Context: an optimization exercise on an open-source flow, tuned for a short achievable clock period and few clock cycles. The choices shown serve that exercise and are no tape-out recipe.
In this exercise RTL edits were held to simulation tests only and were not proved equivalent to the original.
The series may have gaps, and a smaller design here may also do less where the tests do not look.
Power is estimated from default activity; no workload was simulated.

**design/flow/design.v**
```verilog
module cpu (
    input  wire        clk_i,
    input  wire        rst_ni,
    input  wire [31:0] rdata_i,
    input  wire        irq_i,
    output wire [31:0] addr_o,
    output wire [31:0] wdata_o,
    output wire        we_o
);
  wire [31:0] instruction_w;
  wire        branch_op_w;
  wire [31:0] imm_w;
  wire        ir_en_w;
  wire        pc_add_imm_w;
  wire        cont_pc_en_w;
  wire        pc_sel_alu_w;
  wire        pc_sel_pc_base_w;
  wire        pc_sel_mtvec_w;
  wire        pc_sel_mepc_w;
  wire        rf_we_w;
  wire        sel_addr_w;
  wire        sel_b_w;
  wire        sel_mem_w;
  wire        sel_pc_w;
  wire        sel_imm_w;
  wire        sel_csr_w;
  wire [ 5:0] alu_op_w;
  wire [31:0] ra_w;
  wire [31:0] rb_w;
  wire [31:0] op_b_w;
  wire [31:0] alu_res_w;
  wire [31:0] next_pc_addr_w;
  wire        pc_en_w;
  wire [31:0] alu_mux_imm_w;
  wire [31:0] pc_mux_rdata_w;
  wire        sel_pc_or_mem_w;
  wire [31:0] alu_pc_res_w;
  wire [31:0] final_mux_w;
  wire        csr_we_w;
  wire        csr_set_w;
  wire        csr_clear_w;
  wire        csr_interrupt_w;
  wire        csr_mret_w;
  wire [31:0] csr_rdata_w;
  wire [31:0] mtvec_w;
  wire [31:0] mepc_w;
  wire        ipending_w;
  ir ir_inst (
      .clk_i   (clk_i),
      .enable_i(ir_en_w),
      .d_i     (rdata_i),
      .q_o     (instruction_w)
  );
  controller controller_inst (
      .clk_i           (clk_i),
      .rst_ni          (rst_ni),
      .instruction_i   (instruction_w),
      .ipending_i      (ipending_w),
      .branch_op_o     (branch_op_w),
      .imm_o           (imm_w),
      .ir_en_o         (ir_en_w),
      .pc_add_imm_o    (pc_add_imm_w),
      .pc_en_o         (cont_pc_en_w),
      .pc_sel_alu_o    (pc_sel_alu_w),
      .pc_sel_pc_base_o(pc_sel_pc_base_w),
      .pc_sel_mtvec_o  (pc_sel_mtvec_w),
      .pc_sel_mepc_o   (pc_sel_mepc_w),
      .rf_we_o         (rf_we_w),
      .sel_addr_o      (sel_addr_w),
      .sel_b_o         (sel_b_w),
      .sel_mem_o       (sel_mem_w),
      .sel_pc_o        (sel_pc_w),
      .sel_imm_o       (sel_imm_w),
      .sel_csr_o       (sel_csr_w),
      .we_o            (we_o),
      .alu_op_o        (alu_op_w),
      .csr_write_o     (csr_we_w),
      .csr_set_o       (csr_set_w),
      .csr_clear_o     (csr_clear_w),
      .csr_interrupt_o (csr_interrupt_w),
      .csr_mret_o      (csr_mret_w)
  );
  register_file rf_inst (
      .clk_i   (clk_i),
      .aa_i    (instruction_w[19:15]),
      .ab_i    (instruction_w[24:20]),
      .aw_i    (instruction_w[11:7]),
      .wren_i  (rf_we_w),
      .wrdata_i(final_mux_w),
      .a_o     (ra_w),
      .b_o     (rb_w)
  );
  mux2x32 mux_inst_imm_rb (
      .a_i  (imm_w),
      .b_i  (rb_w),
      .sel_i(sel_b_w),
      .o_o  (op_b_w)
  );
  alu alu_inst (
      .a_i     (ra_w),
      .b_i     (op_b_w),
      .op_i    (alu_op_w),
      .result_o(alu_res_w)
  );
  assign pc_en_w = (branch_op_w && alu_res_w[0]) || cont_pc_en_w;
  pc pc_inst (
      .clk_i        (clk_i),
      .rst_ni       (rst_ni),
      .en_i         (pc_en_w),
      .sel_alu_i    (pc_sel_alu_w),
      .sel_pc_base_i(pc_sel_pc_base_w),
      .sel_mtvec_i  (pc_sel_mtvec_w),
      .sel_mepc_i   (pc_sel_mepc_w),
      .add_imm_i    (pc_add_imm_w),
      .imm_i        (imm_w),
      .alu_i        (alu_res_w),
      .mtvec_i      (mtvec_w),
      .mepc_i       (mepc_w),
      .addr_o       (next_pc_addr_w)
  );
  mux2x32 mux_inst_alu_imm (
      .a_i  (alu_res_w),
      .b_i  (imm_w),
      .sel_i(sel_imm_w),
      .o_o  (alu_mux_imm_w)
  );
  mux2x32 mux_inst_mem_pc (
      .a_i  (next_pc_addr_w),
      .b_i  (rdata_i),
      .sel_i(sel_mem_w),
      .o_o  (pc_mux_rdata_w)
  );
  assign sel_pc_or_mem_w = sel_pc_w || sel_mem_w;
  mux2x32 mux_inst_alu_pc (
      .a_i  (alu_mux_imm_w),
      .b_i  (pc_mux_rdata_w),
      .sel_i(sel_pc_or_mem_w),
      .o_o  (alu_pc_res_w)
  );
  mux2x32 mux_inst_final (
      .a_i  (alu_pc_res_w),
      .b_i  (csr_rdata_w),
      .sel_i(sel_csr_w),
      .o_o  (final_mux_w)
  );
  mux2x32 mux_inst_mem_addr (
      .a_i  (next_pc_addr_w),
      .b_i  (alu_res_w),
      .sel_i(sel_addr_w),
      .o_o  (addr_o)
  );
  wire [31:0] imm_csr_w;
  mux2x32 mux_inst_imm_csr (
      .a_i  (ra_w),
      .b_i  (imm_w),
      .sel_i(sel_imm_w),
      .o_o  (imm_csr_w)
  );
  csr csr_inst (
      .clk_i      (clk_i),
      .rst_ni     (rst_ni),
      .addr_i     (instruction_w[31:20]),
      .wdata_i    (imm_csr_w),
      .irq_i      (irq_i),
      .pc_i       (next_pc_addr_w),
      .write_i    (csr_we_w),
      .set_i      (csr_set_w),
      .clear_i    (csr_clear_w),
      .interrupt_i(csr_interrupt_w),
      .mret_i     (csr_mret_w),
      .rdata_o    (csr_rdata_w),
      .mtvec_o    (mtvec_w),
      .mepc_o     (mepc_w),
      .ipending_o (ipending_w)
  );
  assign wdata_o = rb_w;
endmodule
module controller (
    input wire clk_i,
    input wire rst_ni,
    input wire [31:0] instruction_i,
    input wire ipending_i,
    output reg branch_op_o,
    output reg [31:0] imm_o,
    output reg ir_en_o,
    output reg pc_add_imm_o,
    output reg pc_en_o,
    output reg pc_sel_alu_o,
    output reg pc_sel_pc_base_o,
    output reg pc_sel_mtvec_o,
    output reg pc_sel_mepc_o,
    output reg rf_we_o,
    output reg sel_addr_o,
    output reg sel_b_o,
    output reg sel_mem_o,
    output reg sel_pc_o,
    output reg sel_imm_o,
    output reg sel_csr_o,
    output reg we_o,
    output reg csr_write_o,
    output reg csr_set_o,
    output reg csr_clear_o,
    output reg csr_interrupt_o,
    output reg csr_mret_o,
    output reg [5:0] alu_op_o
);
    reg [3:0]   current_state_r;
    reg [3:0]   next_state_r;
    reg  [1:0]  bits_5_and_4_alu_op_r;
    reg         special_bit_alu_op_r;
    reg  [2:0]  last_3_bits_alu_op_r;
    wire [ 2:0] func3_w;
    wire [ 6:0] func7_w;
    wire [11:0] imm_w;
    wire [ 6:0] op_code_w;
    assign func3_w   = instruction_i[14:12];
    assign func7_w   = instruction_i[31:25];
    assign imm_w     = instruction_i[31:20];
    assign op_code_w = instruction_i[ 6: 0];
    localparam FETCH_1            = 4'b0000;
    localparam FETCH_2            = 4'B0001;
    localparam DECODE             = 4'b0010;
    localparam U_TYPE_S           = 4'b0011;
    localparam R_TYPE_S           = 4'b0100;
    localparam S_TYPE_S           = 4'b0101;
    localparam I_TYPE_S           = 4'b0110;
    localparam BREAK_S            = 4'b0111;
    localparam B_TYPE_S           = 4'b1000;
    localparam J_TYPE_S           = 4'b1001;
    localparam JALR_S             = 4'b1010;
    localparam LOAD_1             = 4'b1011;
    localparam LOAD_2             = 4'b1100;
    localparam CSR_S              = 4'b1101;
    localparam INTERRUPT_RETURN_S = 4'b1110;
    localparam R_TYPE_OP = 7'b0110011;
    localparam I_TYPE_OP = 7'b0010011;
    localparam U_TYPE_OP = 7'b0110111;
    localparam S_TYPE_OP = 7'b0100011;
    localparam LOAD_OP   = 7'b0000011;
    localparam SYSTEM_OP = 7'b1110011;
    localparam B_TYPE_OP = 7'b1100011;
    localparam J_TYPE_OP = 7'b1101111;
    localparam JALR_OP   = 7'b1100111;
    always @(*) begin
        next_state_r = FETCH_1;
        case (current_state_r)
            FETCH_1: next_state_r = FETCH_2;
            FETCH_2: begin
                if (ipending_i) begin
                    next_state_r = FETCH_1;
                end else begin
                    next_state_r = DECODE;
                end
            end
            DECODE: begin
                case (op_code_w)
                    I_TYPE_OP: next_state_r = I_TYPE_S;
                    R_TYPE_OP: next_state_r = R_TYPE_S;
                    U_TYPE_OP: next_state_r = U_TYPE_S;
                    S_TYPE_OP: next_state_r = S_TYPE_S;
                    LOAD_OP:   next_state_r = LOAD_1;
                    SYSTEM_OP:  begin
                        if (imm_w == 1 && func3_w == 3'b0) begin
                            next_state_r = BREAK_S;
                        end else if (imm_w == 12'h302 && func3_w == 3'b0) begin
                            next_state_r = INTERRUPT_RETURN_S;
                        end else begin
                            next_state_r = CSR_S;
                        end
                    end
                    B_TYPE_OP: next_state_r = B_TYPE_S;
                    J_TYPE_OP: next_state_r = J_TYPE_S;
                    JALR_OP:   next_state_r = JALR_S;
                    default:   next_state_r = FETCH_1;
                endcase
            end
            I_TYPE_S: next_state_r = FETCH_2;
            R_TYPE_S: next_state_r = FETCH_2;
            U_TYPE_S: next_state_r = FETCH_2;
            LOAD_1:   next_state_r = LOAD_2;
            LOAD_2:   next_state_r = FETCH_1;
            S_TYPE_S: next_state_r = FETCH_1;
            BREAK_S:  next_state_r = BREAK_S;
            B_TYPE_S: next_state_r = FETCH_1;
            J_TYPE_S: next_state_r = FETCH_1;
            JALR_S:   next_state_r = FETCH_1;
            CSR_S:    next_state_r = FETCH_2;
            INTERRUPT_RETURN_S: next_state_r = FETCH_1;
            default:  next_state_r = FETCH_1;
        endcase
    end
    always @(posedge clk_i) begin
        if (!rst_ni) begin
            current_state_r <= FETCH_1;
        end else begin
            current_state_r <= next_state_r;
        end
    end
    always @(*) begin
        imm_o            = 32'b0;
        branch_op_o      = 1'b0;
        ir_en_o          = 1'b0;
        pc_add_imm_o     = 1'b0;
        pc_en_o          = 1'b0;
        pc_sel_alu_o     = 1'b0;
        pc_sel_pc_base_o = 1'b0;
        rf_we_o          = 1'b0;
        sel_addr_o       = 1'b0;
        sel_b_o          = 1'b0;
        sel_mem_o        = 1'b0;
        sel_pc_o         = 1'b0;
        sel_imm_o        = 1'b0;
        we_o             = 1'b0;
        sel_csr_o        = 1'b0;
        pc_sel_mepc_o    = 1'b0;
        pc_sel_mtvec_o   = 1'b0;
        csr_write_o      = 1'b0;
        csr_set_o        = 1'b0;
        csr_clear_o      = 1'b0;
        csr_interrupt_o  = 1'b0;
        csr_mret_o       = 1'b0;
        case (current_state_r)
            FETCH_1: begin
                we_o = 1'b0;
            end
            FETCH_2: begin
                pc_en_o = 1'b1;
                if (ipending_i) begin
                    csr_interrupt_o = 1'b1;
                    pc_sel_mtvec_o  = 1'b1;
                end else begin
                    ir_en_o = 1'b1;
                end
            end
            I_TYPE_S: begin
                imm_o   = { {20{imm_w[11]}}, imm_w };
                rf_we_o = 1'b1;
            end
            R_TYPE_S: begin
                rf_we_o = 1'b1;
                sel_b_o = 1'b1;
            end
            U_TYPE_S: begin
                imm_o     = instruction_i[31:12] << 12;
                rf_we_o   = 1'b1;
                sel_imm_o = 1'b1;
            end
            LOAD_1: begin
                imm_o = { {20{imm_w[11]}}, imm_w };
                sel_addr_o = 1'b1;
                we_o       = 1'b0;
            end
            LOAD_2: begin
                imm_o = { {20{imm_w[11]}}, imm_w };
                sel_addr_o = 1'b1;
                sel_mem_o  = 1'b1;
                rf_we_o    = 1'b1;
            end
            S_TYPE_S: begin
                imm_o = $signed({
                    {20{instruction_i[31]}},
                    instruction_i[31:25],
                    instruction_i[11: 7]
                });
                we_o       = 1'b1;
                sel_addr_o = 1'b1;
            end
            B_TYPE_S: begin
                imm_o = $signed({
                    {19{instruction_i[31]}},
                    instruction_i[31],
                    instruction_i[7],
                    instruction_i[30:25],
                    instruction_i[11:8],
                    1'b0
                });
                sel_b_o          = 1'b1;
                branch_op_o      = 1'b1;
                pc_add_imm_o     = 1'b1;
                pc_sel_pc_base_o = 1'b1;
            end
            J_TYPE_S: begin
                imm_o = $signed({
                    {11{instruction_i[31]}},
                    instruction_i[31],
                    instruction_i[19:12],
                    instruction_i[20],
                    instruction_i[30:21],
                    1'b0
                });
                rf_we_o          = 1'b1;
                sel_pc_o         = 1'b1;
                pc_en_o          = 1'b1;
                pc_add_imm_o     = 1'b1;
                pc_sel_pc_base_o = 1'b1;
            end
            JALR_S: begin
                imm_o = { {20{imm_w[11]}}, imm_w };
                pc_en_o      = 1'b1;
                pc_sel_alu_o = 1'b1;
                sel_pc_o     = 1'b1;
                rf_we_o      = 1'b1;
            end
            CSR_S: begin
                sel_csr_o = 1'b1;
                rf_we_o   = 1'b1;
                case (func3_w)
                    3'b001, 3'b101: csr_write_o = 1'b1;
                    3'b010, 3'b110: csr_set_o   = 1'b1;
                    3'b011, 3'b111: csr_clear_o = 1'b1;
                    default: begin
                    end
                endcase
                if (func3_w[2]) begin
                    sel_imm_o = 1'b1;
                    imm_o     = { 27'b0, instruction_i[19:15] };
                end else begin
                    sel_imm_o = 1'b0;
                    imm_o     = 32'b0;
                end
            end
            INTERRUPT_RETURN_S: begin
                csr_mret_o    = 1'b1;
                pc_sel_mepc_o = 1'b1;
                pc_en_o       = 1'b1;
            end
            default: begin
                imm_o            = 32'b0;
                branch_op_o      = 1'b0;
                ir_en_o          = 1'b0;
                pc_add_imm_o     = 1'b0;
                pc_en_o          = 1'b0;
                pc_sel_alu_o     = 1'b0;
                pc_sel_pc_base_o = 1'b0;
                rf_we_o          = 1'b0;
                sel_addr_o       = 1'b0;
                sel_b_o          = 1'b0;
                sel_mem_o        = 1'b0;
                sel_pc_o         = 1'b0;
                sel_imm_o        = 1'b0;
                we_o             = 1'b0;
                sel_csr_o        = 1'b0;
                pc_sel_mepc_o    = 1'b0;
                pc_sel_mtvec_o   = 1'b0;
                csr_write_o      = 1'b0;
                csr_set_o        = 1'b0;
                csr_clear_o      = 1'b0;
                csr_interrupt_o  = 1'b0;
                csr_mret_o       = 1'b0;
            end
        endcase
    end
    always @(*) begin
        bits_5_and_4_alu_op_r = 2'b0;
        special_bit_alu_op_r  = 1'b0;
        last_3_bits_alu_op_r  = 3'b0;
        case (op_code_w)
            R_TYPE_OP, I_TYPE_OP: begin
                case (func3_w)
                    3'b000:                 bits_5_and_4_alu_op_r = 2'b00;
                    3'b010, 3'b011:         bits_5_and_4_alu_op_r = 2'b01;
                    3'b100, 3'b110, 3'b111: bits_5_and_4_alu_op_r = 2'b10;
                    3'b001, 3'b101:         bits_5_and_4_alu_op_r = 2'b11;
                    default:                bits_5_and_4_alu_op_r = 2'b00;
                endcase
                if (func3_w == 3'b010 || func3_w == 3'b011) begin
                    last_3_bits_alu_op_r = func3_w << 1;
                end else begin
                    last_3_bits_alu_op_r = func3_w;
                end
                if (op_code_w == I_TYPE_OP && func3_w == 0) begin
                    special_bit_alu_op_r = 1'b0;
                end else if (func7_w == 7'h20) begin
                    special_bit_alu_op_r = 1'b1;
                end else if (bits_5_and_4_alu_op_r == 2'b01) begin
                    special_bit_alu_op_r = 1'b1;
                end else begin
                    special_bit_alu_op_r = 1'b0;
                end
            end
            B_TYPE_OP: begin
                bits_5_and_4_alu_op_r = 2'b01;
                special_bit_alu_op_r  = 1'b1;
                last_3_bits_alu_op_r  = func3_w;
            end
            default: begin
                bits_5_and_4_alu_op_r = 2'b00;
                special_bit_alu_op_r  = 1'b0;
                last_3_bits_alu_op_r  = 3'b000;
            end
        endcase
        alu_op_o = {
            bits_5_and_4_alu_op_r,
            special_bit_alu_op_r,
            last_3_bits_alu_op_r
        };
    end
endmodule
module ir (
    input  wire        clk_i,
    input  wire        enable_i,
    input  wire [31:0] d_i,
    output reg  [31:0] q_o
);
    always @(posedge clk_i) begin
        if (enable_i) begin
            q_o <= d_i;
        end
    end
endmodule
module register_file (
    input  wire        clk_i,
    input  wire [ 4:0] aa_i,
    input  wire [ 4:0] ab_i,
    input  wire [ 4:0] aw_i,
    input  wire        wren_i,
    input  wire [31:0] wrdata_i,
    output wire [31:0] a_o,
    output wire [31:0] b_o
);
  reg [31:0] reg_array_r[32];
  assign a_o = (aa_i == 5'b0) ? 32'b0 : reg_array_r[aa_i];
  assign b_o = (ab_i == 5'b0) ? 32'b0 : reg_array_r[ab_i];
  always @(posedge clk_i) begin
    if (wren_i && aw_i != 5'b0) begin
      reg_array_r[aw_i] <= wrdata_i;
    end
  end
endmodule
module mux2x32 (
    input  wire [31:0] a_i,
    input  wire [31:0] b_i,
    input  wire        sel_i,
    output reg  [31:0] o_o
);
    always @(*) begin
        o_o = 32'b0;
        if (sel_i) begin
            o_o = b_i;
        end else begin
            o_o = a_i;
        end
    end
endmodule
module mux4x32 (
    input  wire [31:0] a_i,
    input  wire [31:0] b_i,
    input  wire [31:0] c_i,
    input  wire [31:0] d_i,
    input  wire [ 1:0] sel_i,
    output wire [31:0] o_o
);
    assign o_o = (sel_i == 2'b00) ? a_i :
                 (sel_i == 2'b01) ? b_i :
                 (sel_i == 2'b10) ? c_i :
                 (sel_i == 2'b11) ? d_i :
                 32'b0;
endmodule
module alu (
    input  wire [31:0] a_i,
    input  wire [31:0] b_i,
    input  wire [ 5:0] op_i,
    output wire [31:0] result_o
);
  wire [31:0] addsub_result_w;
  wire        carry_w;
  wire        zero_w;
  wire        sub_w;
  assign sub_w = op_i[3];
  add_sub add_sub_unit (
      .a_i    (a_i),
      .b_i    (b_i),
      .sub_i  (sub_w),
      .carry_o(carry_w),
      .zero_o (zero_w),
      .r_o    (addsub_result_w)
  );
  wire comp_result_w;
  comparator comp_unit (
      .carry_i  (carry_w),
      .zero_i   (zero_w),
      .a_31_i   (a_i[31]),
      .b_31_i   (b_i[31]),
      .diff_31_i(addsub_result_w[31]),
      .op_i     (op_i[2:0]),
      .r_o      (comp_result_w)
  );
  wire [31:0] logic_result_w;
  logic_unit logic_unit (
      .a_i (a_i),
      .b_i (b_i),
      .op_i(op_i[2:0]),
      .r_o (logic_result_w)
  );
  wire [31:0] shift_result_w;
  wire        arithmetic_shift_w;
  assign arithmetic_shift_w = op_i[3];
  shift_unit shift_unit (
      .a_i         (a_i),
      .b_i         (b_i),
      .op_i        (op_i[2:0]),
      .arithmetic_i(arithmetic_shift_w),
      .r_o         (shift_result_w)
  );
  wire [31:0] comp_result_extended_w;
  assign comp_result_extended_w = {31'b0, comp_result_w};
  mux4x32 result_mux (
      .a_i  (addsub_result_w),
      .b_i  (comp_result_extended_w),
      .c_i  (logic_result_w),
      .d_i  (shift_result_w),
      .sel_i(op_i[5:4]),
      .o_o  (result_o)
  );
endmodule
module add_sub (
    input  wire [31:0] a_i,
    input  wire [31:0] b_i,
    input  wire        sub_i,
    output reg         carry_o,
    output reg         zero_o,
    output reg  [31:0] r_o
);
    wire [31:0] b_xor_w = b_i ^ {32{sub_i}};
    assign {carry_o, r_o} = {1'b0, a_i} + {1'b0, b_xor_w} + {32'b0, sub_i};
    assign zero_o = (r_o == 32'b0);
endmodule
module comparator (
    input  wire       a_31_i,
    input  wire       b_31_i,
    input  wire       diff_31_i,
    input  wire       carry_i,
    input  wire       zero_i,
    input  wire [2:0] op_i,
    output wire       r_o
);
    assign r_o = (op_i == 3'b000) ? zero_i  :
                 (op_i == 3'b001) ? ~zero_i :
                 (op_i == 3'b100) ? (( a_31_i & ~b_31_i) |
                                        ((a_31_i ~^ b_31_i)) &  diff_31_i) :
                 (op_i == 3'b101) ? ((~a_31_i &  b_31_i) |
                                        ((a_31_i ~^ b_31_i)) & ~diff_31_i) :
                 (op_i == 3'b110) ? (~carry_i & ~zero_i) :
                 (op_i == 3'b111) ? ( carry_i |  zero_i) :
                 1'b0;
endmodule
module logic_unit (
    input  wire [31:0] a_i,
    input  wire [31:0] b_i,
    input  wire [ 2:0] op_i,
    output reg [31:0] r_o
);
    assign r_o = (op_i == 3'b100) ? (a_i ^ b_i) :
                 (op_i == 3'b110) ? (a_i | b_i) :
                 (op_i == 3'b111) ? (a_i & b_i) :
                 32'b0;
endmodule
module shift_unit (
    input  wire [31:0] a_i,
    input  wire [31:0] b_i,
    input  wire [ 2:0] op_i,
    input  wire        arithmetic_i,
    output wire [31:0] r_o
);
    assign r_o = (op_i == 3'b001)                  ? (a_i << b_i[4:0]) :
                 (op_i == 3'b101 && ~arithmetic_i) ? (a_i >> b_i[4:0]) :
                 (op_i == 3'b101 &&  arithmetic_i) ? $signed(($signed(a_i) >>> b_i[4:0])) :
                 32'b0;
endmodule
module pc (
    input  wire        clk_i,
    input  wire        rst_ni,
    input  wire        en_i,
    input  wire        sel_alu_i,
    input  wire        sel_pc_base_i,
    input  wire        sel_mtvec_i,
    input  wire        sel_mepc_i,
    input  wire        add_imm_i,
    input  wire [31:0] imm_i,
    input  wire [31:0] alu_i,
    input  wire [31:0] mtvec_i,
    input  wire [31:0] mepc_i,
    output wire [31:0] addr_o
);
    reg [31:0] current_address_r;
    reg [31:0] next_address_r;
    localparam RESET_VALUE        = 32'h80000000;
    localparam MASK_LAST_TWO_BITS = 32'hfffffffc;
    always @(*) begin
        next_address_r = current_address_r;
        if (add_imm_i) begin
            next_address_r = current_address_r + imm_i;
        end else begin
            next_address_r = current_address_r + 4;
        end
    end
    always @(posedge clk_i) begin
        if (!rst_ni) begin
            current_address_r <= RESET_VALUE;
        end else if (en_i) begin
            if (sel_pc_base_i) begin
                current_address_r <= next_address_r - 4;
            end else if (sel_alu_i) begin
                current_address_r <= (alu_i & MASK_LAST_TWO_BITS);
            end else if (sel_mtvec_i) begin
                current_address_r <= (mtvec_i & MASK_LAST_TWO_BITS);
            end else if (sel_mepc_i) begin
                current_address_r <= mepc_i;
            end else begin
                current_address_r <= next_address_r;
            end
        end
    end
    assign addr_o = current_address_r;
endmodule
module csr (
    input  wire        clk_i,
    input  wire        rst_ni,
    input  wire [11:0] addr_i,
    input  wire [31:0] wdata_i,
    input  wire        irq_i,
    input  wire [31:0] pc_i,
    input  wire        write_i,
    input  wire        set_i,
    input  wire        clear_i,
    input  wire        interrupt_i,
    input  wire        mret_i,
    output wire [31:0] rdata_o,
    output wire [31:0] mtvec_o,
    output wire [31:0] mepc_o,
    output wire        ipending_o
);
  reg [31:0] mstatus_r, mie_r, mtvec_r, mepc_r, mcause_r, mip_r;
  reg [31:0] next_mstatus_r;
  reg [31:0] next_mie_r;
  reg [31:0] next_mtvec_r;
  reg [31:0] next_mepc_r;
  reg [31:0] next_mcause_r;
  reg [31:0] next_mip_r;
  localparam MSTATUS_ADDR = 12'h300;
  localparam MIE_ADDR     = 12'h304;
  localparam MTVEC_ADDR   = 12'h305;
  localparam MEPC_ADDR    = 12'h341;
  localparam MCAUSE_ADDR  = 12'h342;
  localparam MIP_ADDR     = 12'h344;
  localparam MSTATUS_MASK = 32'h00001888;
  localparam MIE_MASK     = 32'h00000800;
  localparam MCASUE_MASK  = 32'h80000800;
  localparam MIP_MASK     = 32'h00000800;
  localparam MSTATUS_RST  = 32'h00001800;
  always @(*) begin
    next_mstatus_r = mstatus_r;
    next_mie_r     = mie_r;
    next_mtvec_r   = mtvec_r;
    next_mepc_r    = mepc_r;
    next_mcause_r  = mcause_r;
    next_mip_r     = mip_r;
    if (write_i && !set_i && !clear_i) begin
      case (addr_i)
        MSTATUS_ADDR: begin
          next_mstatus_r = (wdata_i | MSTATUS_RST);
        end
        MIE_ADDR: begin
          next_mie_r = (wdata_i & MIE_MASK);
        end
        MTVEC_ADDR: begin
          next_mtvec_r = wdata_i;
        end
        MEPC_ADDR: begin
          next_mepc_r = wdata_i;
        end
        MCAUSE_ADDR: begin
          next_mcause_r = (wdata_i & MCASUE_MASK);
        end
        MIP_ADDR: begin
          next_mip_r = (wdata_i & MIP_MASK);
        end
        default: begin
        end
      endcase
    end else if (!write_i && set_i && !clear_i) begin
      case (addr_i)
        MSTATUS_ADDR: begin
          next_mstatus_r = ((wdata_i | mstatus_r) & MSTATUS_MASK);
        end
        MIE_ADDR: begin
          next_mie_r = ((wdata_i | mie_r) & MIE_MASK);
        end
        MTVEC_ADDR: begin
          next_mtvec_r = (wdata_i | mtvec_r);
        end
        MEPC_ADDR: begin
          next_mepc_r = (wdata_i | mepc_r);
        end
        MCAUSE_ADDR: begin
          next_mcause_r = ((wdata_i | mcause_r) & MCASUE_MASK);
        end
        MIP_ADDR: begin
          next_mip_r = ((wdata_i | mip_r) & MIP_MASK);
        end
        default: begin
        end
      endcase
    end else if (!write_i && !set_i && clear_i) begin
      case (addr_i)
        MSTATUS_ADDR: begin
          next_mstatus_r = ((mstatus_r & ~wdata_i) & MSTATUS_MASK);
        end
        MIE_ADDR: begin
          next_mie_r = ((mie_r & ~wdata_i) & MIE_MASK);
        end
        MTVEC_ADDR: begin
          next_mtvec_r = (mtvec_r & ~wdata_i);
        end
        MEPC_ADDR: begin
          next_mepc_r = (mepc_r & ~wdata_i);
        end
        MCAUSE_ADDR: begin
          next_mcause_r = ((mcause_r & ~wdata_i) & MCASUE_MASK);
        end
        MIP_ADDR: begin
          next_mip_r = ((mip_r & ~wdata_i) & MIP_MASK);
        end
        default: begin
        end
      endcase
    end
    if (irq_i) begin
      next_mip_r[11] = mstatus_r[3] & mie_r[11];
    end
    if (interrupt_i) begin
      next_mepc_r = pc_i;
      next_mstatus_r[7] = mstatus_r[3];
      next_mstatus_r[3] = 1'b0;
      next_mcause_r[31] = 1'b1;
      next_mcause_r[11] = 1'b1;
      next_mip_r[11]    = 1'b0;
    end
    if (mret_i) begin
      next_mstatus_r[3] = mstatus_r[7];
    end
  end
  always @(posedge clk_i) begin
    if (!rst_ni) begin
      mstatus_r <= MSTATUS_RST;
      mie_r     <= 32'h0;
      mtvec_r   <= 32'h0;
      mepc_r    <= 32'h0;
      mcause_r  <= 32'h0;
      mip_r     <= 32'h0;
    end else begin
      mstatus_r <= next_mstatus_r;
      mie_r     <= next_mie_r;
      mtvec_r   <= next_mtvec_r;
      mepc_r    <= next_mepc_r;
      mcause_r  <= next_mcause_r;
      mip_r     <= next_mip_r;
    end
  end
  assign rdata_o =
    addr_i == MSTATUS_ADDR ? mstatus_r :
    addr_i == MIE_ADDR     ? mie_r :
    addr_i == MTVEC_ADDR   ? mtvec_r :
    addr_i == MEPC_ADDR    ? mepc_r :
    addr_i == MCAUSE_ADDR  ? mcause_r :
    addr_i == MIP_ADDR     ? mip_r :
    32'h0;
  assign mtvec_o = mtvec_r;
  assign mepc_o  = mepc_r;
  assign ipending_o = mip_r != 32'b0;
endmodule
```
**design/flow/run.sh**
```bash
#!/bin/bash
# synth_recipe.tcl (not shown) runs the flow's synth.tcl, then flattens the netlist and writes it again
# the make line also repeats each setting of config.mk as NAME=value (left out here)
make -C /OpenROAD-flow-scripts/flow DESIGN_CONFIG=/design/flow/config.mk WORK_HOME=/design/flow/orfs CLKGATE_MAP_FILE= SYNTH_SCRIPT=/design/flow/synth_recipe.tcl finish
```
**design/flow/constraint.sdc**
```tcl
create_clock -name core_clock -period 11.0 [get_ports {clk_i}]
set_input_delay 2.2000 -clock core_clock [delete_from_list [all_inputs] [get_ports {clk_i}]]
set_output_delay 2.2000 -clock core_clock [all_outputs]
set_load 0.01 [all_outputs]
```
**design/flow/config.mk**
```make
export PLATFORM = sky130hd
export DESIGN_NAME = cpu
export DESIGN_NICKNAME = cpu
export VERILOG_FILES = /design/flow/design.v
export SDC_FILE = /design/flow/constraint.sdc
export NUM_CORES = 4
export LEC_CHECK = 0
export CAP_MARGIN = 20
export CORE_MARGIN = 2
export CORE_UTILIZATION = 40
export PLACE_DENSITY = 0.6
export SLEW_MARGIN = 20
export SYNTH_MEMORY_MAX_BITS = 4096
```
Figure 1. A small window of the routed layout (run 1).
Scale bar: 10 um. Region (305, 92) to (335, 122) um. Cells in gray, sequential cells in the stronger gray; small squares are vias.
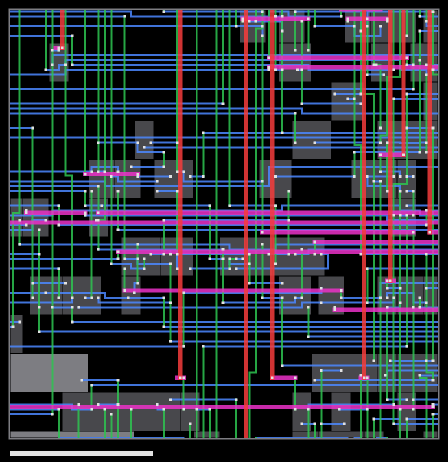
metal 2 -> green
metal 4 -> red
metal 1 -> blue
metal 3 -> magenta
most frequent = a21oi_1 (7), inv_1 (5), nor2_1 (5)
sequential cells in the window = 0
cells with their middle in the window = 43

Figure 2. Cell density map (run 1).
The die is cut into 21 by 21 equal tiles; white is low, dark blue is high, 0 to 100% covered.
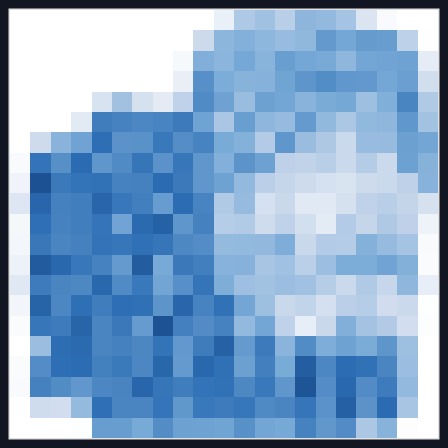
mean over tiles = 43%
nearly empty tiles = 14%
fullest tile = 86%
tiles over 75% full = 7.3%
emptiest ninth of the die = upper left

Figure 3. Wiring heat map (run 1).
The die is cut into 21 by 21 equal tiles; white is low, dark blue is high, scaled to the fullest tile. Values are wire area over tile area, all layers added.
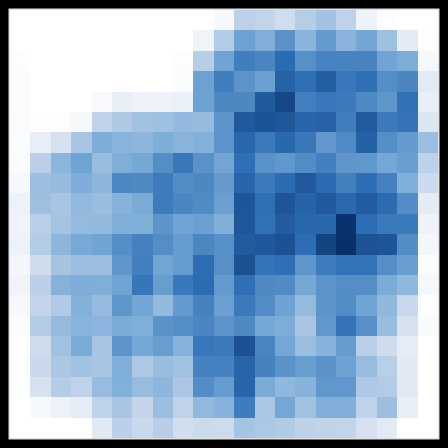
tiles over half the peak = 45%
mean over tiles = 0.30
nearly empty tiles = 14%
densest ninth of the die = center
fullest tile = 0.70
emptiest ninth of the die = upper left
average wire per standard cell: 37.5 um
via count: 57500

Figure 4. Finished layout with every layer on (run 1).
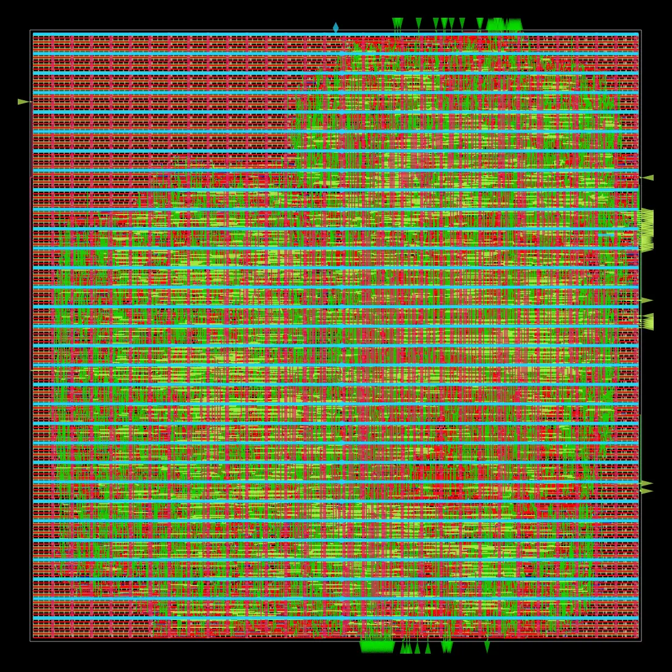
cell area after layout: 81600 um^2
Die Footprint: 183000 um^2

==> impl_summary.log, run 1 <==
INFO  metric worstPathMaxFanout = 32
INFO  metric synth-adder-area-share = 0.0234
INFO  metric clock_path_buffers = 3
INFO  metric unrepaired_setup_endpoints_after_global_routing = true
INFO  metric floorplan.die.height = ~430 um
INFO  metric p_per_area = about 180 nW/um^2
INFO  metric placedInstanceArea = 77100 um^2
INFO  metric synth-xor-area-share = 0.0149
INFO  metric largest_register_ff_count = between 1000 and 1500
INFO  metric cts_root_buf = clkbuf_16
INFO  metric ys.warnings.count = 8
INFO  metric highest-signal-layer = met5
INFO  metric synthToLayoutAreaGrowth = 13.8%
INFO  metric clock_sink_count = around 1200
INFO  metric synth_area_leaders = edfxtp_1 (44%), mux4_2 (18%), dfxtp_1 (4.1%)
INFO  metric netlist.top_cell.by_area = edfxtp_1
INFO  metric drive_above_1_share = 0.223
INFO  metric finalMaxSlewViolations = 0
INFO  metric reg_top3 = rf_inst.reg_array_r x1024, ir_inst.q_o x32, pc_inst.current_address_r x32
INFO  metric timing.critical_path.slowest_stage_cell = mux2i_1
INFO  metric routed_via_density = slightly below 7
INFO  metric period_share = 0.975
INFO  metric ys_async_sr_fraction = 0
INFO  metric worst_ep_arrival_time = between 8 and 9 ns
INFO  metric worst_slew_margin_rel = 0.167
INFO  metric syn-instance-count = about 5700
INFO  metric die_width = between 400 and 500 um
INFO  metric grt_util_all_layers = 0.338
INFO  metric dominant_combinational_cell_family_by_area_after_synthesis = multiplexers
INFO  metric finalWorstSetupSlack = roughly 0.28 ns
INFO  metric wl_met3 = between 30000 and 40000 um
INFO  metric fp.coreArea = ~180000 um^2
INFO  metric grt.busiest_layer = met2
INFO  metric slowest_delay = slightly below 0.8 ns
INFO  metric clock.fmax = between 90 and 100 MHz
INFO  metric grt_remaining_overflow = 0
INFO  metric place.port_buffers = just under 100
INFO  metric ios = 100
INFO  metric maxCapViolCount = 0
INFO  metric grt_util_met3 = 0.0724
INFO  metric detail_route.wirelength = ~310000 um
INFO  metric met2_usage = 0.499
INFO  metric drt_drc_violations_left = 0
INFO  metric start_util = 0.402
INFO  metric register_with_the_highest_flop_count = rf_inst.reg_array_r
INFO  metric fill_cells = 15900
INFO  metric synth-main-ff-cell = edfxtp_1
INFO  metric met1_usage = 0.458
INFO  metric pre_cts_setup_slack = ~1.0 ns
INFO  metric hpwl = around 220000 um
INFO  metric count_of_distinct_cell_types_in_the_synthesized_netlist = ~110
INFO  metric tritoncts.num_buffers = about 140
INFO  metric global_route_wire_length_before_repair = about 430000 um
INFO  metric final_util = 0.458
INFO  metric finalPower = approximately 14 mW
INFO  metric crit_path_cell_trace = buf_12 > buf_12 > mux4_2 > mux4_2 > mux2i_1 > o21ai_0 > o21ai_0 > xnor2_1 > ha_1 > a21o_1 > a21oi_1 > o21ai_0 > or4b_2 > o21ai_0 > buf_4 > xnor2_1 > nor3b_1 > o2111ai_1 > a2111o_1 > o211ai_4 > nor2_1 > nor2_1 > clkdlybuf4s50_1
INFO  metric clock_latency = a little under 0.8 ns
INFO  metric hold_viol_final = 0
INFO  metric met2_wirelength = approximately 140000 um
INFO  metric status = timing/DRC/antenna clean
INFO  metric wl_met1 = ~120000 um
INFO  metric final_total_negative_setup_slack = 0 ns
INFO  metric placement_rows = 155
INFO  metric p_leak = around 28 nW
INFO  metric period_minus_slack = roughly 11 ns
INFO  metric synth_seq_area_share = 0.484
INFO  metric cell_class_contributing_the_biggest_share_of_worst_path_delay = compound AO/OA/AOI/OAI gates
INFO  metric maximum_resistive_drop_on_vdd = roughly 110 uV
INFO  metric syn-mean-instance-area = approximately 13 um^2
INFO  metric fin_skew = roughly 0.054 ns
INFO  metric drt.antenna.violating_nets = 0
INFO  metric antenna_found_initial = 13
INFO  metric ctsHoldBuffers = 0
INFO  metric critPathMostFrequentCell = o21ai_0
INFO  metric drt_first_iter_violations = slightly above 9000
INFO  metric design.final.nets = between 6000 and 7000
INFO  metric gp_congestion = roughly 1.1
INFO  metric mappedNetlistArea = about 72000 um^2
INFO  metric synth_enable_flop_cells = 1056
INFO  metric worstSetupEndpointType = primary output
INFO  metric timing_worst_slew_pin_value = between 1 and 1.5 ns
INFO  metric cts_tree = done
INFO  metric report.final.setup_viol = 0
INFO  metric cts.htree.levels = 4
INFO  metric criticalPathCategory = reg2out
Testbench counts for the RTL of run 1, summed over its fixed seeds: cycles 200,740.
## run 1: final cells by class
class / instances / area (um^2) / area share
multi-input combinational: 3972 / 35300 / 0.433
clock inverter: 70 / 703 / 0.00862
tap: 2355 / 2950 / 0.0361
clock buffer: 172 / 3670 / 0.0450
sequential: 1204 / 34700 / 0.425
antenna: 11 / 27.5 / 0.000338
inverter: 125 / 473 / 0.00580
timing repair buffer: 437 / 3740 / 0.0458
## run 1: path summary, 6_finish.rpt
path	from	end	slack, ns	cells past startpoint
max reg2reg	flop	rf_inst.reg_array_r[3][0]$_DFFE_PP_	2.36	23
max	flop	addr_o[0]	0.28	23
min	flop	flop	0.48	2
min reg2reg	flop	flop	0.48	2
## run 1: cell usage in the layout (no fill, tap or decap), types with 111 or more instances in the layout
cell type / netlist / final
inv_1: 114 / 113
nand2_1: 442 / 442
ha_1: 131 / 131
edfxtp_1: 1056 / 1056
dfxtp_1: 148 / 139
mux4_2: 580 / 580
clkbuf_16: 0 / 140
buf_4: 22 / 319
nor2_1: 450 / 413
o21ai_0: 339 / 334
a22oi_1: 112 / 111
a21oi_1: 367 / 347
mux2i_1: 237 / 231
## run 1: worst reg2reg max path, cell delays in order (launching register included)
cell	delay, ns
dfxtp_4	0.48
buf_12	0.28
buf_12	0.29
mux4_2	0.59
mux4_2	0.47
mux2i_1	0.78
o21ai_0	0.18
o21ai_0	0.21
xnor2_1	0.12
ha_1	0.43
a21o_1	0.22
a21oi_1	0.17
o21ai_0	0.22
or4b_2	0.68
o21ai_0	0.41
buf_4	0.22
xnor2_1	0.17
nor3b_1	0.23
o2111ai_1	0.25
a2111o_1	0.40
o211ai_4	0.15
buf_4	0.28
a211oi_1	0.14
a21oi_4	0.82
## run 1: cell usage after synthesis, drive strengths merged (100+ instances only)
cell	count
a211oi	100
a21oi	371
a22oi	121
buf	157
clkbuf	292
dfxtp	148
edfxtp	1056
ha	131
inv	124
mux2i	237
mux4	580
nand2	442
nor2	453
nor3	108
o21ai	358
## run 1: timing repair
item                                   in CTS  in global routing
buffers inserted                            0                  0
endpoints found under the hold margin       0                  0
gates resized for setup                     0                 13
setup endpoints to repair                   0                  2
## run 1: report_power, final
group | internal [mW] | total [mW] | leakage, nW | switching, mW
Sequential | 5.47 | 5.58 | 10.8 | 0.113
Clock | 2.57 | 4.52 | 2.13 | 1.94
Combinational | 1.47 | 4.35 | 14.8 | 2.88
Figure 5. Clock wires, drivers and flops (run 1).
Scale bar: 100 um.
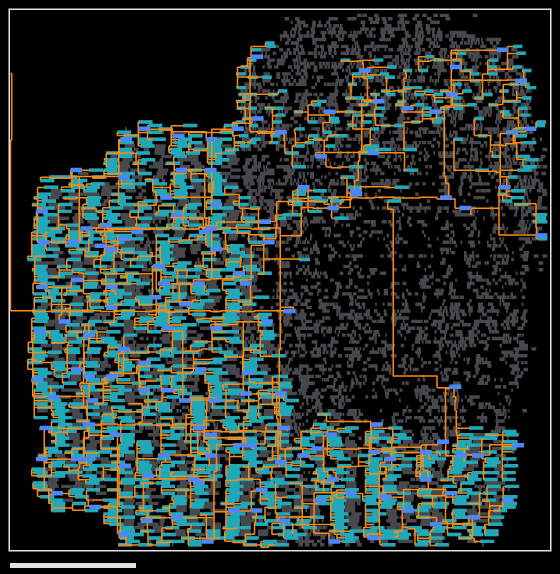

==> run 2: changes to the inputs <==
--- a/design/flow/design.v
+++ b/design/flow/design.v
@@ -7,173 +7,351 @@
     output wire [31:0] wdata_o,
     output wire        we_o
 );
-  wire [31:0] instruction_w;
-  wire        branch_op_w;
-  wire [31:0] imm_w;
-  wire        ir_en_w;
-  wire        pc_add_imm_w;
-  wire        cont_pc_en_w;
-  wire        pc_sel_alu_w;
-  wire        pc_sel_pc_base_w;
-  wire        pc_sel_mtvec_w;
-  wire        pc_sel_mepc_w;
-  wire        rf_we_w;
-  wire        sel_addr_w;
-  wire        sel_b_w;
-  wire        sel_mem_w;
-  wire        sel_pc_w;
-  wire        sel_imm_w;
-  wire        sel_csr_w;
-  wire [ 5:0] alu_op_w;
-  wire [31:0] ra_w;
-  wire [31:0] rb_w;
-  wire [31:0] op_b_w;
-  wire [31:0] alu_res_w;
-  wire [31:0] next_pc_addr_w;
-  wire        pc_en_w;
-  wire [31:0] alu_mux_imm_w;
-  wire [31:0] pc_mux_rdata_w;
-  wire        sel_pc_or_mem_w;
-  wire [31:0] alu_pc_res_w;
-  wire [31:0] final_mux_w;
-  wire        csr_we_w;
-  wire        csr_set_w;
-  wire        csr_clear_w;
-  wire        csr_interrupt_w;
-  wire        csr_mret_w;
-  wire [31:0] csr_rdata_w;
-  wire [31:0] mtvec_w;
-  wire [31:0] mepc_w;
-  wire        ipending_w;
-  ir ir_inst (
-      .clk_i   (clk_i),
-      .enable_i(ir_en_w),
-      .d_i     (rdata_i),
-      .q_o     (instruction_w)
-  );
-  controller controller_inst (
-      .clk_i           (clk_i),
-      .rst_ni          (rst_ni),
-      .instruction_i   (instruction_w),
-      .ipending_i      (ipending_w),
-      .branch_op_o     (branch_op_w),
-      .imm_o           (imm_w),
-      .ir_en_o         (ir_en_w),
-      .pc_add_imm_o    (pc_add_imm_w),
-      .pc_en_o         (cont_pc_en_w),
-      .pc_sel_alu_o    (pc_sel_alu_w),
-      .pc_sel_pc_base_o(pc_sel_pc_base_w),
-      .pc_sel_mtvec_o  (pc_sel_mtvec_w),
-      .pc_sel_mepc_o   (pc_sel_mepc_w),
-      .rf_we_o         (rf_we_w),
-      .sel_addr_o      (sel_addr_w),
-      .sel_b_o         (sel_b_w),
-      .sel_mem_o       (sel_mem_w),
-      .sel_pc_o        (sel_pc_w),
-      .sel_imm_o       (sel_imm_w),
-      .sel_csr_o       (sel_csr_w),
-      .we_o            (we_o),
-      .alu_op_o        (alu_op_w),
-      .csr_write_o     (csr_we_w),
-      .csr_set_o       (csr_set_w),
-      .csr_clear_o     (csr_clear_w),
-      .csr_interrupt_o (csr_interrupt_w),
-      .csr_mret_o      (csr_mret_w)
-  );
-  register_file rf_inst (
-      .clk_i   (clk_i),
-      .aa_i    (instruction_w[19:15]),
-      .ab_i    (instruction_w[24:20]),
-      .aw_i    (instruction_w[11:7]),
-      .wren_i  (rf_we_w),
-      .wrdata_i(final_mux_w),
-      .a_o     (ra_w),
-      .b_o     (rb_w)
-  );
-  mux2x32 mux_inst_imm_rb (
-      .a_i  (imm_w),
-      .b_i  (rb_w),
-      .sel_i(sel_b_w),
-      .o_o  (op_b_w)
-  );
-  alu alu_inst (
-      .a_i     (ra_w),
-      .b_i     (op_b_w),
-      .op_i    (alu_op_w),
-      .result_o(alu_res_w)
-  );
-  assign pc_en_w = (branch_op_w && alu_res_w[0]) || cont_pc_en_w;
-  pc pc_inst (
-      .clk_i        (clk_i),
-      .rst_ni       (rst_ni),
-      .en_i         (pc_en_w),
-      .sel_alu_i    (pc_sel_alu_w),
-      .sel_pc_base_i(pc_sel_pc_base_w),
-      .sel_mtvec_i  (pc_sel_mtvec_w),
-      .sel_mepc_i   (pc_sel_mepc_w),
-      .add_imm_i    (pc_add_imm_w),
-      .imm_i        (imm_w),
-      .alu_i        (alu_res_w),
-      .mtvec_i      (mtvec_w),
-      .mepc_i       (mepc_w),
-      .addr_o       (next_pc_addr_w)
-  );
-  mux2x32 mux_inst_alu_imm (
-      .a_i  (alu_res_w),
-      .b_i  (imm_w),
-      .sel_i(sel_imm_w),
-      .o_o  (alu_mux_imm_w)
-  );
-  mux2x32 mux_inst_mem_pc (
-      .a_i  (next_pc_addr_w),
-      .b_i  (rdata_i),
-      .sel_i(sel_mem_w),
-      .o_o  (pc_mux_rdata_w)
-  );
-  assign sel_pc_or_mem_w = sel_pc_w || sel_mem_w;
-  mux2x32 mux_inst_alu_pc (
-      .a_i  (alu_mux_imm_w),
-      .b_i  (pc_mux_rdata_w),
-      .sel_i(sel_pc_or_mem_w),
-      .o_o  (alu_pc_res_w)
-  );
-  mux2x32 mux_inst_final (
-      .a_i  (alu_pc_res_w),
-      .b_i  (csr_rdata_w),
-      .sel_i(sel_csr_w),
-      .o_o  (final_mux_w)
-  );
-  mux2x32 mux_inst_mem_addr (
-      .a_i  (next_pc_addr_w),
-      .b_i  (alu_res_w),
-      .sel_i(sel_addr_w),
-      .o_o  (addr_o)
-  );
-  wire [31:0] imm_csr_w;
-  mux2x32 mux_inst_imm_csr (
-      .a_i  (ra_w),
-      .b_i  (imm_w),
-      .sel_i(sel_imm_w),
-      .o_o  (imm_csr_w)
-  );
-  csr csr_inst (
-      .clk_i      (clk_i),
-      .rst_ni     (rst_ni),
-      .addr_i     (instruction_w[31:20]),
-      .wdata_i    (imm_csr_w),
-      .irq_i      (irq_i),
-      .pc_i       (next_pc_addr_w),
-      .write_i    (csr_we_w),
-      .set_i      (csr_set_w),
-      .clear_i    (csr_clear_w),
-      .interrupt_i(csr_interrupt_w),
-      .mret_i     (csr_mret_w),
-      .rdata_o    (csr_rdata_w),
-      .mtvec_o    (mtvec_w),
-      .mepc_o     (mepc_w),
-      .ipending_o (ipending_w)
-  );
-  assign wdata_o = rb_w;
+  localparam [31:0] RESET_PC = 32'h80000000;
+  reg  [31:0] addr_q;
+  reg         we_q;
+  reg  [31:0] wdata_q;
+  reg         fetch_q;      
+  reg         load_q;       
+  reg  [ 4:0] m_rd_q;
+  reg  [31:0] fp_q;         
+  reg         halt_q;
+  assign addr_o  = addr_q;
+  assign we_o    = we_q;
+  assign wdata_o = wdata_q;
+  reg         d_v_q;
+  reg  [31:0] d_pc_q;
+  reg         d_pred_q;     
+  reg         m_wen_q;      
+  reg         l_wen_q;      
+  reg  [ 4:0] l_rd_q;
+  reg         wl_v_q;
+  reg  [ 4:0] wl_rd_q;
+  reg  [31:0] ldq;
+  reg         wx_v_q;
+  reg  [ 4:0] wx_rd_q;
+  reg  [31:0] wb_q;         
+  wire [31:0] rfv [0:31];
+  assign rfv[0] = 32'b0;
+  genvar gi;
+  generate
+    for (gi = 1; gi < 32; gi = gi + 1) begin : g_rf
+      reg [31:0] r;
+      always @(posedge clk_i) begin
+        if (wx_v_q && wx_rd_q == gi) r <= wb_q;
+        else if (wl_v_q && wl_rd_q == gi) r <= ldq;
+      end
+      assign rfv[gi] = r;
+    end
+  endgenerate
+  reg  [31:0] mstatus_q, mtvec_q, mepc_q;
+  reg         mie_q, mcause31_q, mcause11_q, mip_q;
+  reg         x_v_q;
+  reg         x_pred_q;
+  reg  [31:0] x_pc_q;
+  reg  [ 4:0] x_rd_q;
+  reg         x_wr_q;        
+  reg         x_ld_q, x_st_q, x_br_q, x_jal_q, x_jalr_q, x_mret_q, x_ebreak_q;
+  reg  [31:0] opa_q, opb_q, sd_q;
+  reg         x_sub_q, x_sra_q;
+  reg         sel_add_q, sel_slt_q, sel_sltu_q, sel_xor_q, sel_or_q, sel_and_q;
+  reg         sel_sll_q, sel_sr_q, sel_csr_q, sel_fix_q;
+  reg  [31:0] fix_q;         
+  reg  [31:0] ximm_q;        
+  reg  [31:0] link_q;        
+  reg  [ 5:0] csr_sel_q;     
+  reg         csr_w_q, csr_s_q, csr_c_q;
+  wire        r_v    = d_v_q;
+  wire [31:0] ir     = rdata_i;
+  wire [31:0] r_pc   = d_pc_q;
+  wire        r_pred = d_pred_q;
+  wire [ 6:0] opc   = ir[6:0];
+  wire [ 4:0] r_rd  = ir[11:7];
+  wire [ 2:0] r_f3  = ir[14:12];
+  wire [ 4:0] r_rs1 = ir[19:15];
+  wire [ 4:0] r_rs2 = ir[24:20];
+  wire [ 6:0] r_f7  = ir[31:25];
+  wire is_op   = opc == 7'b0110011;
+  wire is_opi  = opc == 7'b0010011;
+  wire is_lui  = opc == 7'b0110111;
+  wire is_ld   = opc == 7'b0000011;
+  wire is_st   = opc == 7'b0100011;
+  wire is_br   = opc == 7'b1100011;
+  wire is_jal  = opc == 7'b1101111;
+  wire is_jalr = opc == 7'b1100111;
+  wire is_sys  = opc == 7'b1110011;
+  wire is_ebreak = is_sys && ir[31:20] == 12'h001 && r_f3 == 3'b000;
+  wire is_mret   = is_sys && ir[31:20] == 12'h302 && r_f3 == 3'b000;
+  wire is_csr    = is_sys && !is_ebreak && !is_mret;
+  wire is_alu    = is_op | is_opi;
+  wire use_rs1 = is_alu | is_ld | is_st | is_br | is_jalr | (is_csr & ~r_f3[2]);
+  wire use_rs2 = is_op | is_st | is_br;
+  wire wr_rd   = (is_alu | is_lui | is_ld | is_jal | is_jalr | is_csr) && r_rd != 5'd0;
+  wire [31:0] imm_i = {{20{ir[31]}}, ir[31:20]};
+  wire [31:0] imm_s = {{20{ir[31]}}, ir[31:25], ir[11:7]};
+  wire [31:0] imm_b = {{19{ir[31]}}, ir[31], ir[7], ir[30:25], ir[11:8], 1'b0};
+  wire [31:0] imm_j = {{11{ir[31]}}, ir[31], ir[19:12], ir[20], ir[30:21], 1'b0};
+  wire [31:0] imm_u = {ir[31:12], 12'b0};
+  wire [31:0] rf_a = rfv[r_rs1];
+  wire [31:0] rf_b = rfv[r_rs2];
+  wire wx_a = wx_v_q && wx_rd_q == r_rs1;
+  wire wx_b = wx_v_q && wx_rd_q == r_rs2;
+  wire wl_a = wl_v_q && wl_rd_q == r_rs1;
+  wire wl_b = wl_v_q && wl_rd_q == r_rs2;
+  wire ll_a = l_wen_q && l_rd_q == r_rs1;    
+  wire ll_b = l_wen_q && l_rd_q == r_rs2;
+  wire [31:0] rs1v = wx_a ? wb_q : ll_a ? rdata_i : wl_a ? ldq : rf_a;
+  wire [31:0] rs2v = wx_b ? wb_q : ll_b ? rdata_i : wl_b ? ldq : rf_b;
+  function automatic hz(input [31:0] w, input [4:0] d);
+    reg u1, u2, wr;
+    begin
+      u1 = w[6:0] == 7'b0110011 || w[6:0] == 7'b0010011 || w[6:0] == 7'b0000011 ||
+           w[6:0] == 7'b0100011 || w[6:0] == 7'b1100011 || w[6:0] == 7'b1100111 ||
+           (w[6:0] == 7'b1110011 && !w[14]);
+      u2 = w[6:0] == 7'b0110011 || w[6:0] == 7'b0100011 || w[6:0] == 7'b1100011;
+      wr = w[6:0] == 7'b0110011 || w[6:0] == 7'b0010011 || w[6:0] == 7'b0110111 ||
+           w[6:0] == 7'b0000011 || w[6:0] == 7'b1101111 || w[6:0] == 7'b1100111 ||
+           w[6:0] == 7'b1110011;
+      hz = (u1 && w[19:15] == d) || (u2 && w[24:20] == d);
+    end
+  endfunction
+  wire ldx_v = x_v_q && x_ld_q && x_wr_q;
+  wire stall_d = (ldx_v && hz(rdata_i, x_rd_q)) || (m_wen_q && hz(rdata_i, m_rd_q));
+  wire stall = stall_d;
+  wire x_alu_wr = x_v_q && x_wr_q && !x_ld_q;
+  wire fa = x_alu_wr && x_rd_q == r_rs1;
+  wire fb = x_alu_wr && x_rd_q == r_rs2;
+  wire [31:0] rs1f, rs2f;    
+  wire x_trap = x_v_q && mip_q && !halt_q;
+  wire x_exec = x_v_q && !mip_q && !halt_q;
+  wire [31:0] a  = opa_q;
+  wire [31:0] b  = opb_q;
+  wire [31:0] sd = sd_q;
+  wire [31:0] asum = a + b;               
+  wire [31:0] dif  = a - b;
+  wire [31:0] sum  = x_sub_q ? dif : asum;
+  wire [31:0] tgt_q = x_pc_q + ximm_q;    
+  wire eq  = a == b;
+  wire lts = $signed(a) < $signed(b);
+  wire ltu = a < b;
+  wire [31:0] sll = a << b[4:0];
+  wire [31:0] sr  = $signed({x_sra_q & a[31], a}) >>> b[4:0];
+  wire [31:0] csr_rd = ({32{csr_sel_q[0]}} & mstatus_q) |
+                       ({32{csr_sel_q[1]}} & {20'b0, mie_q, 11'b0}) |
+                       ({32{csr_sel_q[2]}} & mtvec_q) |
+                       ({32{csr_sel_q[3]}} & mepc_q) |
+                       ({32{csr_sel_q[4]}} & {mcause31_q, 19'b0, mcause11_q, 11'b0}) |
+                       ({32{csr_sel_q[5]}} & {20'b0, mip_q, 11'b0});
+  wire [31:0] x_res = ({32{sel_add_q}} & sum) |
+                      {31'b0, (sel_slt_q & lts) | (sel_sltu_q & ltu)} |
+                      ({32{sel_xor_q}} & (a ^ b)) |
+                      ({32{sel_or_q}} & (a | b)) |
+                      ({32{sel_and_q}} & (a & b)) |
+                      ({32{sel_sll_q}} & sll) |
+                      ({32{sel_sr_q}} & sr) |
+                      ({32{sel_csr_q}} & csr_rd) |
+                      ({32{sel_fix_q}} & fix_q);
+  assign rs1f = fa ? x_res : rs1v;
+  assign rs2f = fb ? x_res : rs2v;
+  reg  [5:0] bc_q;    
+  reg        jal_q;
+  wire taken = (bc_q[0] & eq) | (bc_q[1] & !eq) | (bc_q[2] & lts) | (bc_q[3] & !lts) |
+               (bc_q[4] & ltu) | (bc_q[5] & !ltu);
+  wire x_tk     = taken | jal_q;
+  wire x_jr     = x_exec && x_jalr_q;
+  wire x_mr     = x_exec && x_mret_q;
+  wire x_eb     = x_exec && x_ebreak_q;
+  wire red_tk   = x_trap | x_mr | x_jr | (x_exec & !x_pred_q);
+  wire red_nt   = x_trap | x_mr | x_jr | (x_exec & x_pred_q);
+  wire x_redir  = x_tk ? red_tk : red_nt;
+  wire x_flush  = x_redir | x_eb;
+  reg  [31:0] x_tgt_c;
+  always @(*) begin
+    if (x_trap)        x_tgt_c = {mtvec_q[31:2], 2'b00};
+    else if (x_mret_q) x_tgt_c = mepc_q;
+    else               x_tgt_c = {asum[31:2], 2'b00};
+  end
+  wire x_fix = x_trap | x_mret_q | x_jalr_q;
+  wire [31:0] fa_tk = x_fix ? x_tgt_c : tgt_q;
+  wire [31:0] fa_nt = x_fix ? x_tgt_c : link_q;
+  wire x_mem = x_exec && (x_ld_q || x_st_q);
+  wire x_wx  = x_exec && x_wr_q && !x_ld_q;    
+  wire r_issue  = r_v && !stall && !halt_q && !x_flush;
+  wire r_replay = r_v && stall && !halt_q && !x_flush;
+  wire fetch_next = !halt_q && !x_eb && !x_mem;
+  reg  [1:0]  btb_v;
+  reg  [31:0] btb_tag0, btb_tag1, btb_tgt0, btb_tgt1;
+  reg         btb_rr;
+  wire hit0 = btb_v[0] && btb_tag0 == addr_q;
+  wire hit1 = btb_v[1] && btb_tag1 == addr_q;
+  wire btb_hit = fetch_q && (hit0 || hit1);
+  wire [31:0] seq_fa  = !fetch_q ? fp_q : hit0 ? btb_tgt0 : hit1 ? btb_tgt1 : addr_q + 32'd4;
+  wire [31:0] seq2    = r_replay ? d_pc_q : seq_fa;
+  wire [31:0] nfa_tk  = red_tk ? fa_tk : seq2;
+  wire [31:0] nfa_nt  = red_nt ? fa_nt : seq2;
+  wire [31:0] next_fa = x_tk ? nfa_tk : nfa_nt;
+  always @(posedge clk_i) begin
+    if (!rst_ni) begin
+      addr_q   <= RESET_PC;
+      we_q     <= 1'b0;
+      fetch_q  <= 1'b1;
+      load_q   <= 1'b0;
+      halt_q   <= 1'b0;
+      d_v_q    <= 1'b0;
+      m_wen_q  <= 1'b0;
+      l_wen_q  <= 1'b0;
+      wl_v_q   <= 1'b0;
+      wx_v_q   <= 1'b0;
+      x_v_q    <= 1'b0;
+    end else begin
+      we_q    <= x_mem && x_st_q;
+      load_q  <= x_mem && x_ld_q;
+      fetch_q  <= fetch_next;
+      addr_q   <= x_mem ? asum : next_fa;
+      if (x_mem) fp_q <= x_pred_q ? link_q : seq2;
+      if (x_eb) halt_q <= 1'b1;
+      d_v_q <= fetch_q && !x_flush && !r_replay;
+      m_wen_q <= x_mem && x_ld_q && x_wr_q;
+      l_wen_q <= m_wen_q && !(x_wx && x_rd_q == m_rd_q);
+      wl_v_q  <= l_wen_q && !(x_wx && x_rd_q == l_rd_q);
+      wx_v_q <= x_wx;
+      x_v_q <= r_issue;
+    end
+    d_pc_q   <= addr_q;
+    d_pred_q <= btb_hit;
+    if (x_mem) wdata_q <= sd;
+    m_rd_q  <= x_rd_q;
+    l_rd_q  <= m_rd_q;
+    wl_rd_q <= l_rd_q;
+    ldq     <= rdata_i;
+    wx_rd_q <= x_rd_q;
+    if (x_exec && x_wr_q && !x_ld_q) wb_q <= x_res;
+    begin
+      x_pred_q   <= r_pred;
+      x_pc_q     <= r_pc;
+      x_rd_q     <= r_rd;
+      x_wr_q     <= wr_rd;
+      x_ld_q     <= is_ld;
+      x_st_q     <= is_st;
+      x_br_q     <= is_br;
+      x_jal_q    <= is_jal;
+      x_jalr_q   <= is_jalr;
+      x_mret_q   <= is_mret;
+      x_ebreak_q <= is_ebreak;
+      bc_q       <= {6{is_br}} & {r_f3 == 3'b111, r_f3 == 3'b110, r_f3 == 3'b101,
+                                  r_f3 == 3'b100, r_f3 == 3'b001, r_f3 == 3'b000};
+      jal_q      <= is_jal;
+      opa_q      <= (is_csr && r_f3[2]) ? {27'b0, r_rs1} : rs1f;
+      opb_q      <= (is_op | is_br) ? rs2f : is_st ? imm_s : imm_i;
+      sd_q       <= rs2f;
+      x_sub_q    <= is_op && r_f7 == 7'h20;
+      x_sra_q    <= r_f7 == 7'h20;
+      sel_add_q  <= is_alu && r_f3 == 3'b000;
+      sel_slt_q  <= is_alu && r_f3 == 3'b010;
+      sel_sltu_q <= is_alu && r_f3 == 3'b011;
+      sel_xor_q  <= is_alu && r_f3 == 3'b100;
+      sel_or_q   <= is_alu && r_f3 == 3'b110;
+      sel_and_q  <= is_alu && r_f3 == 3'b111;
+      sel_sll_q  <= is_alu && r_f3 == 3'b001;
+      sel_sr_q   <= is_alu && r_f3 == 3'b101;
+      sel_csr_q  <= is_csr;
+      sel_fix_q  <= is_lui | is_jal | is_jalr;
+      fix_q      <= is_lui ? imm_u : r_pc + 32'd4;
+      link_q     <= r_pc + 32'd4;
+      ximm_q     <= is_jal ? imm_j : imm_b;
+      csr_sel_q  <= {ir[31:20] == 12'h344, ir[31:20] == 12'h342, ir[31:20] == 12'h341,
+                     ir[31:20] == 12'h305, ir[31:20] == 12'h304, ir[31:20] == 12'h300};
+      csr_w_q    <= is_csr && r_f3[1:0] == 2'b01;
+      csr_s_q    <= is_csr && r_f3[1:0] == 2'b10;
+      csr_c_q    <= is_csr && r_f3[1:0] == 2'b11;
+    end
+  end
+  reg         ins_q;
+  reg  [31:0] ins_pc_q, ins_tgt_q;
+  always @(posedge clk_i) begin
+    if (!rst_ni) begin
+      ins_q  <= 1'b0;
+      btb_v  <= 2'b00;
+      btb_rr <= 1'b0;
+    end else begin
+      ins_q <= x_exec && x_br_q && taken && !x_pred_q;
+      if (ins_q) begin
+        btb_rr <= ~btb_rr;
+        btb_v[btb_rr] <= 1'b1;
+      end
+    end
+    ins_pc_q  <= x_pc_q;
+    ins_tgt_q <= tgt_q;
+    if (ins_q) begin
+      if (btb_rr) begin btb_tag1 <= ins_pc_q; btb_tgt1 <= ins_tgt_q; end
+      else        begin btb_tag0 <= ins_pc_q; btb_tgt0 <= ins_tgt_q; end
+    end
+  end
+  wire cw = x_exec && csr_w_q;
+  wire cs = x_exec && csr_s_q;
+  wire cc = x_exec && csr_c_q;
+  reg [31:0] n_mstatus, n_mtvec, n_mepc;
+  reg        n_mie, n_mc31, n_mc11, n_mip;
+  always @(*) begin
+    n_mstatus = mstatus_q;
+    n_mtvec   = mtvec_q;
+    n_mepc    = mepc_q;
+    n_mie     = mie_q;
+    n_mc31    = mcause31_q;
+    n_mc11    = mcause11_q;
+    n_mip     = mip_q;
+    if (cw) begin
+      if (csr_sel_q[0]) n_mstatus = a | 32'h00001800;
+      if (csr_sel_q[1]) n_mie = a[11];
+      if (csr_sel_q[2]) n_mtvec = a;
+      if (csr_sel_q[3]) n_mepc = a;
+      if (csr_sel_q[4]) begin n_mc31 = a[31]; n_mc11 = a[11]; end
+      if (csr_sel_q[5]) n_mip = a[11];
+    end else if (cs) begin
+      if (csr_sel_q[0]) n_mstatus = (mstatus_q | a) & 32'h00001888;
+      if (csr_sel_q[1]) n_mie = mie_q | a[11];
+      if (csr_sel_q[2]) n_mtvec = mtvec_q | a;
+      if (csr_sel_q[3]) n_mepc = mepc_q | a;
+      if (csr_sel_q[4]) begin n_mc31 = mcause31_q | a[31]; n_mc11 = mcause11_q | a[11]; end
+      if (csr_sel_q[5]) n_mip = mip_q | a[11];
+    end else if (cc) begin
+      if (csr_sel_q[0]) n_mstatus = (mstatus_q & ~a) & 32'h00001888;
+      if (csr_sel_q[1]) n_mie = mie_q & ~a[11];
+      if (csr_sel_q[2]) n_mtvec = mtvec_q & ~a;
+      if (csr_sel_q[3]) n_mepc = mepc_q & ~a;
+      if (csr_sel_q[4]) begin n_mc31 = mcause31_q & ~a[31]; n_mc11 = mcause11_q & ~a[11]; end
+      if (csr_sel_q[5]) n_mip = mip_q & ~a[11];
+    end
+    if (irq_i) n_mip = mstatus_q[3] & mie_q;
+    if (x_trap) begin
+      n_mepc       = x_pc_q;
+      n_mstatus[7] = mstatus_q[3];
+      n_mstatus[3] = 1'b0;
+      n_mc31       = 1'b1;
+      n_mc11       = 1'b1;
+      n_mip        = 1'b0;
+    end
+    if (x_mr) n_mstatus[3] = mstatus_q[7];
+  end
+  always @(posedge clk_i) begin
+    if (!rst_ni) begin
+      mstatus_q  <= 32'h00001800;
+      mie_q      <= 1'b0;
+      mtvec_q    <= 32'b0;
+      mepc_q     <= 32'b0;
+      mcause31_q <= 1'b0;
+      mcause11_q <= 1'b0;
+      mip_q      <= 1'b0;
+    end else begin
+      mstatus_q  <= n_mstatus;
+      mie_q      <= n_mie;
+      mtvec_q    <= n_mtvec;
+      mepc_q     <= n_mepc;
+      mcause31_q <= n_mc31;
+      mcause11_q <= n_mc11;
+      mip_q      <= n_mip;
+    end
+  end
 endmodule
 module controller (
     input wire clk_i,
==> design/flow/flow/run.sh (new file) <==
#!/bin/bash
set -euo pipefail
bash standard.sh SETUP_SLACK_MARGIN=7.5 TNS_END_PERCENT=100 finish > flow_standard.log 2>&1
==> design/flow/standard.sh (new file) <==
#!/bin/bash
# synth_recipe.tcl (not shown) runs the flow's synth.tcl, then flattens the netlist and writes it again
# the make line also repeats each setting of config.mk as NAME=value (left out here)
make -C /OpenROAD-flow-scripts/flow DESIGN_CONFIG=/design/flow/config.mk WORK_HOME=/design/flow/orfs CLKGATE_MAP_FILE= SYNTH_SCRIPT=/design/flow/synth_recipe.tcl "${@:-finish}"
==> design/flow/config.mk (replaced) <==
export PLATFORM = sky130hd
export DESIGN_NAME = cpu
export DESIGN_NICKNAME = cpu
export VERILOG_FILES = /design/flow/design.v
export SDC_FILE = /design/flow/constraint.sdc
export NUM_CORES = 4
export LEC_CHECK = 0
export ABC_CLOCK_PERIOD_IN_PS = 3000
export CAP_MARGIN = 20
export CELL_PAD_IN_SITES_DETAIL_PLACEMENT = 1
export CORE_MARGIN = 2
export CORE_UTILIZATION = 30
export GPL_ROUTABILITY_DRIVEN = 1
export GPL_TIMING_DRIVEN = 1
export PLACE_DENSITY = 0.45
export SLEW_MARGIN = 20
export SYNTH_MEMORY_MAX_BITS = 4096
removed: design/flow/run.sh
Figure 6. Clock wires, drivers and flops (run 2).
Scale bar: 200 um.
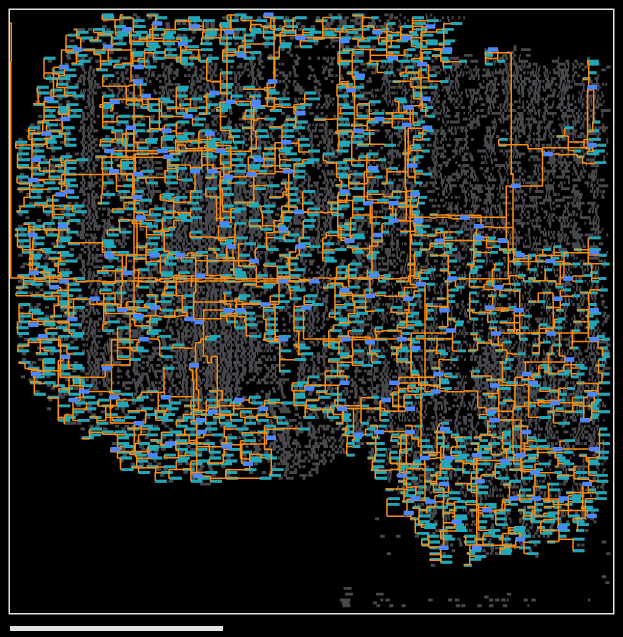
flip-flops -> cyan  # count 1741
clock wires -> orange  # length 26.6 mm
clock drivers -> blue  # count 207
flops lie = spread over the die
routed clock nets = 208

Figure 7. Cell density map (run 2).
The die is cut into 28 by 28 equal tiles; white is low, dark blue is high, 0 to 100% covered.
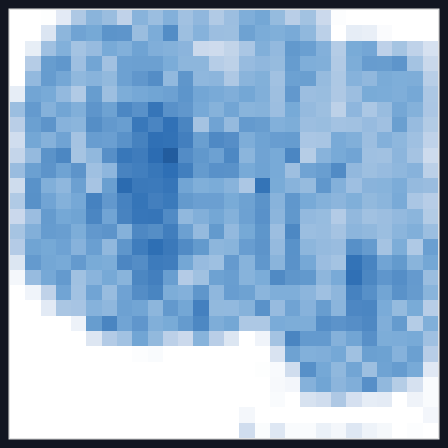
tiles over 75% full = 0.40%
mean over tiles = 38%
emptiest ninth of the die = lower left
starting density of the core: 0.301
Placeable Area: 315000 um^2
Final Core Density: 0.399

==> impl_summary.log, run 2 <==
INFO  metric mappedNetlistArea = 94800 um^2 (+32%)
INFO  metric highest-signal-layer = met5
INFO  metric synth_seq_area_share = 0.496 (+0.0118)
INFO  metric criticalPathCategory = in2reg
INFO  metric period_minus_slack = 4.70 ns (-6.02 ns)
INFO  metric cts_root_buf = clkbuf_16
INFO  metric crit_path_cell_trace = buf_12 > buf_12 > buf_4 > nand3b_1 > buf_4 > nor2_4 > buf_12 > a22oi_2 > nand4_1 > nor4_4 > o211ai_1 > o21ai_1 > nor2_1 > a211oi_2 > o31ai_1
INFO  metric synthToLayoutAreaGrowth = 32.5%
INFO  metric grt_remaining_overflow = 0 (unchanged)
INFO  metric synth_enable_flop_cells = 1214 (+15%)
INFO  metric cts_tree = done
INFO  metric synthMostInstantiatedCell = edfxtp_1
INFO  metric maxCapViolCount = 0 (unchanged)
INFO  metric place.port_buffers = 99 (unchanged)
INFO  metric timing_worst_slew_pin_value = 1.39 ns (+0.151 ns)
INFO  metric placement_rows = 206 (+33%)
INFO  metric finalMaxSlewViolations = 0 (unchanged)
INFO  metric synth-main-ff-cell = edfxtp_1
INFO  metric tritoncts.num_buffers = 207 (+52%)
INFO  metric cts.htree.levels = 4 (unchanged)
INFO  metric wl_met1 = 221000 um (+84%)
INFO  metric finalPower = 17.5 mW (+21%)
INFO  metric routed_via_density = 6.87 (-0.28%)
INFO  metric drt_drc_violations_left = 0 (unchanged)
INFO  metric drt_first_iter_violations = 15700 (+71%)
INFO  metric netlist.top_cell.by_area = edfxtp_1
INFO  metric clock_latency = 0.99 ns (+0.20 ns)
INFO  metric ys_async_sr_fraction = 0 (unchanged)
INFO  metric antenna_found_initial = 51 (+38)
INFO  metric clock_path_buffers = 4 (+1)
INFO  metric floorplan.die.height = 566 um (+33%)
INFO  metric met2_wirelength = 267000 um (+97%)
INFO  metric unrepaired_setup_endpoints_after_global_routing = true
INFO  metric timing.critical_path.slowest_stage_cell = nor4_4
INFO  metric drive_above_1_share = 0.398 (+0.176)
INFO  metric synth_area_leaders = edfxtp_1 (38%), mux2_2 (12%), dfxtp_1 (11%)
INFO  metric maximum_resistive_drop_on_vdd = 156 uV (+41%)
INFO  metric syn-instance-count = 8657 (+51%)
INFO  metric status = timing/DRC/antenna clean
INFO  metric finalWorstSetupSlack = 6.30 ns (+6.02 ns)
INFO  metric most-common-layout-cells = edfxtp_1 (1214), mux2_2 (1025), buf_4 (741), a22oi_1 (549), nor2_1 (480)
INFO  metric slowest_delay = 0.79 ns (about the same)
INFO  metric wl_met3 = 86400 um (+150%)
INFO  metric p_per_area = 139 nW/um^2 (-21%)
INFO  metric hold_viol_final = 0 (unchanged)
INFO  metric design.final.nets = 9468 (+57%)
INFO  metric clock_sink_count = 1741 (+45%)
INFO  metric worstPathMaxFanout = 25 (-22%)
INFO  metric die-area = 321000 um^2 (+76%)
Testbench counts for the RTL of run 2, summed over its fixed seeds: cycles 79,092.
Figure 8. A small window of the routed layout (run 2).
Scale bar: 10 um. Region (410, 127) to (440, 157) um. Cells in gray, sequential cells in the stronger gray; small squares are vias.
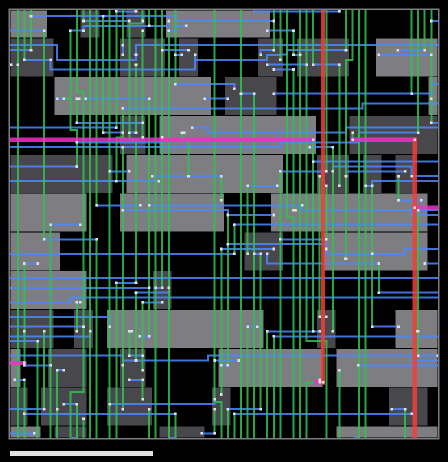
metal 3 -> magenta
metal 2 -> green
metal 1 -> blue
metal 4 -> red
cells with their middle in the window = 36
sequential cells in the window = 11
netlist names of flops here include = fp_q (3), ins_tgt_q (3), d_pc_q (2)
most frequent = dfxtp_1 (6), nand2_1 (5), edfxtp_1 (5)

Figure 9. Wiring heat map (run 2).
The die is cut into 28 by 28 equal tiles; white is low, dark blue is high, scaled to the fullest tile. Values are wire area over tile area, all layers added.
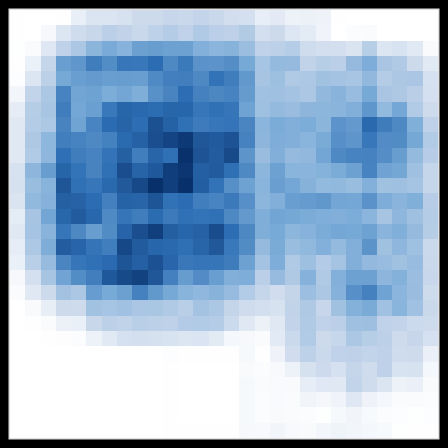
fullest tile = 1.0
emptiest ninth of the die = lower left
mean over tiles = 0.38
tiles over half the peak = 31%
nearly empty tiles = 17%
via count: 93800
aggregate routed wire length: 652000 um

[run 2: worst paths after layout]
path | startpoint | endpoint | slack, ns | cells past startpoint
min | d_pred_q$_DFF_P_ | x_pred_q$_DFF_P_ | 0.33 | 0
min reg2reg | d_pred_q$_DFF_P_ | x_pred_q$_DFF_P_ | 0.33 | 0
max | rdata_i[23] | opb_q[5]$_DFF_P_ | 6.30 | 15
max reg2reg | opa_q[7]$_SDFF_PP0_ | addr_q[25]$_SDFF_PN0_ | 6.90 | 16
[run 2: kinds of logic (layout without fill, tap and decap cells)]
kind of cell,after synthesis,in the layout,synth area share
flops,1741,1741,0.496
simple gates,1968,1977,0.0990
fa+ha+maj,132,132,0.0177
compound gates,2358,2358,0.177
buf+inv,1038,1838,0.0417
other cells,0,39,0
mux,1178,1178,0.146
xor+xnor,242,242,0.0224
[run 2: worst max-delay path: cells and delay by family]
family | cells | cell delay [ns]
buffers and inverters | 5 | 0.77
AO/OA/AOI/OAI | 5 | 1.10
AND/OR/NAND/NOR | 5 | 1.26
[run 2: power by group]
group / leakage (nW) / total (mW) / internal [mW] / switching (mW)
logic: 26.3 / 3.14 / 1.21 / 1.93
registers: 15.3 / 7.28 / 7.11 / 0.175
clock network: 3.27 / 7.07 / 4.02 / 3.06
total: 44.8 / 17.5 / 12.3 / 5.16
[run 2: layout make-up]
| cell class | instances | area [um^2] | area share |
|---|---|---|---|
| Inverter | 145 | 599 | 0.00477 |
| Multi-Input combinational cell | 5887 | 50600 | 0.402 |
| Clock buffer | 269 | 5750 | 0.0458 |
| Antenna cell | 39 | 97.6 | 0.000776 |
| Timing Repair Buffer | 1317 | 15300 | 0.122 |
| Sequential cell | 1741 | 47200 | 0.376 |
| Clock inverter | 105 | 928 | 0.00739 |
| Timing Repair inverter | 2 | 13.8 | 0.000109 |
| Tap cell | 4160 | 5200 | 0.0414 |
[run 2: timing repair]
item                                    in CTS  in global routing
buffers inserted                           677                169
pin swaps                                  401                357
hold endpoints to repair                     0                  0
endpoints found under the setup margin     871                379
cloned                                      61                  8
gates resized for setup                   1609                432
[run 2: per-layer routing]
metal  vias to the layer above  track usage
met5                         -      0.00595
li1                      34700            -
met3                      3276        0.161
met1                     47200        0.435
met2                      8533        0.556
met4                        39        0.354
Figure 10. Finished layout with every layer on (run 2).
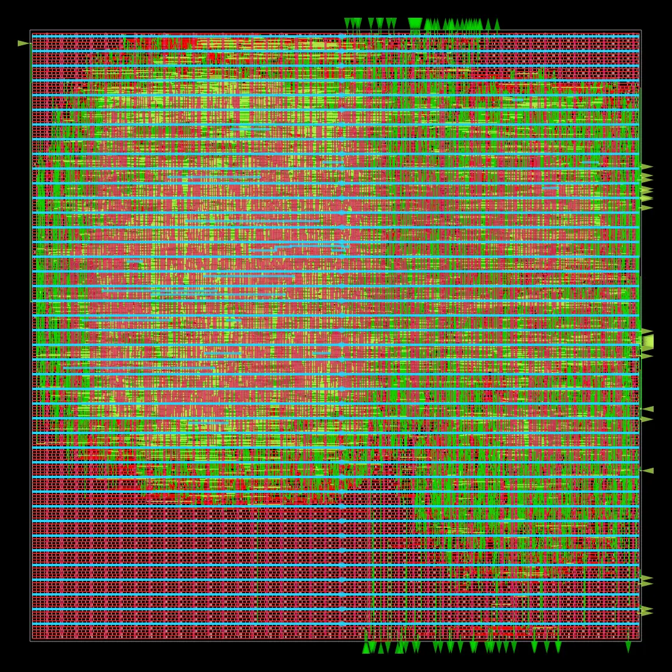

==> run 3: changes to the inputs <==
--- a/design/flow/design.v
+++ b/design/flow/design.v
@@ -92,16 +92,20 @@
   wire [31:0] imm_b = {{19{ir[31]}}, ir[31], ir[7], ir[30:25], ir[11:8], 1'b0};
   wire [31:0] imm_j = {{11{ir[31]}}, ir[31], ir[19:12], ir[20], ir[30:21], 1'b0};
   wire [31:0] imm_u = {ir[31:12], 12'b0};
-  wire [31:0] rf_a = rfv[r_rs1];
-  wire [31:0] rf_b = rfv[r_rs2];
+  reg  [31:0] rf_a, rf_b;
+  integer k;
+  always @(*) begin
+    rf_a = 32'b0;
+    rf_b = 32'b0;
+    for (k = 1; k < 32; k = k + 1) begin
+      rf_a = rf_a | ({32{r_rs1 == k}} & rfv[k]);
+      rf_b = rf_b | ({32{r_rs2 == k}} & rfv[k]);
+    end
+  end
   wire wx_a = wx_v_q && wx_rd_q == r_rs1;
   wire wx_b = wx_v_q && wx_rd_q == r_rs2;
   wire wl_a = wl_v_q && wl_rd_q == r_rs1;
   wire wl_b = wl_v_q && wl_rd_q == r_rs2;
-  wire ll_a = l_wen_q && l_rd_q == r_rs1;    
-  wire ll_b = l_wen_q && l_rd_q == r_rs2;
-  wire [31:0] rs1v = wx_a ? wb_q : ll_a ? rdata_i : wl_a ? ldq : rf_a;
-  wire [31:0] rs2v = wx_b ? wb_q : ll_b ? rdata_i : wl_b ? ldq : rf_b;
   function automatic hz(input [31:0] w, input [4:0] d);
     reg u1, u2, wr;
     begin
@@ -121,7 +125,7 @@
   wire x_alu_wr = x_v_q && x_wr_q && !x_ld_q;
   wire fa = x_alu_wr && x_rd_q == r_rs1;
   wire fb = x_alu_wr && x_rd_q == r_rs2;
-  wire [31:0] rs1f, rs2f;    
+  wire [31:0] opa_n, opb_n, sd_n;    
   wire x_trap = x_v_q && mip_q && !halt_q;
   wire x_exec = x_v_q && !mip_q && !halt_q;
   wire [31:0] a  = opa_q;
@@ -151,8 +155,23 @@
                       ({32{sel_sr_q}} & sr) |
                       ({32{sel_csr_q}} & csr_rd) |
                       ({32{sel_fix_q}} & fix_q);
-  assign rs1f = fa ? x_res : rs1v;
-  assign rs2f = fb ? x_res : rs2v;
+  wire za    = is_csr && r_f3[2];         
+  wire sa_x  = !za && fa;
+  wire sa_wb = !za && !fa && wx_a;
+  wire sa_wl = !za && !fa && !wx_a && wl_a;
+  wire sa_rf = !za && !fa && !wx_a && !wl_a;
+  assign opa_n = ({32{sa_x}} & x_res) | ({32{sa_wb}} & wb_q) | ({32{sa_wl}} & ldq) |
+                 ({32{za}} & {27'b0, r_rs1}) | ({32{sa_rf}} & rf_a);
+  wire ib    = !(is_op | is_br);          
+  wire sb_x  = fb;
+  wire sb_wb = !fb && wx_b;
+  wire sb_wl = !fb && !wx_b && wl_b;
+  wire sb_rf = !fb && !wx_b && !wl_b;
+  assign sd_n  = ({32{sb_x}} & x_res) | ({32{sb_wb}} & wb_q) | ({32{sb_wl}} & ldq) |
+                 ({32{sb_rf}} & rf_b);
+  assign opb_n = ({32{!ib && sb_x}} & x_res) | ({32{!ib && sb_wb}} & wb_q) |
+                 ({32{!ib && sb_wl}} & ldq) | ({32{!ib && sb_rf}} & rf_b) |
+                 ({32{ib}} & (is_st ? imm_s : imm_i));
   reg  [5:0] bc_q;    
   reg        jal_q;
   wire taken = (bc_q[0] & eq) | (bc_q[1] & !eq) | (bc_q[2] & lts) | (bc_q[3] & !lts) |
@@ -177,7 +196,9 @@
   wire x_mem = x_exec && (x_ld_q || x_st_q);
   wire x_wx  = x_exec && x_wr_q && !x_ld_q;    
   wire r_issue  = r_v && !stall && !halt_q && !x_flush;
-  wire r_replay = r_v && stall && !halt_q && !x_flush;
+  wire r_stall  = r_v && stall && !halt_q && !x_flush;
+  reg         rp_q;
+  reg  [31:0] rp_pc_q;
   wire fetch_next = !halt_q && !x_eb && !x_mem;
   reg  [1:0]  btb_v;
   reg  [31:0] btb_tag0, btb_tag1, btb_tgt0, btb_tgt1;
@@ -186,7 +207,7 @@
   wire hit1 = btb_v[1] && btb_tag1 == addr_q;
   wire btb_hit = fetch_q && (hit0 || hit1);
   wire [31:0] seq_fa  = !fetch_q ? fp_q : hit0 ? btb_tgt0 : hit1 ? btb_tgt1 : addr_q + 32'd4;
-  wire [31:0] seq2    = r_replay ? d_pc_q : seq_fa;
+  wire [31:0] seq2    = rp_q ? rp_pc_q : seq_fa;
   wire [31:0] nfa_tk  = red_tk ? fa_tk : seq2;
   wire [31:0] nfa_nt  = red_nt ? fa_nt : seq2;
   wire [31:0] next_fa = x_tk ? nfa_tk : nfa_nt;
@@ -198,6 +219,7 @@
       load_q   <= 1'b0;
       halt_q   <= 1'b0;
       d_v_q    <= 1'b0;
+      rp_q     <= 1'b0;
       m_wen_q  <= 1'b0;
       l_wen_q  <= 1'b0;
       wl_v_q   <= 1'b0;
@@ -210,7 +232,8 @@
       addr_q   <= x_mem ? asum : next_fa;
       if (x_mem) fp_q <= x_pred_q ? link_q : seq2;
       if (x_eb) halt_q <= 1'b1;
-      d_v_q <= fetch_q && !x_flush && !r_replay;
+      d_v_q <= fetch_q && !x_flush && !r_stall && !rp_q;
+      rp_q  <= r_stall;
       m_wen_q <= x_mem && x_ld_q && x_wr_q;
       l_wen_q <= m_wen_q && !(x_wx && x_rd_q == m_rd_q);
       wl_v_q  <= l_wen_q && !(x_wx && x_rd_q == l_rd_q);
@@ -218,6 +241,7 @@
       x_v_q <= r_issue;
     end
     d_pc_q   <= addr_q;
+    rp_pc_q  <= d_pc_q;
     d_pred_q <= btb_hit;
     if (x_mem) wdata_q <= sd;
     m_rd_q  <= x_rd_q;
@@ -241,9 +265,9 @@
       bc_q       <= {6{is_br}} & {r_f3 == 3'b111, r_f3 == 3'b110, r_f3 == 3'b101,
                                   r_f3 == 3'b100, r_f3 == 3'b001, r_f3 == 3'b000};
       jal_q      <= is_jal;
-      opa_q      <= (is_csr && r_f3[2]) ? {27'b0, r_rs1} : rs1f;
-      opb_q      <= (is_op | is_br) ? rs2f : is_st ? imm_s : imm_i;
-      sd_q       <= rs2f;
+      opa_q      <= opa_n;
+      opb_q      <= opb_n;
+      sd_q       <= sd_n;
       x_sub_q    <= is_op && r_f7 == 7'h20;
       x_sra_q    <= r_f7 == 7'h20;
       sel_add_q  <= is_alu && r_f3 == 3'b000;
Figure 11. Finished layout with every layer on (run 3).
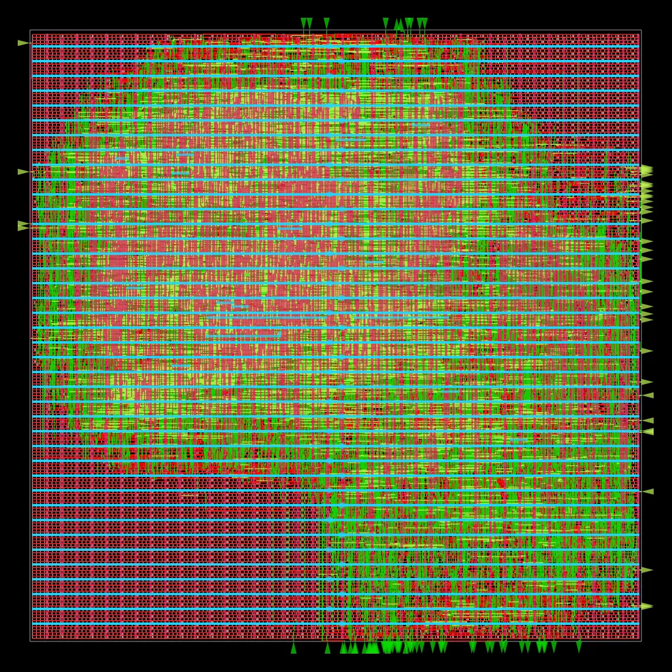
Final Core Density: 0.397
Die Footprint: 316000 um^2
FP Rows: 204
cell area after layout: 123000 um^2

Figure 12. Cell density map (run 3).
The die is cut into 28 by 28 equal tiles; white is low, dark blue is high, 0 to 100% covered.
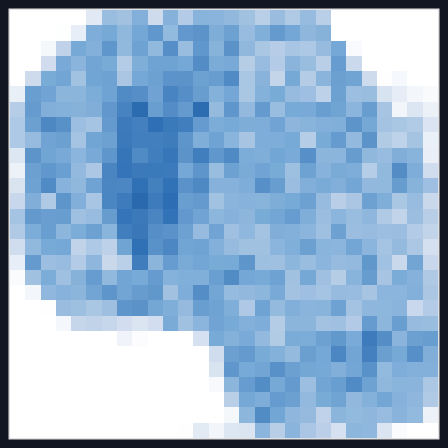
nearly empty tiles = 18%
emptiest ninth of the die = lower left
mean over tiles = 37%
fullest tile = 77%
tiles over 75% full = 0.50%

==> impl_summary.log, run 3 <==
INFO  metric power.share.combinational = 0.181 (about the same)
INFO  metric drtPass1Iterations = 11
INFO  metric swShare = 0.298 (+0.00353)
INFO  metric start_util = 0.302 (+0.000613)
INFO  metric syn-instance-count = 8326 (-3.8%)
INFO  metric syn-mean-instance-area = 11.2 um^2
INFO  metric power_frac_seq = 0.409 (-0.007)
INFO  metric finalMaxSlewViolations = 0 (unchanged)
INFO  metric fin_skew = 0.0698 ns
INFO  metric p_switching = 5.38 mW (+4.2%)
INFO  metric gp_congestion = around 0.97
INFO  metric clock.fmax = about 220 MHz
INFO  metric whs_path_depth = 0 (unchanged)
INFO  metric ys_async_sr_fraction = 0 (unchanged)
INFO  metric p_per_area = 147 nW/um^2 (+5.5%)
INFO  metric mappedNetlistArea = 93300 um^2 (-1.6%)
INFO  metric r2r-start = opa_q[14]$_DFF_P_
INFO  metric met2_wirelength = 253000 um (-5.0%)
INFO  metric dominant_combinational_cell_family_by_area_after_synthesis = compound AO/OA/AOI/OAI gates
INFO  metric clock_path_buffers = 4 (unchanged)
INFO  metric routed_via_density = 6.92 (+0.80%)
INFO  metric cts_tree = done
INFO  metric floorplan.die.height = 562 um (-0.79%)
INFO  metric source_of_the_worst_hold_timing_path = d_pred_q$_DFF_P_
INFO  metric tritoncts.num_buffers = 208 (+0.48%)
INFO  metric maximum_resistive_drop_on_vdd = 154 uV (-0.77%)
INFO  metric finalPower = 18.0 mW (+3.0%)
INFO  metric synth_seq_area_share = 0.504 (+0.00818)
INFO  metric ff2ff_path_depth = 16 (unchanged)
INFO  metric p_leak = 43.1 nW
INFO  metric ys.warnings.count = 1
INFO  metric criticalPathCategory = in2reg
INFO  metric synthMuxAreaShare = 0.152 (+0.00569)
INFO  metric cts_root_buf = clkbuf_16
INFO  metric drt_first_iter_violations = 17000 (+8.7%)
INFO  metric synth-xor-area-share = 0.0228 (+0.000453)
INFO  metric maxCapViolCount = 0 (unchanged)
INFO  metric finalWorstSetupSlack = 6.46 ns (+0.162 ns)
INFO  metric period_share = 0.413
INFO  metric wl_met3 = 90000 um (+4.1%)
INFO  metric clock_sink_count = 1742 (+0.057%)
INFO  metric cts.clk_slew.worst_paths = 0.06 ns
INFO  metric required = 11.84 ns
INFO  metric die_width = around 560 um
INFO  metric clock_latency = 0.97 ns (-0.02 ns)
INFO  metric drive_above_1_share = 0.389 (-0.00983)
INFO  metric drt.antenna.violating_nets = 0
INFO  metric drt_drc_violations_left = 0 (unchanged)
INFO  metric timing.reg2reg.setup_slack = 6.90 ns (about the same)
INFO  metric ys_top_cells_by_count = edfxtp_1 (1214), mux2_2 (1043), clkbuf_1 (701)
INFO  metric report.final.setup_viol = 0
INFO  metric worst_setup_path_start_kind = input port
INFO  metric dpl.cell_count = between 10000 and 15000
INFO  metric cts.htree.levels = 4 (unchanged)
INFO  metric worstSetupEndpointType = flop
INFO  metric global_route_wire_length_before_repair = between 800000 and 900000 um
INFO  metric ctsHoldBuffers = 0
INFO  metric grt_util_all_layers = 0.381
INFO  metric layoutNonFillerInstCount = around 13000
INFO  metric wl_met1 = 226000 um (+2.3%)
INFO  metric synth-main-ff-cell = edfxtp_1
INFO  metric detail_route.wirelength = 630000 um (-3.3%)
INFO  metric vias = 91800 (-2.2%)
INFO  metric design.final.nets = 9074 (-4.2%)
INFO  metric fp.coreArea = 309000 um^2 (-1.8%)
INFO  metric synth-seq-cells = 1742
INFO  metric holdCritPathClass = reg2reg
INFO  metric register_with_the_highest_flop_count = g_rf.r
INFO  metric hold-path-endpoint = x_pred_q$_DFF_P_
INFO  metric grt_remaining_overflow = 0 (unchanged)
INFO  metric timing_worst_slew_pin_value = 1.40 ns (+0.00153 ns)
INFO  metric grt_max_degree = 65
INFO  metric antenna_found_initial = 71 (+39%)
INFO  metric netlist.top_cell.by_area = edfxtp_1
INFO  metric synthToLayoutAreaGrowth = 31.5%
INFO  metric synth-adder-area-share = 0.0179 (+0.000284)
INFO  metric post-synth-top-area-fraction = 0.391
INFO  metric final_total_negative_setup_slack = 0 ns
INFO  metric clock_power_share = 0.410 (+0.006)
INFO  metric unrepaired_setup_endpoints_after_global_routing = true
INFO  metric leading_cell_type_in_the_layout_fill_and_taps_excluded = edfxtp_1
INFO  metric synth_area_leaders = edfxtp_1 (39%), mux2_2 (13%), dfxtp_1 (11%)
INFO  metric largest_register_ff_count = approximately 990
INFO  metric worst_ep_arrival_time = 5.38 ns
INFO  metric status = timing/DRC/antenna clean
INFO  metric highest-signal-layer = met5
INFO  metric drt-wirelength-per-cell = about 48 um
INFO  metric rr_endpoint = addr_q[6]$_SDFF_PN0_
INFO  metric hold_viol_final = 0 (unchanged)
INFO  metric via_count_of_the_first_global_routing_pass = between 80000 and 90000
INFO  metric period_minus_slack = 4.54 ns (-0.162 ns)
INFO  metric worst_slew_margin_rel = 0.0698
INFO  metric synthMostInstantiatedCell = edfxtp_1
INFO  metric count_of_distinct_cell_types_in_the_synthesized_netlist = approximately 110
INFO  metric fill_cells = around 32000
INFO  metric yosys.area_share.simple = 0.0862 (-0.0128)
INFO  metric pre_cts_setup_slack = 4.01 ns
INFO  metric most-common-layout-cells = edfxtp_1 (1214), mux2_2 (1040), buf_4 (605), a22oi_1 (554), dfxtp_1 (454)
INFO  metric place.port_buffers = 99 (unchanged)
INFO  metric synth-compound-area-share = 0.176 (-0.00181)
INFO  metric ios = 100
INFO  metric synth_enable_flop_cells = 1214 (unchanged)
INFO  metric worstPathMaxFanout = 16 (-36%)
INFO  metric p_int = 12.6 mW (+2.5%)
INFO  metric placedInstanceArea = a little over 100000 um^2
Testbench counts for the RTL of run 3, summed over its fixed seeds: cycles 79,157.
Figure 13. A small window of the routed layout (run 3).
Scale bar: 10 um. Region (406, 125) to (436, 155) um. Cells in gray, sequential cells in the stronger gray; small squares are vias.
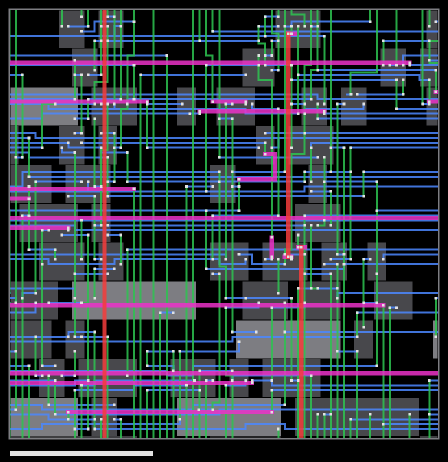
metal 3 -> magenta
metal 1 -> blue
metal 4 -> red
metal 2 -> green
cells with their middle in the window = 48
sequential cells in the window = 5
netlist names of flops here include = ximm_q (2)
most frequent = o21ai_0 (7), nand2_1 (5)

Figure 14. Wiring heat map (run 3).
The die is cut into 28 by 28 equal tiles; white is low, dark blue is high, scaled to the fullest tile. Values are wire area over tile area, all layers added.
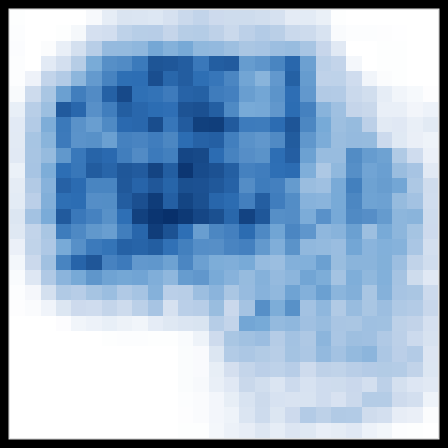
densest ninth of the die = center
nearly empty tiles = 17%
tiles over half the peak = 33%
fullest tile = 1.0
emptiest ninth of the die = lower left
mean over tiles = 0.37

-- run 3: cell families (layout without fill, tap and decap cells) --
family / after synthesis / after routing
compound gates: 2286 / 2286
other cells: 0 / 59
fa+ha+maj: 132 / 132
simple gates: 1695 / 1701
buf+inv: 1003 / 1750
xor+xnor: 243 / 243
mux: 1225 / 1226
flops: 1742 / 1742
-- run 3: worst max-delay path by stage --
| stage | startpoint | end | slack [ns] | depth (start not counted) |
|---|---|---|---|---|
| finish | rdata_i[20] | opb_q[16]$_DFF_P_ | 6.46 | 16 |
| global route | rdata_i[20] | opb_q[16]$_DFF_P_ | 6.52 | 15 |
| CTS | rdata_i[20] | opb_q[17]$_DFF_P_ | 6.78 | 14 |
| detailed placement | rdata_i[15] | opa_q[24]$_DFF_P_ | 4.01 | 13 |
| global placement | rdata_i[24] | opb_q[26]$_DFF_P_ | 3.98 | 14 |
| floorplan | rdata_i[21] | opb_q[17]$_DFF_P_ | 6.66 | 12 |
-- run 3: power groups by stage --
stage	Combinational [mW]	Sequential [mW]	Clock (mW)
after floorplan	1.36	7.41	0
after global placement	2.27	7.53	0
after detailed placement	2.30	7.53	0
after CTS	2.96	7.38	7.37
after global routing	3.31	7.39	7.61
final	3.26	7.38	7.39
-- run 3: final cells by class --
class	count	area [um^2]	area share
multi-input combinational	5588	48000	0.391
sequential	1742	47200	0.385
timing repair buffer	1197	14400	0.118
clock buffer	280	5810	0.0474
tap	4120	5150	0.0420
clock inverter	103	1170	0.00954
inverter	166	704	0.00574
antenna	59	148	0.00120
timing repair inverter	4	42.5	0.000347
-- run 3: worst max-delay path, stage by stage --
cell	delay (ns)
buf_16	0.13
buf_16	0.16
buf_12	0.14
nand2_8	0.07
buf_6	0.14
buf_12	0.11
nor2_4	0.05
buf_8	0.23
a22oi_1	0.19
nand3_1	0.11
nor3_2	0.25
nand3_2	0.19
o211ai_1	0.71
a21oi_1	0.24
a21o_1	0.24
a21o_1	0.17
-- run 3: metal layers --
layer	track usage	vias up
met4	0.286	32
met5	0.00663	-
met1	0.459	46500
li1	-	33500
met3	0.161	3013
met2	0.538	8721
-- run 3: timing repair --
item | 4_1_cts | 5_1_grt
pin swaps | 371 | 275
setup buffers | 552 | 155
gates resized for setup | 1576 | 357
setup endpoints to repair | 918 | 482
gates cloned | 55 | 4
Figure 15. Clock wires, drivers and flops (run 3).
Scale bar: 200 um.
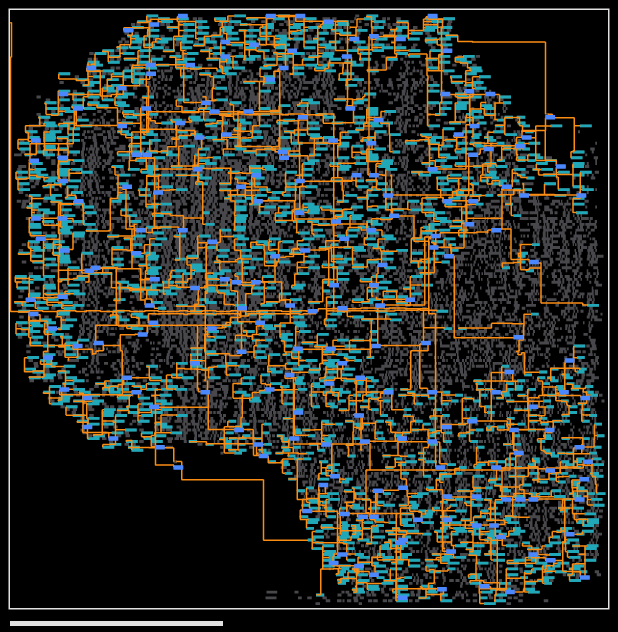

==> run 4: changes to the inputs <==
--- a/design/flow/design.v
+++ b/design/flow/design.v
@@ -104,8 +104,6 @@
   end
   wire wx_a = wx_v_q && wx_rd_q == r_rs1;
   wire wx_b = wx_v_q && wx_rd_q == r_rs2;
-  wire wl_a = wl_v_q && wl_rd_q == r_rs1;
-  wire wl_b = wl_v_q && wl_rd_q == r_rs2;
   function automatic hz(input [31:0] w, input [4:0] d);
     reg u1, u2, wr;
     begin
@@ -120,7 +118,8 @@
     end
   endfunction
   wire ldx_v = x_v_q && x_ld_q && x_wr_q;
-  wire stall_d = (ldx_v && hz(rdata_i, x_rd_q)) || (m_wen_q && hz(rdata_i, m_rd_q));
+  wire stall_d = (ldx_v && hz(rdata_i, x_rd_q)) || (m_wen_q && hz(rdata_i, m_rd_q)) ||
+                 (wl_v_q && hz(rdata_i, wl_rd_q));
   wire stall = stall_d;
   wire x_alu_wr = x_v_q && x_wr_q && !x_ld_q;
   wire fa = x_alu_wr && x_rd_q == r_rs1;
@@ -158,19 +157,17 @@
   wire za    = is_csr && r_f3[2];         
   wire sa_x  = !za && fa;
   wire sa_wb = !za && !fa && wx_a;
-  wire sa_wl = !za && !fa && !wx_a && wl_a;
-  wire sa_rf = !za && !fa && !wx_a && !wl_a;
-  assign opa_n = ({32{sa_x}} & x_res) | ({32{sa_wb}} & wb_q) | ({32{sa_wl}} & ldq) |
+  wire sa_rf = !za && !fa && !wx_a;
+  assign opa_n = ({32{sa_x}} & x_res) | ({32{sa_wb}} & wb_q) |
                  ({32{za}} & {27'b0, r_rs1}) | ({32{sa_rf}} & rf_a);
   wire ib    = !(is_op | is_br);          
   wire sb_x  = fb;
   wire sb_wb = !fb && wx_b;
-  wire sb_wl = !fb && !wx_b && wl_b;
-  wire sb_rf = !fb && !wx_b && !wl_b;
-  assign sd_n  = ({32{sb_x}} & x_res) | ({32{sb_wb}} & wb_q) | ({32{sb_wl}} & ldq) |
+  wire sb_rf = !fb && !wx_b;
+  assign sd_n  = ({32{sb_x}} & x_res) | ({32{sb_wb}} & wb_q) |
                  ({32{sb_rf}} & rf_b);
   assign opb_n = ({32{!ib && sb_x}} & x_res) | ({32{!ib && sb_wb}} & wb_q) |
-                 ({32{!ib && sb_wl}} & ldq) | ({32{!ib && sb_rf}} & rf_b) |
+                 ({32{!ib && sb_rf}} & rf_b) |
                  ({32{ib}} & (is_st ? imm_s : imm_i));
   reg  [5:0] bc_q;    
   reg        jal_q;
Figure 16. Clock wires, drivers and flops (run 4).
Scale bar: 200 um.
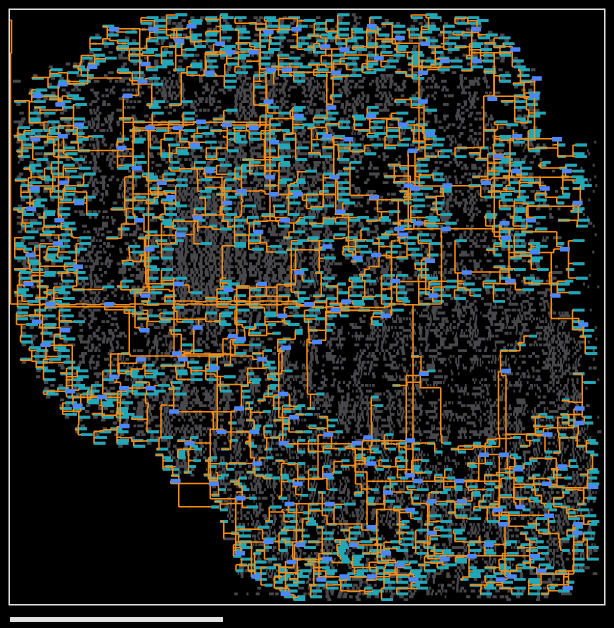
flip-flops -> cyan  # count 1742
clock drivers -> blue  # count 214
clock wires -> orange  # length 27.5 mm
flops lie = spread over the die
reported clock group power: 7.41 mW
clock share of power: 0.414

Figure 17. A small window of the routed layout (run 4).
Scale bar: 10 um. Region (403, 124) to (433, 154) um. Cells in gray, sequential cells in the stronger gray; small squares are vias.
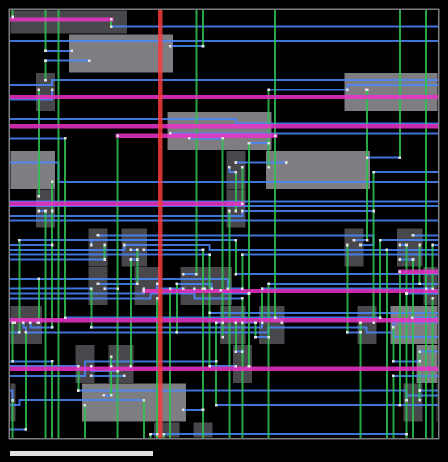
metal 1 -> blue
metal 2 -> green
metal 4 -> red
metal 3 -> magenta
netlist names of flops here include = fix_q (3), mstatus_q (1)
cells with their middle in the window = 26
most frequent = nor2_1 (9), dfxtp_1 (5)
sequential cells in the window = 5

==> impl_summary.log, run 4 <==
INFO  metric die-area = 311000 um^2 (-1.4%)
INFO  metric count_of_distinct_cell_types_in_the_synthesized_netlist = 96 (-14%)
INFO  metric drt-wirelength-per-cell = 48.8 um (+2.6%)
INFO  metric worst_slew_margin_rel = 0.109 (+0.0395)
INFO  metric holdCritPathClass = reg2reg
INFO  metric grt_util_all_layers = 0.385 (+0.00391)
INFO  metric clock_sink_count = 1742 (unchanged)
INFO  metric whs_path_depth = 0 (unchanged)
INFO  metric rr_endpoint = addr_q[30]$_SDFF_PN0_
INFO  metric synthMostInstantiatedCell = edfxtp_1
INFO  metric tritoncts.num_buffers = 214 (+2.9%)
INFO  metric via_count_of_the_first_global_routing_pass = 83200 (-3.6%)
INFO  metric mappedNetlistArea = 92100 um^2 (-1.4%)
INFO  metric synth_area_leaders = edfxtp_1 (40%), mux2_2 (13%), dfxtp_1 (11%)
INFO  metric synth-compound-area-share = 0.174 (-0.00138)
INFO  metric dominant_combinational_cell_family_by_area_after_synthesis = compound AO/OA/AOI/OAI gates
INFO  metric worstPathMaxFanout = 4 (-12)
INFO  metric gp_congestion = 0.965 (-0.37%)
INFO  metric met1_usage = 0.493 (+0.0335)
INFO  metric ys_async_sr_fraction = 0 (unchanged)
INFO  metric ios = 100 (unchanged)
INFO  metric cts_root_buf = clkbuf_16
INFO  metric p_leak = 41.9 nW (-2.9%)
INFO  metric unrepaired_setup_endpoints_after_global_routing = true
INFO  metric drtPass1Iterations = 9 (-2)
INFO  metric period_share = 0.399 (-0.0138)
INFO  metric status = timing/DRC/antenna clean
INFO  metric drt_drc_violations_left = 0 (unchanged)
INFO  metric synth_seq_area_share = 0.511 (+0.00696)
INFO  metric most-common-layout-cells = edfxtp_1 (1214), mux2_2 (1049), buf_4 (527), nor2_1 (446), dfxtp_1 (441)
INFO  metric slowest_delay = 0.50 ns (-0.21 ns)
INFO  metric finalMaxSlewViolations = 0 (unchanged)
INFO  metric synth-xor-area-share = 0.0231 (+0.000315)
INFO  metric timing.reg2reg.setup_slack = 6.61 ns (-0.29 ns)
INFO  metric met2_wirelength = 250000 um (-1.4%)
INFO  metric largest_register_ff_count = 992 (unchanged)
INFO  metric maxCapViolCount = 0 (unchanged)
INFO  metric synth-adder-area-share = 0.0182 (+0.000248)
INFO  metric ff2ff_path_depth = 15 (-1)
INFO  metric ys_top_cells_by_count = edfxtp_1 (1214), mux2_2 (1057), clkbuf_1 (704)
INFO  metric design.final.nets = 8750 (-3.6%)
INFO  metric placedInstanceArea = 99600 um^2 (-0.95%)
INFO  metric grt_max_degree = 68 (+4.6%)
INFO  metric source_of_the_worst_hold_timing_path = d_pred_q$_DFF_P_
INFO  metric maximum_resistive_drop_on_vdd = 119 uV (-23%)
INFO  metric drive_above_1_share = 0.390 (+0.00125)
INFO  metric fill_cells = 31900 (-1.4%)
INFO  metric cts_tree = done
INFO  metric required = 11.80 ns (-0.04 ns)
INFO  metric drt_first_iter_violations = 15600 (-8.3%)
INFO  metric place.port_buffers = 99 (unchanged)
INFO  metric final_total_negative_setup_slack = 0 ns (unchanged)
INFO  metric clock_latency = 1.00 ns (+0.03 ns)
INFO  metric timing_worst_slew_pin_value = 1.34 ns (-0.0593 ns)
INFO  metric timing.critical_path.slowest_stage_cell = or4_4
INFO  metric crit_path_cell_trace = inv_2 > ha_4 > or4_4 > nor3_4 > and2_4 > and4_4 > mux2_4 > and4b_4 > o21ba_4 > buf_6 > buf_4 > nor2_4 > o221ai_2 > o221ai_1 > a221oi_1
INFO  metric wl_met1 = 242000 um (+7.3%)
INFO  metric report.final.setup_viol = 0 (unchanged)
INFO  metric hold_viol_final = 0 (unchanged)
INFO  metric global_route_wire_length_before_repair = 805000 um (-1.5%)
INFO  metric clock.fmax = 228 MHz (+3.5%)
INFO  metric grt_util_met3 = 0.157 (-0.00377)
INFO  metric synthToLayoutAreaGrowth = 30.6%
INFO  metric yosys.area_share.simple = 0.0810 (-0.00517)
INFO  metric detail_route.wirelength = 630000 um (about the same)
INFO  metric syn-instance-count = 8089 (-2.8%)
INFO  metric r2r-start = opa_q[19]$_DFF_P_
INFO  metric worst_setup_path_start_kind = flop
INFO  metric hold-path-endpoint = x_pred_q$_DFF_P_
INFO  metric synthMuxAreaShare = 0.152 (+0.000264)
INFO  metric pre_cts_setup_slack = 4.26 ns (+0.251 ns)
INFO  metric wl_met3 = 86400 um (-4.0%)
INFO  metric postLayoutCellArea = 120000 um^2 (-2.0%)
INFO  metric worstSetupEndpointType = flop
INFO  metric register_with_the_highest_flop_count = g_rf.r
INFO  metric syn-mean-instance-area = 11.4 um^2 (+1.5%)
INFO  metric vias = 88800 (-3.2%)
INFO  metric ys.warnings.count = 1 (unchanged)
INFO  metric finalPower = 17.9 mW (-0.72%)
INFO  metric placement_rows = 203 (-0.49%)
INFO  metric layoutNonFillerInstCount = 12900 (-2.5%)
INFO  metric p_per_area = 149 nW/um^2 (+1.3%)
INFO  metric post-synth-top-area-fraction = 0.396 (+0.00540)
INFO  metric criticalPathCategory = reg2reg
INFO  metric drt.antenna.violating_nets = 0 (unchanged)
INFO  metric met2_usage = 0.530 (-0.00780)
INFO  metric netlist.top_cell.by_area = edfxtp_1
INFO  metric synth_enable_flop_cells = 1214 (unchanged)
INFO  metric routed_via_density = 6.87 (-0.75%)
INFO  metric grt_remaining_overflow = 0 (unchanged)
INFO  metric floorplan.die.height = 558 um (-0.68%)
Testbench counts for the RTL of run 4, summed over its fixed seeds: cycles 79,646.
Figure 18. Wiring heat map (run 4).
The die is cut into 28 by 28 equal tiles; white is low, dark blue is high, scaled to the fullest tile. Values are wire area over tile area, all layers added.
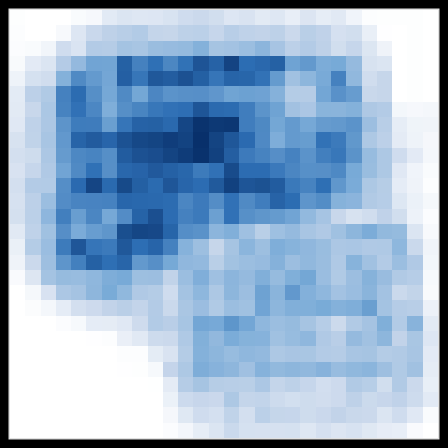
tiles over half the peak = 29%
emptiest ninth of the die = lower left
mean over tiles = 0.37

Figure 19. Cell density map (run 4).
The die is cut into 28 by 28 equal tiles; white is low, dark blue is high, 0 to 100% covered.
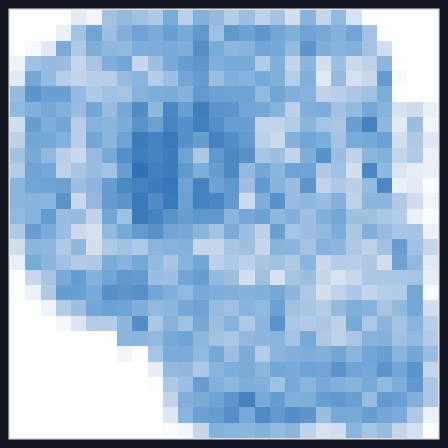
emptiest ninth of the die = lower left
fullest tile = 74%
nearly empty tiles = 13%
Placeable Area: 306000 um^2
starting density of the core: 0.301
Final Core Density: 0.393

## run 4: worst max path at each step
stage                       from  cells past startpoint                     to  slack [ns]
5_1_grt        opa_q[18]$_DFF_P_                     15  addr_q[28]$_SDFF_PN0_        6.63
3_3_place_gp         rdata_i[22]                     10       opb_q[4]$_DFF_P_        4.09
4_1_cts        opa_q[18]$_DFF_P_                     17   addr_q[3]$_SDFF_PN0_        6.74
3_5_place_dp         rdata_i[21]                     14       opb_q[5]$_DFF_P_        4.26
6_report       opa_q[19]$_DFF_P_                     15  addr_q[30]$_SDFF_PN0_        6.61
2_1_floorplan        rdata_i[23]                     11      opb_q[15]$_DFF_P_        6.87
## run 4: layout make-up
| cell class | count | area share |
|---|---|---|
| well taps | 4100 | 0.0427 |
| clock inverters | 104 | 0.00945 |
| clock buffers | 290 | 0.0496 |
| inverters | 142 | 0.00477 |
| diodes | 64 | 0.00133 |
| multi-input cells | 5384 | 0.390 |
| flip-flops and latches | 1742 | 0.393 |
| repair buffers | 1099 | 0.110 |
## run 4: worst max-delay path, delay by kind of cell (launching register included)
kind            cells  cell delay, ns
buf+inv             3            0.34
mux                 1            0.33
simple gates        6            1.82
flops               1            0.47
compound gates      4            0.93
fa+ha+maj           1            0.26
## run 4: cell families after synthesis
kind of cell / after synthesis
compound gates: 2214
xor+xnor: 243
fa+ha+maj: 132
buf+inv: 968
flops: 1742
mux: 1205
simple gates: 1585
## run 4: timing repair
action | 4_1_cts | 5_1_grt
hold buffers | 0 | 0
buffers inserted | 493 | 135
endpoints found under the setup margin | 878 | 433
pin swaps | 350 | 266
gates resized for setup | 1388 | 267
cloned | 47 | 15
## run 4: through the flow
stage | util | hold WS [ns]
2_1_floorplan | - | 0.310
3_3_place_gp | 0.325 | 0.319
3_5_place_dp | 0.326 | 0.315
4_1_cts | 0.383 | 0.334
5_1_grt | 0.393 | 0.345
6_report | 0.393 | 0.330
## run 4: report_power, final
| group | leakage, nW | internal [mW] | total [mW] | switching (mW) |
|---|---|---|---|---|
| Clock | 3.47 | 4.25 | 7.41 | 3.16 |
| Combinational | 23.1 | 1.18 | 3.00 | 1.82 |
| Sequential | 15.3 | 7.20 | 7.49 | 0.294 |
| Total | 41.9 | 12.6 | 17.9 | 5.27 |
Figure 20. Finished layout with every layer on (run 4).
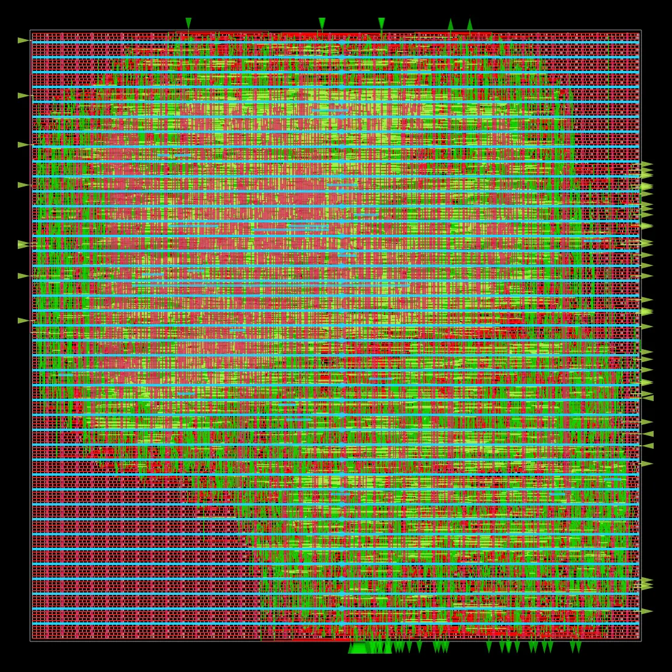

==> run 5: changes to the inputs <==
--- a/design/flow/design.v
+++ b/design/flow/design.v
@@ -25,7 +25,7 @@
   reg         m_wen_q;      
   reg         l_wen_q;      
   reg  [ 4:0] l_rd_q;
-  reg         wl_v_q;
+  reg         wl_v_q;       
   reg  [ 4:0] wl_rd_q;
   reg  [31:0] ldq;
   reg         wx_v_q;
@@ -47,7 +47,8 @@
   reg  [31:0] mstatus_q, mtvec_q, mepc_q;
   reg         mie_q, mcause31_q, mcause11_q, mip_q;
   reg         x_v_q;
-  reg         x_pred_q;
+  reg         x_pred_q;      
+  reg         x_btbp_q;      
   reg  [31:0] x_pc_q;
   reg  [ 4:0] x_rd_q;
   reg         x_wr_q;        
@@ -194,6 +195,19 @@
   wire x_wx  = x_exec && x_wr_q && !x_ld_q;    
   wire r_issue  = r_v && !stall && !halt_q && !x_flush;
   wire r_stall  = r_v && stall && !halt_q && !x_flush;
+  wire r_fwd_sel = r_v && !halt_q && (is_jal || (is_br && ir[31] && !r_pred));
+  wire r_fwd     = r_fwd_sel && r_issue;
+  wire [13:0] bt_lo;
+  wire [21:0] jt_lo;
+  ks_add #(13, 4) u_bt (.a(d_pc_q[12:0]), .b(imm_b[12:0]), .cin(1'b0), .s(bt_lo[12:0]), .cout(bt_lo[13]));
+  ks_add #(21, 5) u_jt (.a(d_pc_q[20:0]), .b(imm_j[20:0]), .cin(1'b0), .s(jt_lo[20:0]), .cout(jt_lo[21]));
+  reg  [18:0] pb_inc, pb_dec;
+  reg  [10:0] pj_inc, pj_dec;
+  wire [18:0] pb_hi  = d_pc_q[31:13];
+  wire [10:0] pj_hi  = d_pc_q[31:21];
+  wire [18:0] bt_hi  = (bt_lo[13] == ir[31]) ? pb_hi : bt_lo[13] ? pb_inc : pb_dec;
+  wire [10:0] jt_hi  = (jt_lo[21] == ir[31]) ? pj_hi : jt_lo[21] ? pj_inc : pj_dec;
+  wire [31:0] r_tgt  = ir[3] ? {jt_hi, jt_lo[20:0]} : {bt_hi, bt_lo[12:0]};
   reg         rp_q;
   reg  [31:0] rp_pc_q;
   wire fetch_next = !halt_q && !x_eb && !x_mem;
@@ -204,10 +218,9 @@
   wire hit1 = btb_v[1] && btb_tag1 == addr_q;
   wire btb_hit = fetch_q && (hit0 || hit1);
   wire [31:0] seq_fa  = !fetch_q ? fp_q : hit0 ? btb_tgt0 : hit1 ? btb_tgt1 : addr_q + 32'd4;
-  wire [31:0] seq2    = rp_q ? rp_pc_q : seq_fa;
-  wire [31:0] nfa_tk  = red_tk ? fa_tk : seq2;
-  wire [31:0] nfa_nt  = red_nt ? fa_nt : seq2;
-  wire [31:0] next_fa = x_tk ? nfa_tk : nfa_nt;
+  wire [31:0] seq2    = r_fwd_sel ? r_tgt : rp_q ? rp_pc_q : seq_fa;
+  wire [31:0] x_val   = x_mem ? asum : x_tk ? fa_tk : fa_nt;
+  wire        x_ovr   = x_mem | x_redir;
   always @(posedge clk_i) begin
     if (!rst_ni) begin
       addr_q   <= RESET_PC;
@@ -218,18 +231,18 @@
       d_v_q    <= 1'b0;
       rp_q     <= 1'b0;
       m_wen_q  <= 1'b0;
-      l_wen_q  <= 1'b0;
       wl_v_q   <= 1'b0;
+      l_wen_q  <= 1'b0;
       wx_v_q   <= 1'b0;
       x_v_q    <= 1'b0;
     end else begin
       we_q    <= x_mem && x_st_q;
       load_q  <= x_mem && x_ld_q;
       fetch_q  <= fetch_next;
-      addr_q   <= x_mem ? asum : next_fa;
+      addr_q   <= x_ovr ? x_val : seq2;
       if (x_mem) fp_q <= x_pred_q ? link_q : seq2;
       if (x_eb) halt_q <= 1'b1;
-      d_v_q <= fetch_q && !x_flush && !r_stall && !rp_q;
+      d_v_q <= fetch_q && !x_flush && !r_stall && !rp_q && !r_fwd;
       rp_q  <= r_stall;
       m_wen_q <= x_mem && x_ld_q && x_wr_q;
       l_wen_q <= m_wen_q && !(x_wx && x_rd_q == m_rd_q);
@@ -238,6 +251,10 @@
       x_v_q <= r_issue;
     end
     d_pc_q   <= addr_q;
+    pb_inc   <= addr_q[31:13] + 19'd1;
+    pb_dec   <= addr_q[31:13] - 19'd1;
+    pj_inc   <= addr_q[31:21] + 11'd1;
+    pj_dec   <= addr_q[31:21] - 11'd1;
     rp_pc_q  <= d_pc_q;
     d_pred_q <= btb_hit;
     if (x_mem) wdata_q <= sd;
@@ -248,7 +265,8 @@
     wx_rd_q <= x_rd_q;
     if (x_exec && x_wr_q && !x_ld_q) wb_q <= x_res;
     begin
-      x_pred_q   <= r_pred;
+      x_pred_q   <= r_pred || is_jal || (is_br && ir[31]);
+      x_btbp_q   <= r_pred;
       x_pc_q     <= r_pc;
       x_rd_q     <= r_rd;
       x_wr_q     <= wr_rd;
@@ -295,7 +313,7 @@
       btb_v  <= 2'b00;
       btb_rr <= 1'b0;
     end else begin
-      ins_q <= x_exec && x_br_q && taken && !x_pred_q;
+      ins_q <= x_exec && x_br_q && taken && !x_btbp_q;
       if (ins_q) begin
         btb_rr <= ~btb_rr;
         btb_v[btb_rr] <= 1'b1;
@@ -374,6 +392,38 @@
     end
   end
 endmodule
+module ks_add #(
+    parameter W = 32,
+    parameter L = 5      
+) (
+    input  wire [W-1:0] a,
+    input  wire [W-1:0] b,
+    input  wire         cin,
+    output wire [W-1:0] s,
+    output wire         cout
+);
+  wire [W-1:0] g [0:L];
+  wire [W-1:0] p [0:L];
+  wire [W-1:0] p0 = a ^ b;
+  assign g[0] = (a & b) | {{(W-1){1'b0}}, p0[0] & cin};
+  assign p[0] = p0;
+  genvar l, i;
+  generate
+    for (l = 1; l <= L; l = l + 1) begin : g_lvl
+      for (i = 0; i < W; i = i + 1) begin : g_bit
+        if (i >= (1 << (l - 1))) begin : g_op
+          assign g[l][i] = g[l-1][i] | (p[l-1][i] & g[l-1][i-(1<<(l-1))]);
+          assign p[l][i] = p[l-1][i] & p[l-1][i-(1<<(l-1))];
+        end else begin : g_pass
+          assign g[l][i] = g[l-1][i];
+          assign p[l][i] = p[l-1][i];
+        end
+      end
+    end
+  endgenerate
+  assign s    = p0 ^ {g[L][W-2:0], cin};
+  assign cout = g[L][W-1];
+endmodule
 module controller (
     input wire clk_i,
     input wire rst_ni,
Figure 21. Finished layout with every layer on (run 5).
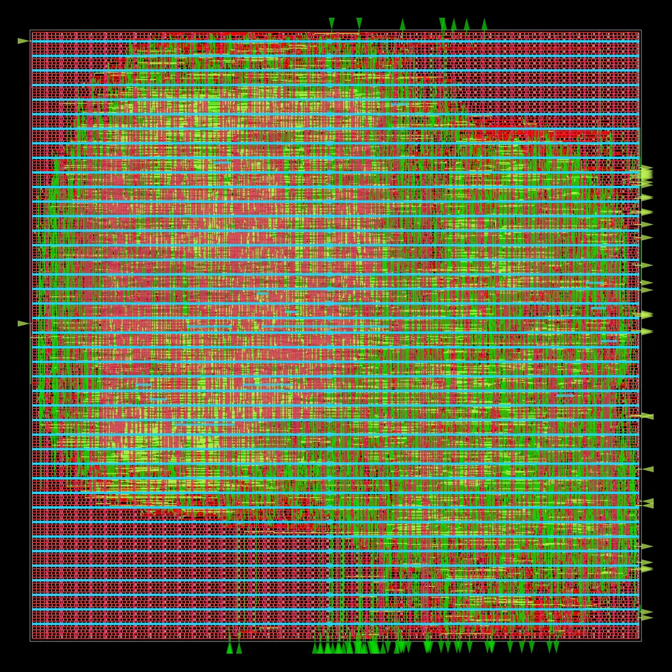
top-level port count: 100
aggregate routed wire length: 656000 um
Die Wd: 571 um
Die Footprint: 326000 um^2

Figure 22. Cell density map (run 5).
The die is cut into 29 by 29 equal tiles; white is low, dark blue is high, 0 to 100% covered.
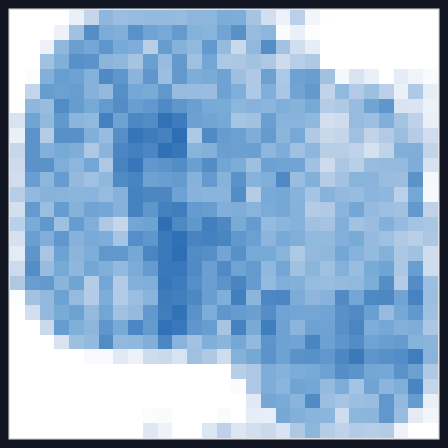
mean over tiles = 38%
densest ninth of the die = center
fullest tile = 75%
nearly empty tiles = 16%
emptiest ninth of the die = lower left
Placeable Area: 320000 um^2
Final Core Density: 0.404
starting density of the core: 0.301

Figure 23. Wiring heat map (run 5).
The die is cut into 29 by 29 equal tiles; white is low, dark blue is high, scaled to the fullest tile. Values are wire area over tile area, all layers added.
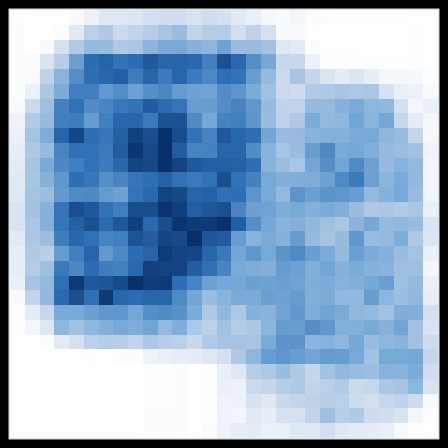
mean over tiles = 0.37
emptiest ninth of the die = lower left
densest ninth of the die = center
fullest tile = 0.92
average wire per standard cell: 47.2 um
via count: 94200
GR Util All Layers: 0.384

Figure 24. Clock wires, drivers and flops (run 5).
Scale bar: 200 um.
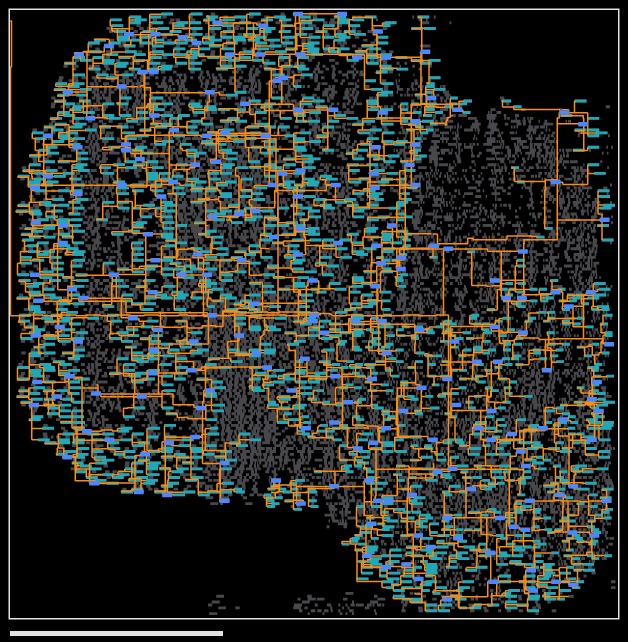
clock wires -> orange  # length 28.5 mm
flip-flops -> cyan  # count 1800
clock drivers -> blue  # count 212
flops lie = spread over the die
clock share of power: 0.410
clock latency of the later-clocked register in the worst-skew pair: 0.97 ns
Clock Skews: 0.0865 ns
reported clock group power: 7.31 mW

==> impl_summary.log, run 5 <==
INFO  metric nNonClkInverters = 180 (+27%)
INFO  metric cell_class_contributing_the_biggest_share_of_worst_path_delay = simple AND/OR/NAND/NOR gates
INFO  metric maximum_resistive_drop_on_vdd = 129 uV (+8.2%)
INFO  metric placedInstanceArea = 105000 um^2 (+5.3%)
INFO  metric synthToLayoutAreaGrowth = 34.3%
INFO  metric timing.critical_path.slowest_stage_cell = nor3_4
INFO  metric placement_rows = 208 (+2.5%)
INFO  metric timing.reg2reg.setup_slack = 6.64 ns (+0.03 ns)
INFO  metric synthMostInstantiatedCell = edfxtp_1
INFO  metric antenna_cells_inserted = 42 (-34%)
INFO  metric largest_register_ff_count = 992 (unchanged)
INFO  metric crit_path_cell_trace = buf_12 > buf_12 > buf_4 > buf_6 > buf_8 > nand3b_1 > buf_6 > nor2_4 > buf_6 > buf_16 > a22o_1 > a221oi_2 > nand4_1 > nor3_4 > nand2_2 > o211ai_1 > o21ai_2 > o21a_1
INFO  metric count_of_distinct_cell_types_in_the_synthesized_netlist = 95 (-1.0%)
INFO  metric synth_area_leaders = edfxtp_1 (38%), mux2_2 (12%), dfxtp_1 (12%)
INFO  metric nMultiInputCombCells = 5800 (+7.7%)
INFO  metric syn-mean-instance-area = 11.2 um^2 (-1.7%)
INFO  metric drtPass1Iterations = 10 (+1)
INFO  metric worst_setup_path_start_kind = input port
INFO  metric hold_viol_final = 0 (unchanged)
INFO  metric place.port_buffers = 99 (unchanged)
INFO  metric most-common-layout-cells = edfxtp_1 (1214), mux2_2 (1028), buf_4 (705), dfxtp_1 (503), nor2_1 (411)
INFO  metric criticalPathCategory = in2reg
INFO  metric drt_first_iter_violations = 16000 (+2.5%)
INFO  metric required = 11.78 ns (-0.02 ns)
INFO  metric whs_path_depth = 0 (unchanged)
INFO  metric fill_cells = 33400 (+4.6%)
INFO  metric worstPathMaxFanout = 6 (+2)
INFO  metric cts_tree = done
INFO  metric mappedNetlistArea = 96400 um^2 (+4.7%)
INFO  metric cp_num_buf_inv = 8 (+5)
INFO  metric report.final.setup_viol = 0 (unchanged)
INFO  metric ys_top_cells_by_count = edfxtp_1 (1214), mux2_2 (1061), clkbuf_1 (736)
INFO  metric final-clk-cell-share = 0.0533 (-0.00574)
INFO  metric drive_above_1_share = 0.412 (+0.0218)
INFO  metric maxCapViolCount = 0 (unchanged)
INFO  metric register_with_the_highest_flop_count = g_rf.r
INFO  metric multi_input_area_share = 0.399 (+0.00978)
INFO  metric drt_drc_violations_left = 0 (unchanged)
INFO  metric synth_enable_flop_cells = 1214 (unchanged)
INFO  metric grt_max_degree = 67 (-1.5%)
INFO  metric syn-instance-count = 8623 (+6.6%)
INFO  metric clock.fmax = 213 MHz (-6.4%)
INFO  metric finalPower = 17.8 mW (-0.30%)
INFO  metric worstSetupEndpointType = flop
INFO  metric tritoncts.num_buffers = 212 (-0.93%)
INFO  metric timing_worst_slew_pin_value = 1.36 ns (+0.0249 ns)
INFO  metric p_leak = 45.7 nW (+9.1%)
INFO  metric drt.antenna.violating_nets = 0 (unchanged)
INFO  metric ff2ff_path_depth = 17 (+2)
INFO  metric post-synth-top-area-fraction = 0.378 (-0.0179)
INFO  metric sequential_cell_total = 1800 (+3.3%)
INFO  metric sh_seq_area = 0.374 (-0.0194)
INFO  metric layout.non_clock_buffers = 1365 (+24%)
INFO  metric cts_root_buf = clkbuf_16
INFO  metric rr_endpoint = addr_q[23]$_SDFF_PN0_
INFO  metric slowest_delay = 0.60 ns (+0.10 ns)
INFO  metric biggestCellCategory = multi-input combinational cells
INFO  metric timing.hold.ws = 0.364 ns (+0.0348 ns)
INFO  metric netlist.top_cell.by_area = edfxtp_1
INFO  metric gp_congestion = 0.973 (+0.85%)
INFO  metric worst_slew_margin_rel = 0.0927 (-0.0166)
INFO  metric finalMaxSlewViolations = 0 (unchanged)
INFO  metric clock_buffers = 293 (+1.0%)
INFO  metric global_route_wire_length_before_repair = 846000 um (+5.1%)
INFO  metric design.final.nets = 9558 (+9.2%)
INFO  metric ys_async_sr_fraction = 0 (unchanged)
INFO  metric layout.nonclk_buf_frac = 0.125 (+0.0158)
INFO  metric postLayoutCellArea = 130000 um^2 (+7.7%)
INFO  metric grt_remaining_overflow = 0 (unchanged)
INFO  metric source_of_the_worst_hold_timing_path = l_rd_q[2]$_DFF_P_
INFO  metric nWellTaps = 4305 (+5.0%)
INFO  metric clock_sink_count = 1800 (+3.3%)
INFO  metric ys.warnings.count = 3 (+2)
INFO  metric status = timing/DRC/antenna clean
INFO  metric ctsHoldBuffers = 0 (unchanged)
INFO  metric period_share = 0.426 (+0.0271)
Testbench counts for the RTL of run 5, summed over its fixed seeds: cycles 78,086.
==> run 5: cell types whose count changed in the layout (fill, tap and decap cells not counted), sizes merged, moves of 30 or more <==
cell    previous run  this run
inv              148       180
xor2              99       131
o211ai            50        85
nand2            363       440
xnor2            144       178
buf             1057      1326
dfxtp            528       586
ha               129       159
nand3            149       190
==> run 5: report_power, final <==
| group | switching (mW) | internal [mW] |
|---|---|---|
| clock | 3.26 | 4.05 |
| sequential | 0.184 | 7.32 |
| combinational | 1.87 | 1.16 |
| total | 5.31 | 12.5 |
==> run 5: how the worst max path moves through the flow <==
stage | start | endpoint | slack [ns] | cells after the start
floorplan | rdata_i[21] | fp_q[29]$_DFFE_PP_ | 6.18 | 15
global placement | rdata_i[23] | opb_q[21]$_DFF_P_ | 3.79 | 11
detailed placement | rdata_i[23] | opb_q[23]$_DFF_P_ | 3.79 | 12
CTS | rdata_i[21] | fp_q[24]$_DFFE_PP_ | 6.54 | 16
global route | rdata_i[21] | opb_q[22]$_DFF_P_ | 6.36 | 18
finish | rdata_i[21] | opb_q[22]$_DFF_P_ | 6.32 | 18
==> run 5: cells by family after synthesis <==
| kind of cell | count (synthesis) | share of synthesized area |
|---|---|---|
| simple gates | 1749 | 0.0853 |
| xor+xnor | 309 | 0.0281 |
| mux | 1231 | 0.149 |
| buf+inv | 1032 | 0.0409 |
| flops | 1800 | 0.500 |
| fa+ha+maj | 164 | 0.0217 |
| compound gates | 2338 | 0.175 |
==> run 5: per-stage QoR <==
stage	instances	utilization	setup WS [ns]
finish	13900	0.404	6.32
global route	13900	0.404	6.36
CTS	13600	0.392	6.54
detailed placement	12500	0.327	3.79
global placement	12500	0.327	3.79
floorplan	8623	-	6.18
==> run 5: timing repair <==
| item | in CTS | in global routing |
|---|---|---|
| setup buffers | 652 | 204 |
| pin swaps | 444 | 337 |
| cloned | 54 | 15 |
| setup endpoints to repair | 770 | 453 |
| gates resized for setup | 1816 | 377 |
==> run 5: worst reg2reg max path, delay by kind of cell, from the launching register on <==
family	cells	cell delay (ns)
compound gates	2	0.46
flops	1	0.35
mux	2	0.66
simple gates	7	1.80
fa+ha+maj	1	0.28
buf+inv	5	0.72
==> run 5: metal layers <==
metal / track usage / vias up / routed length, um
met2: 0.564 / 8387 / 272000
li1: - / 35000 / -
met4: 0.326 / 29 / 72500
met3: 0.134 / 3144 / 81100
met1: 0.446 / 47600 / 230000
met5: 0.00764 / - / 378

[re-timing with driven ports]
How much do the figures lean on ideal ports? The routed layouts below were timed once more, with nothing changed but the port constraints.
Step 1: set_driving_cell puts a clkbuf_16 on clk_i and a buf_2 on each other input, an assumption about the parent block.
Step 2 moves the port delays by t, midway between the first and last clock arrival at a register: inputs arrive t later, outputs are due t later. That takes back most of the time a late clock gives input paths.
Three values: ideal ports, drivers, drivers and shift; two values: the first two.
| run | t (ns) | slack for setup (ns) | worst setup path at the end | latest minus earliest clock arrival (ns) | worst data-port slew with drivers (ns) |
|---|---|---|---|---|---|
| run 1 | 0.847 | 0.279 / 0.198 / 1.046 | register to output | 0.055 / 0.055 | 0.11 |
| run 2 | 1.031 | 6.300 / 6.328 / 5.297 | input to register | 0.107 / 0.107 | 0.21 |
| run 3 | 1.044 | 6.462 / 6.244 / 5.200 | input to register | 0.072 / 0.072 | 0.50 |
| run 4 | 1.045 | 6.613 / 6.613 / 5.651 | input to register | 0.126 / 0.126 | 0.20 |
| run 5 | 1.040 | 6.315 / 6.367 / 5.327 | input to register | 0.093 / 0.093 | 0.15 |
After both steps setup and hold are still met in every run listed. The setup slack of run 3, which loses most, moves by -0.218 ns with the drivers and by -1.262 ns with both steps.
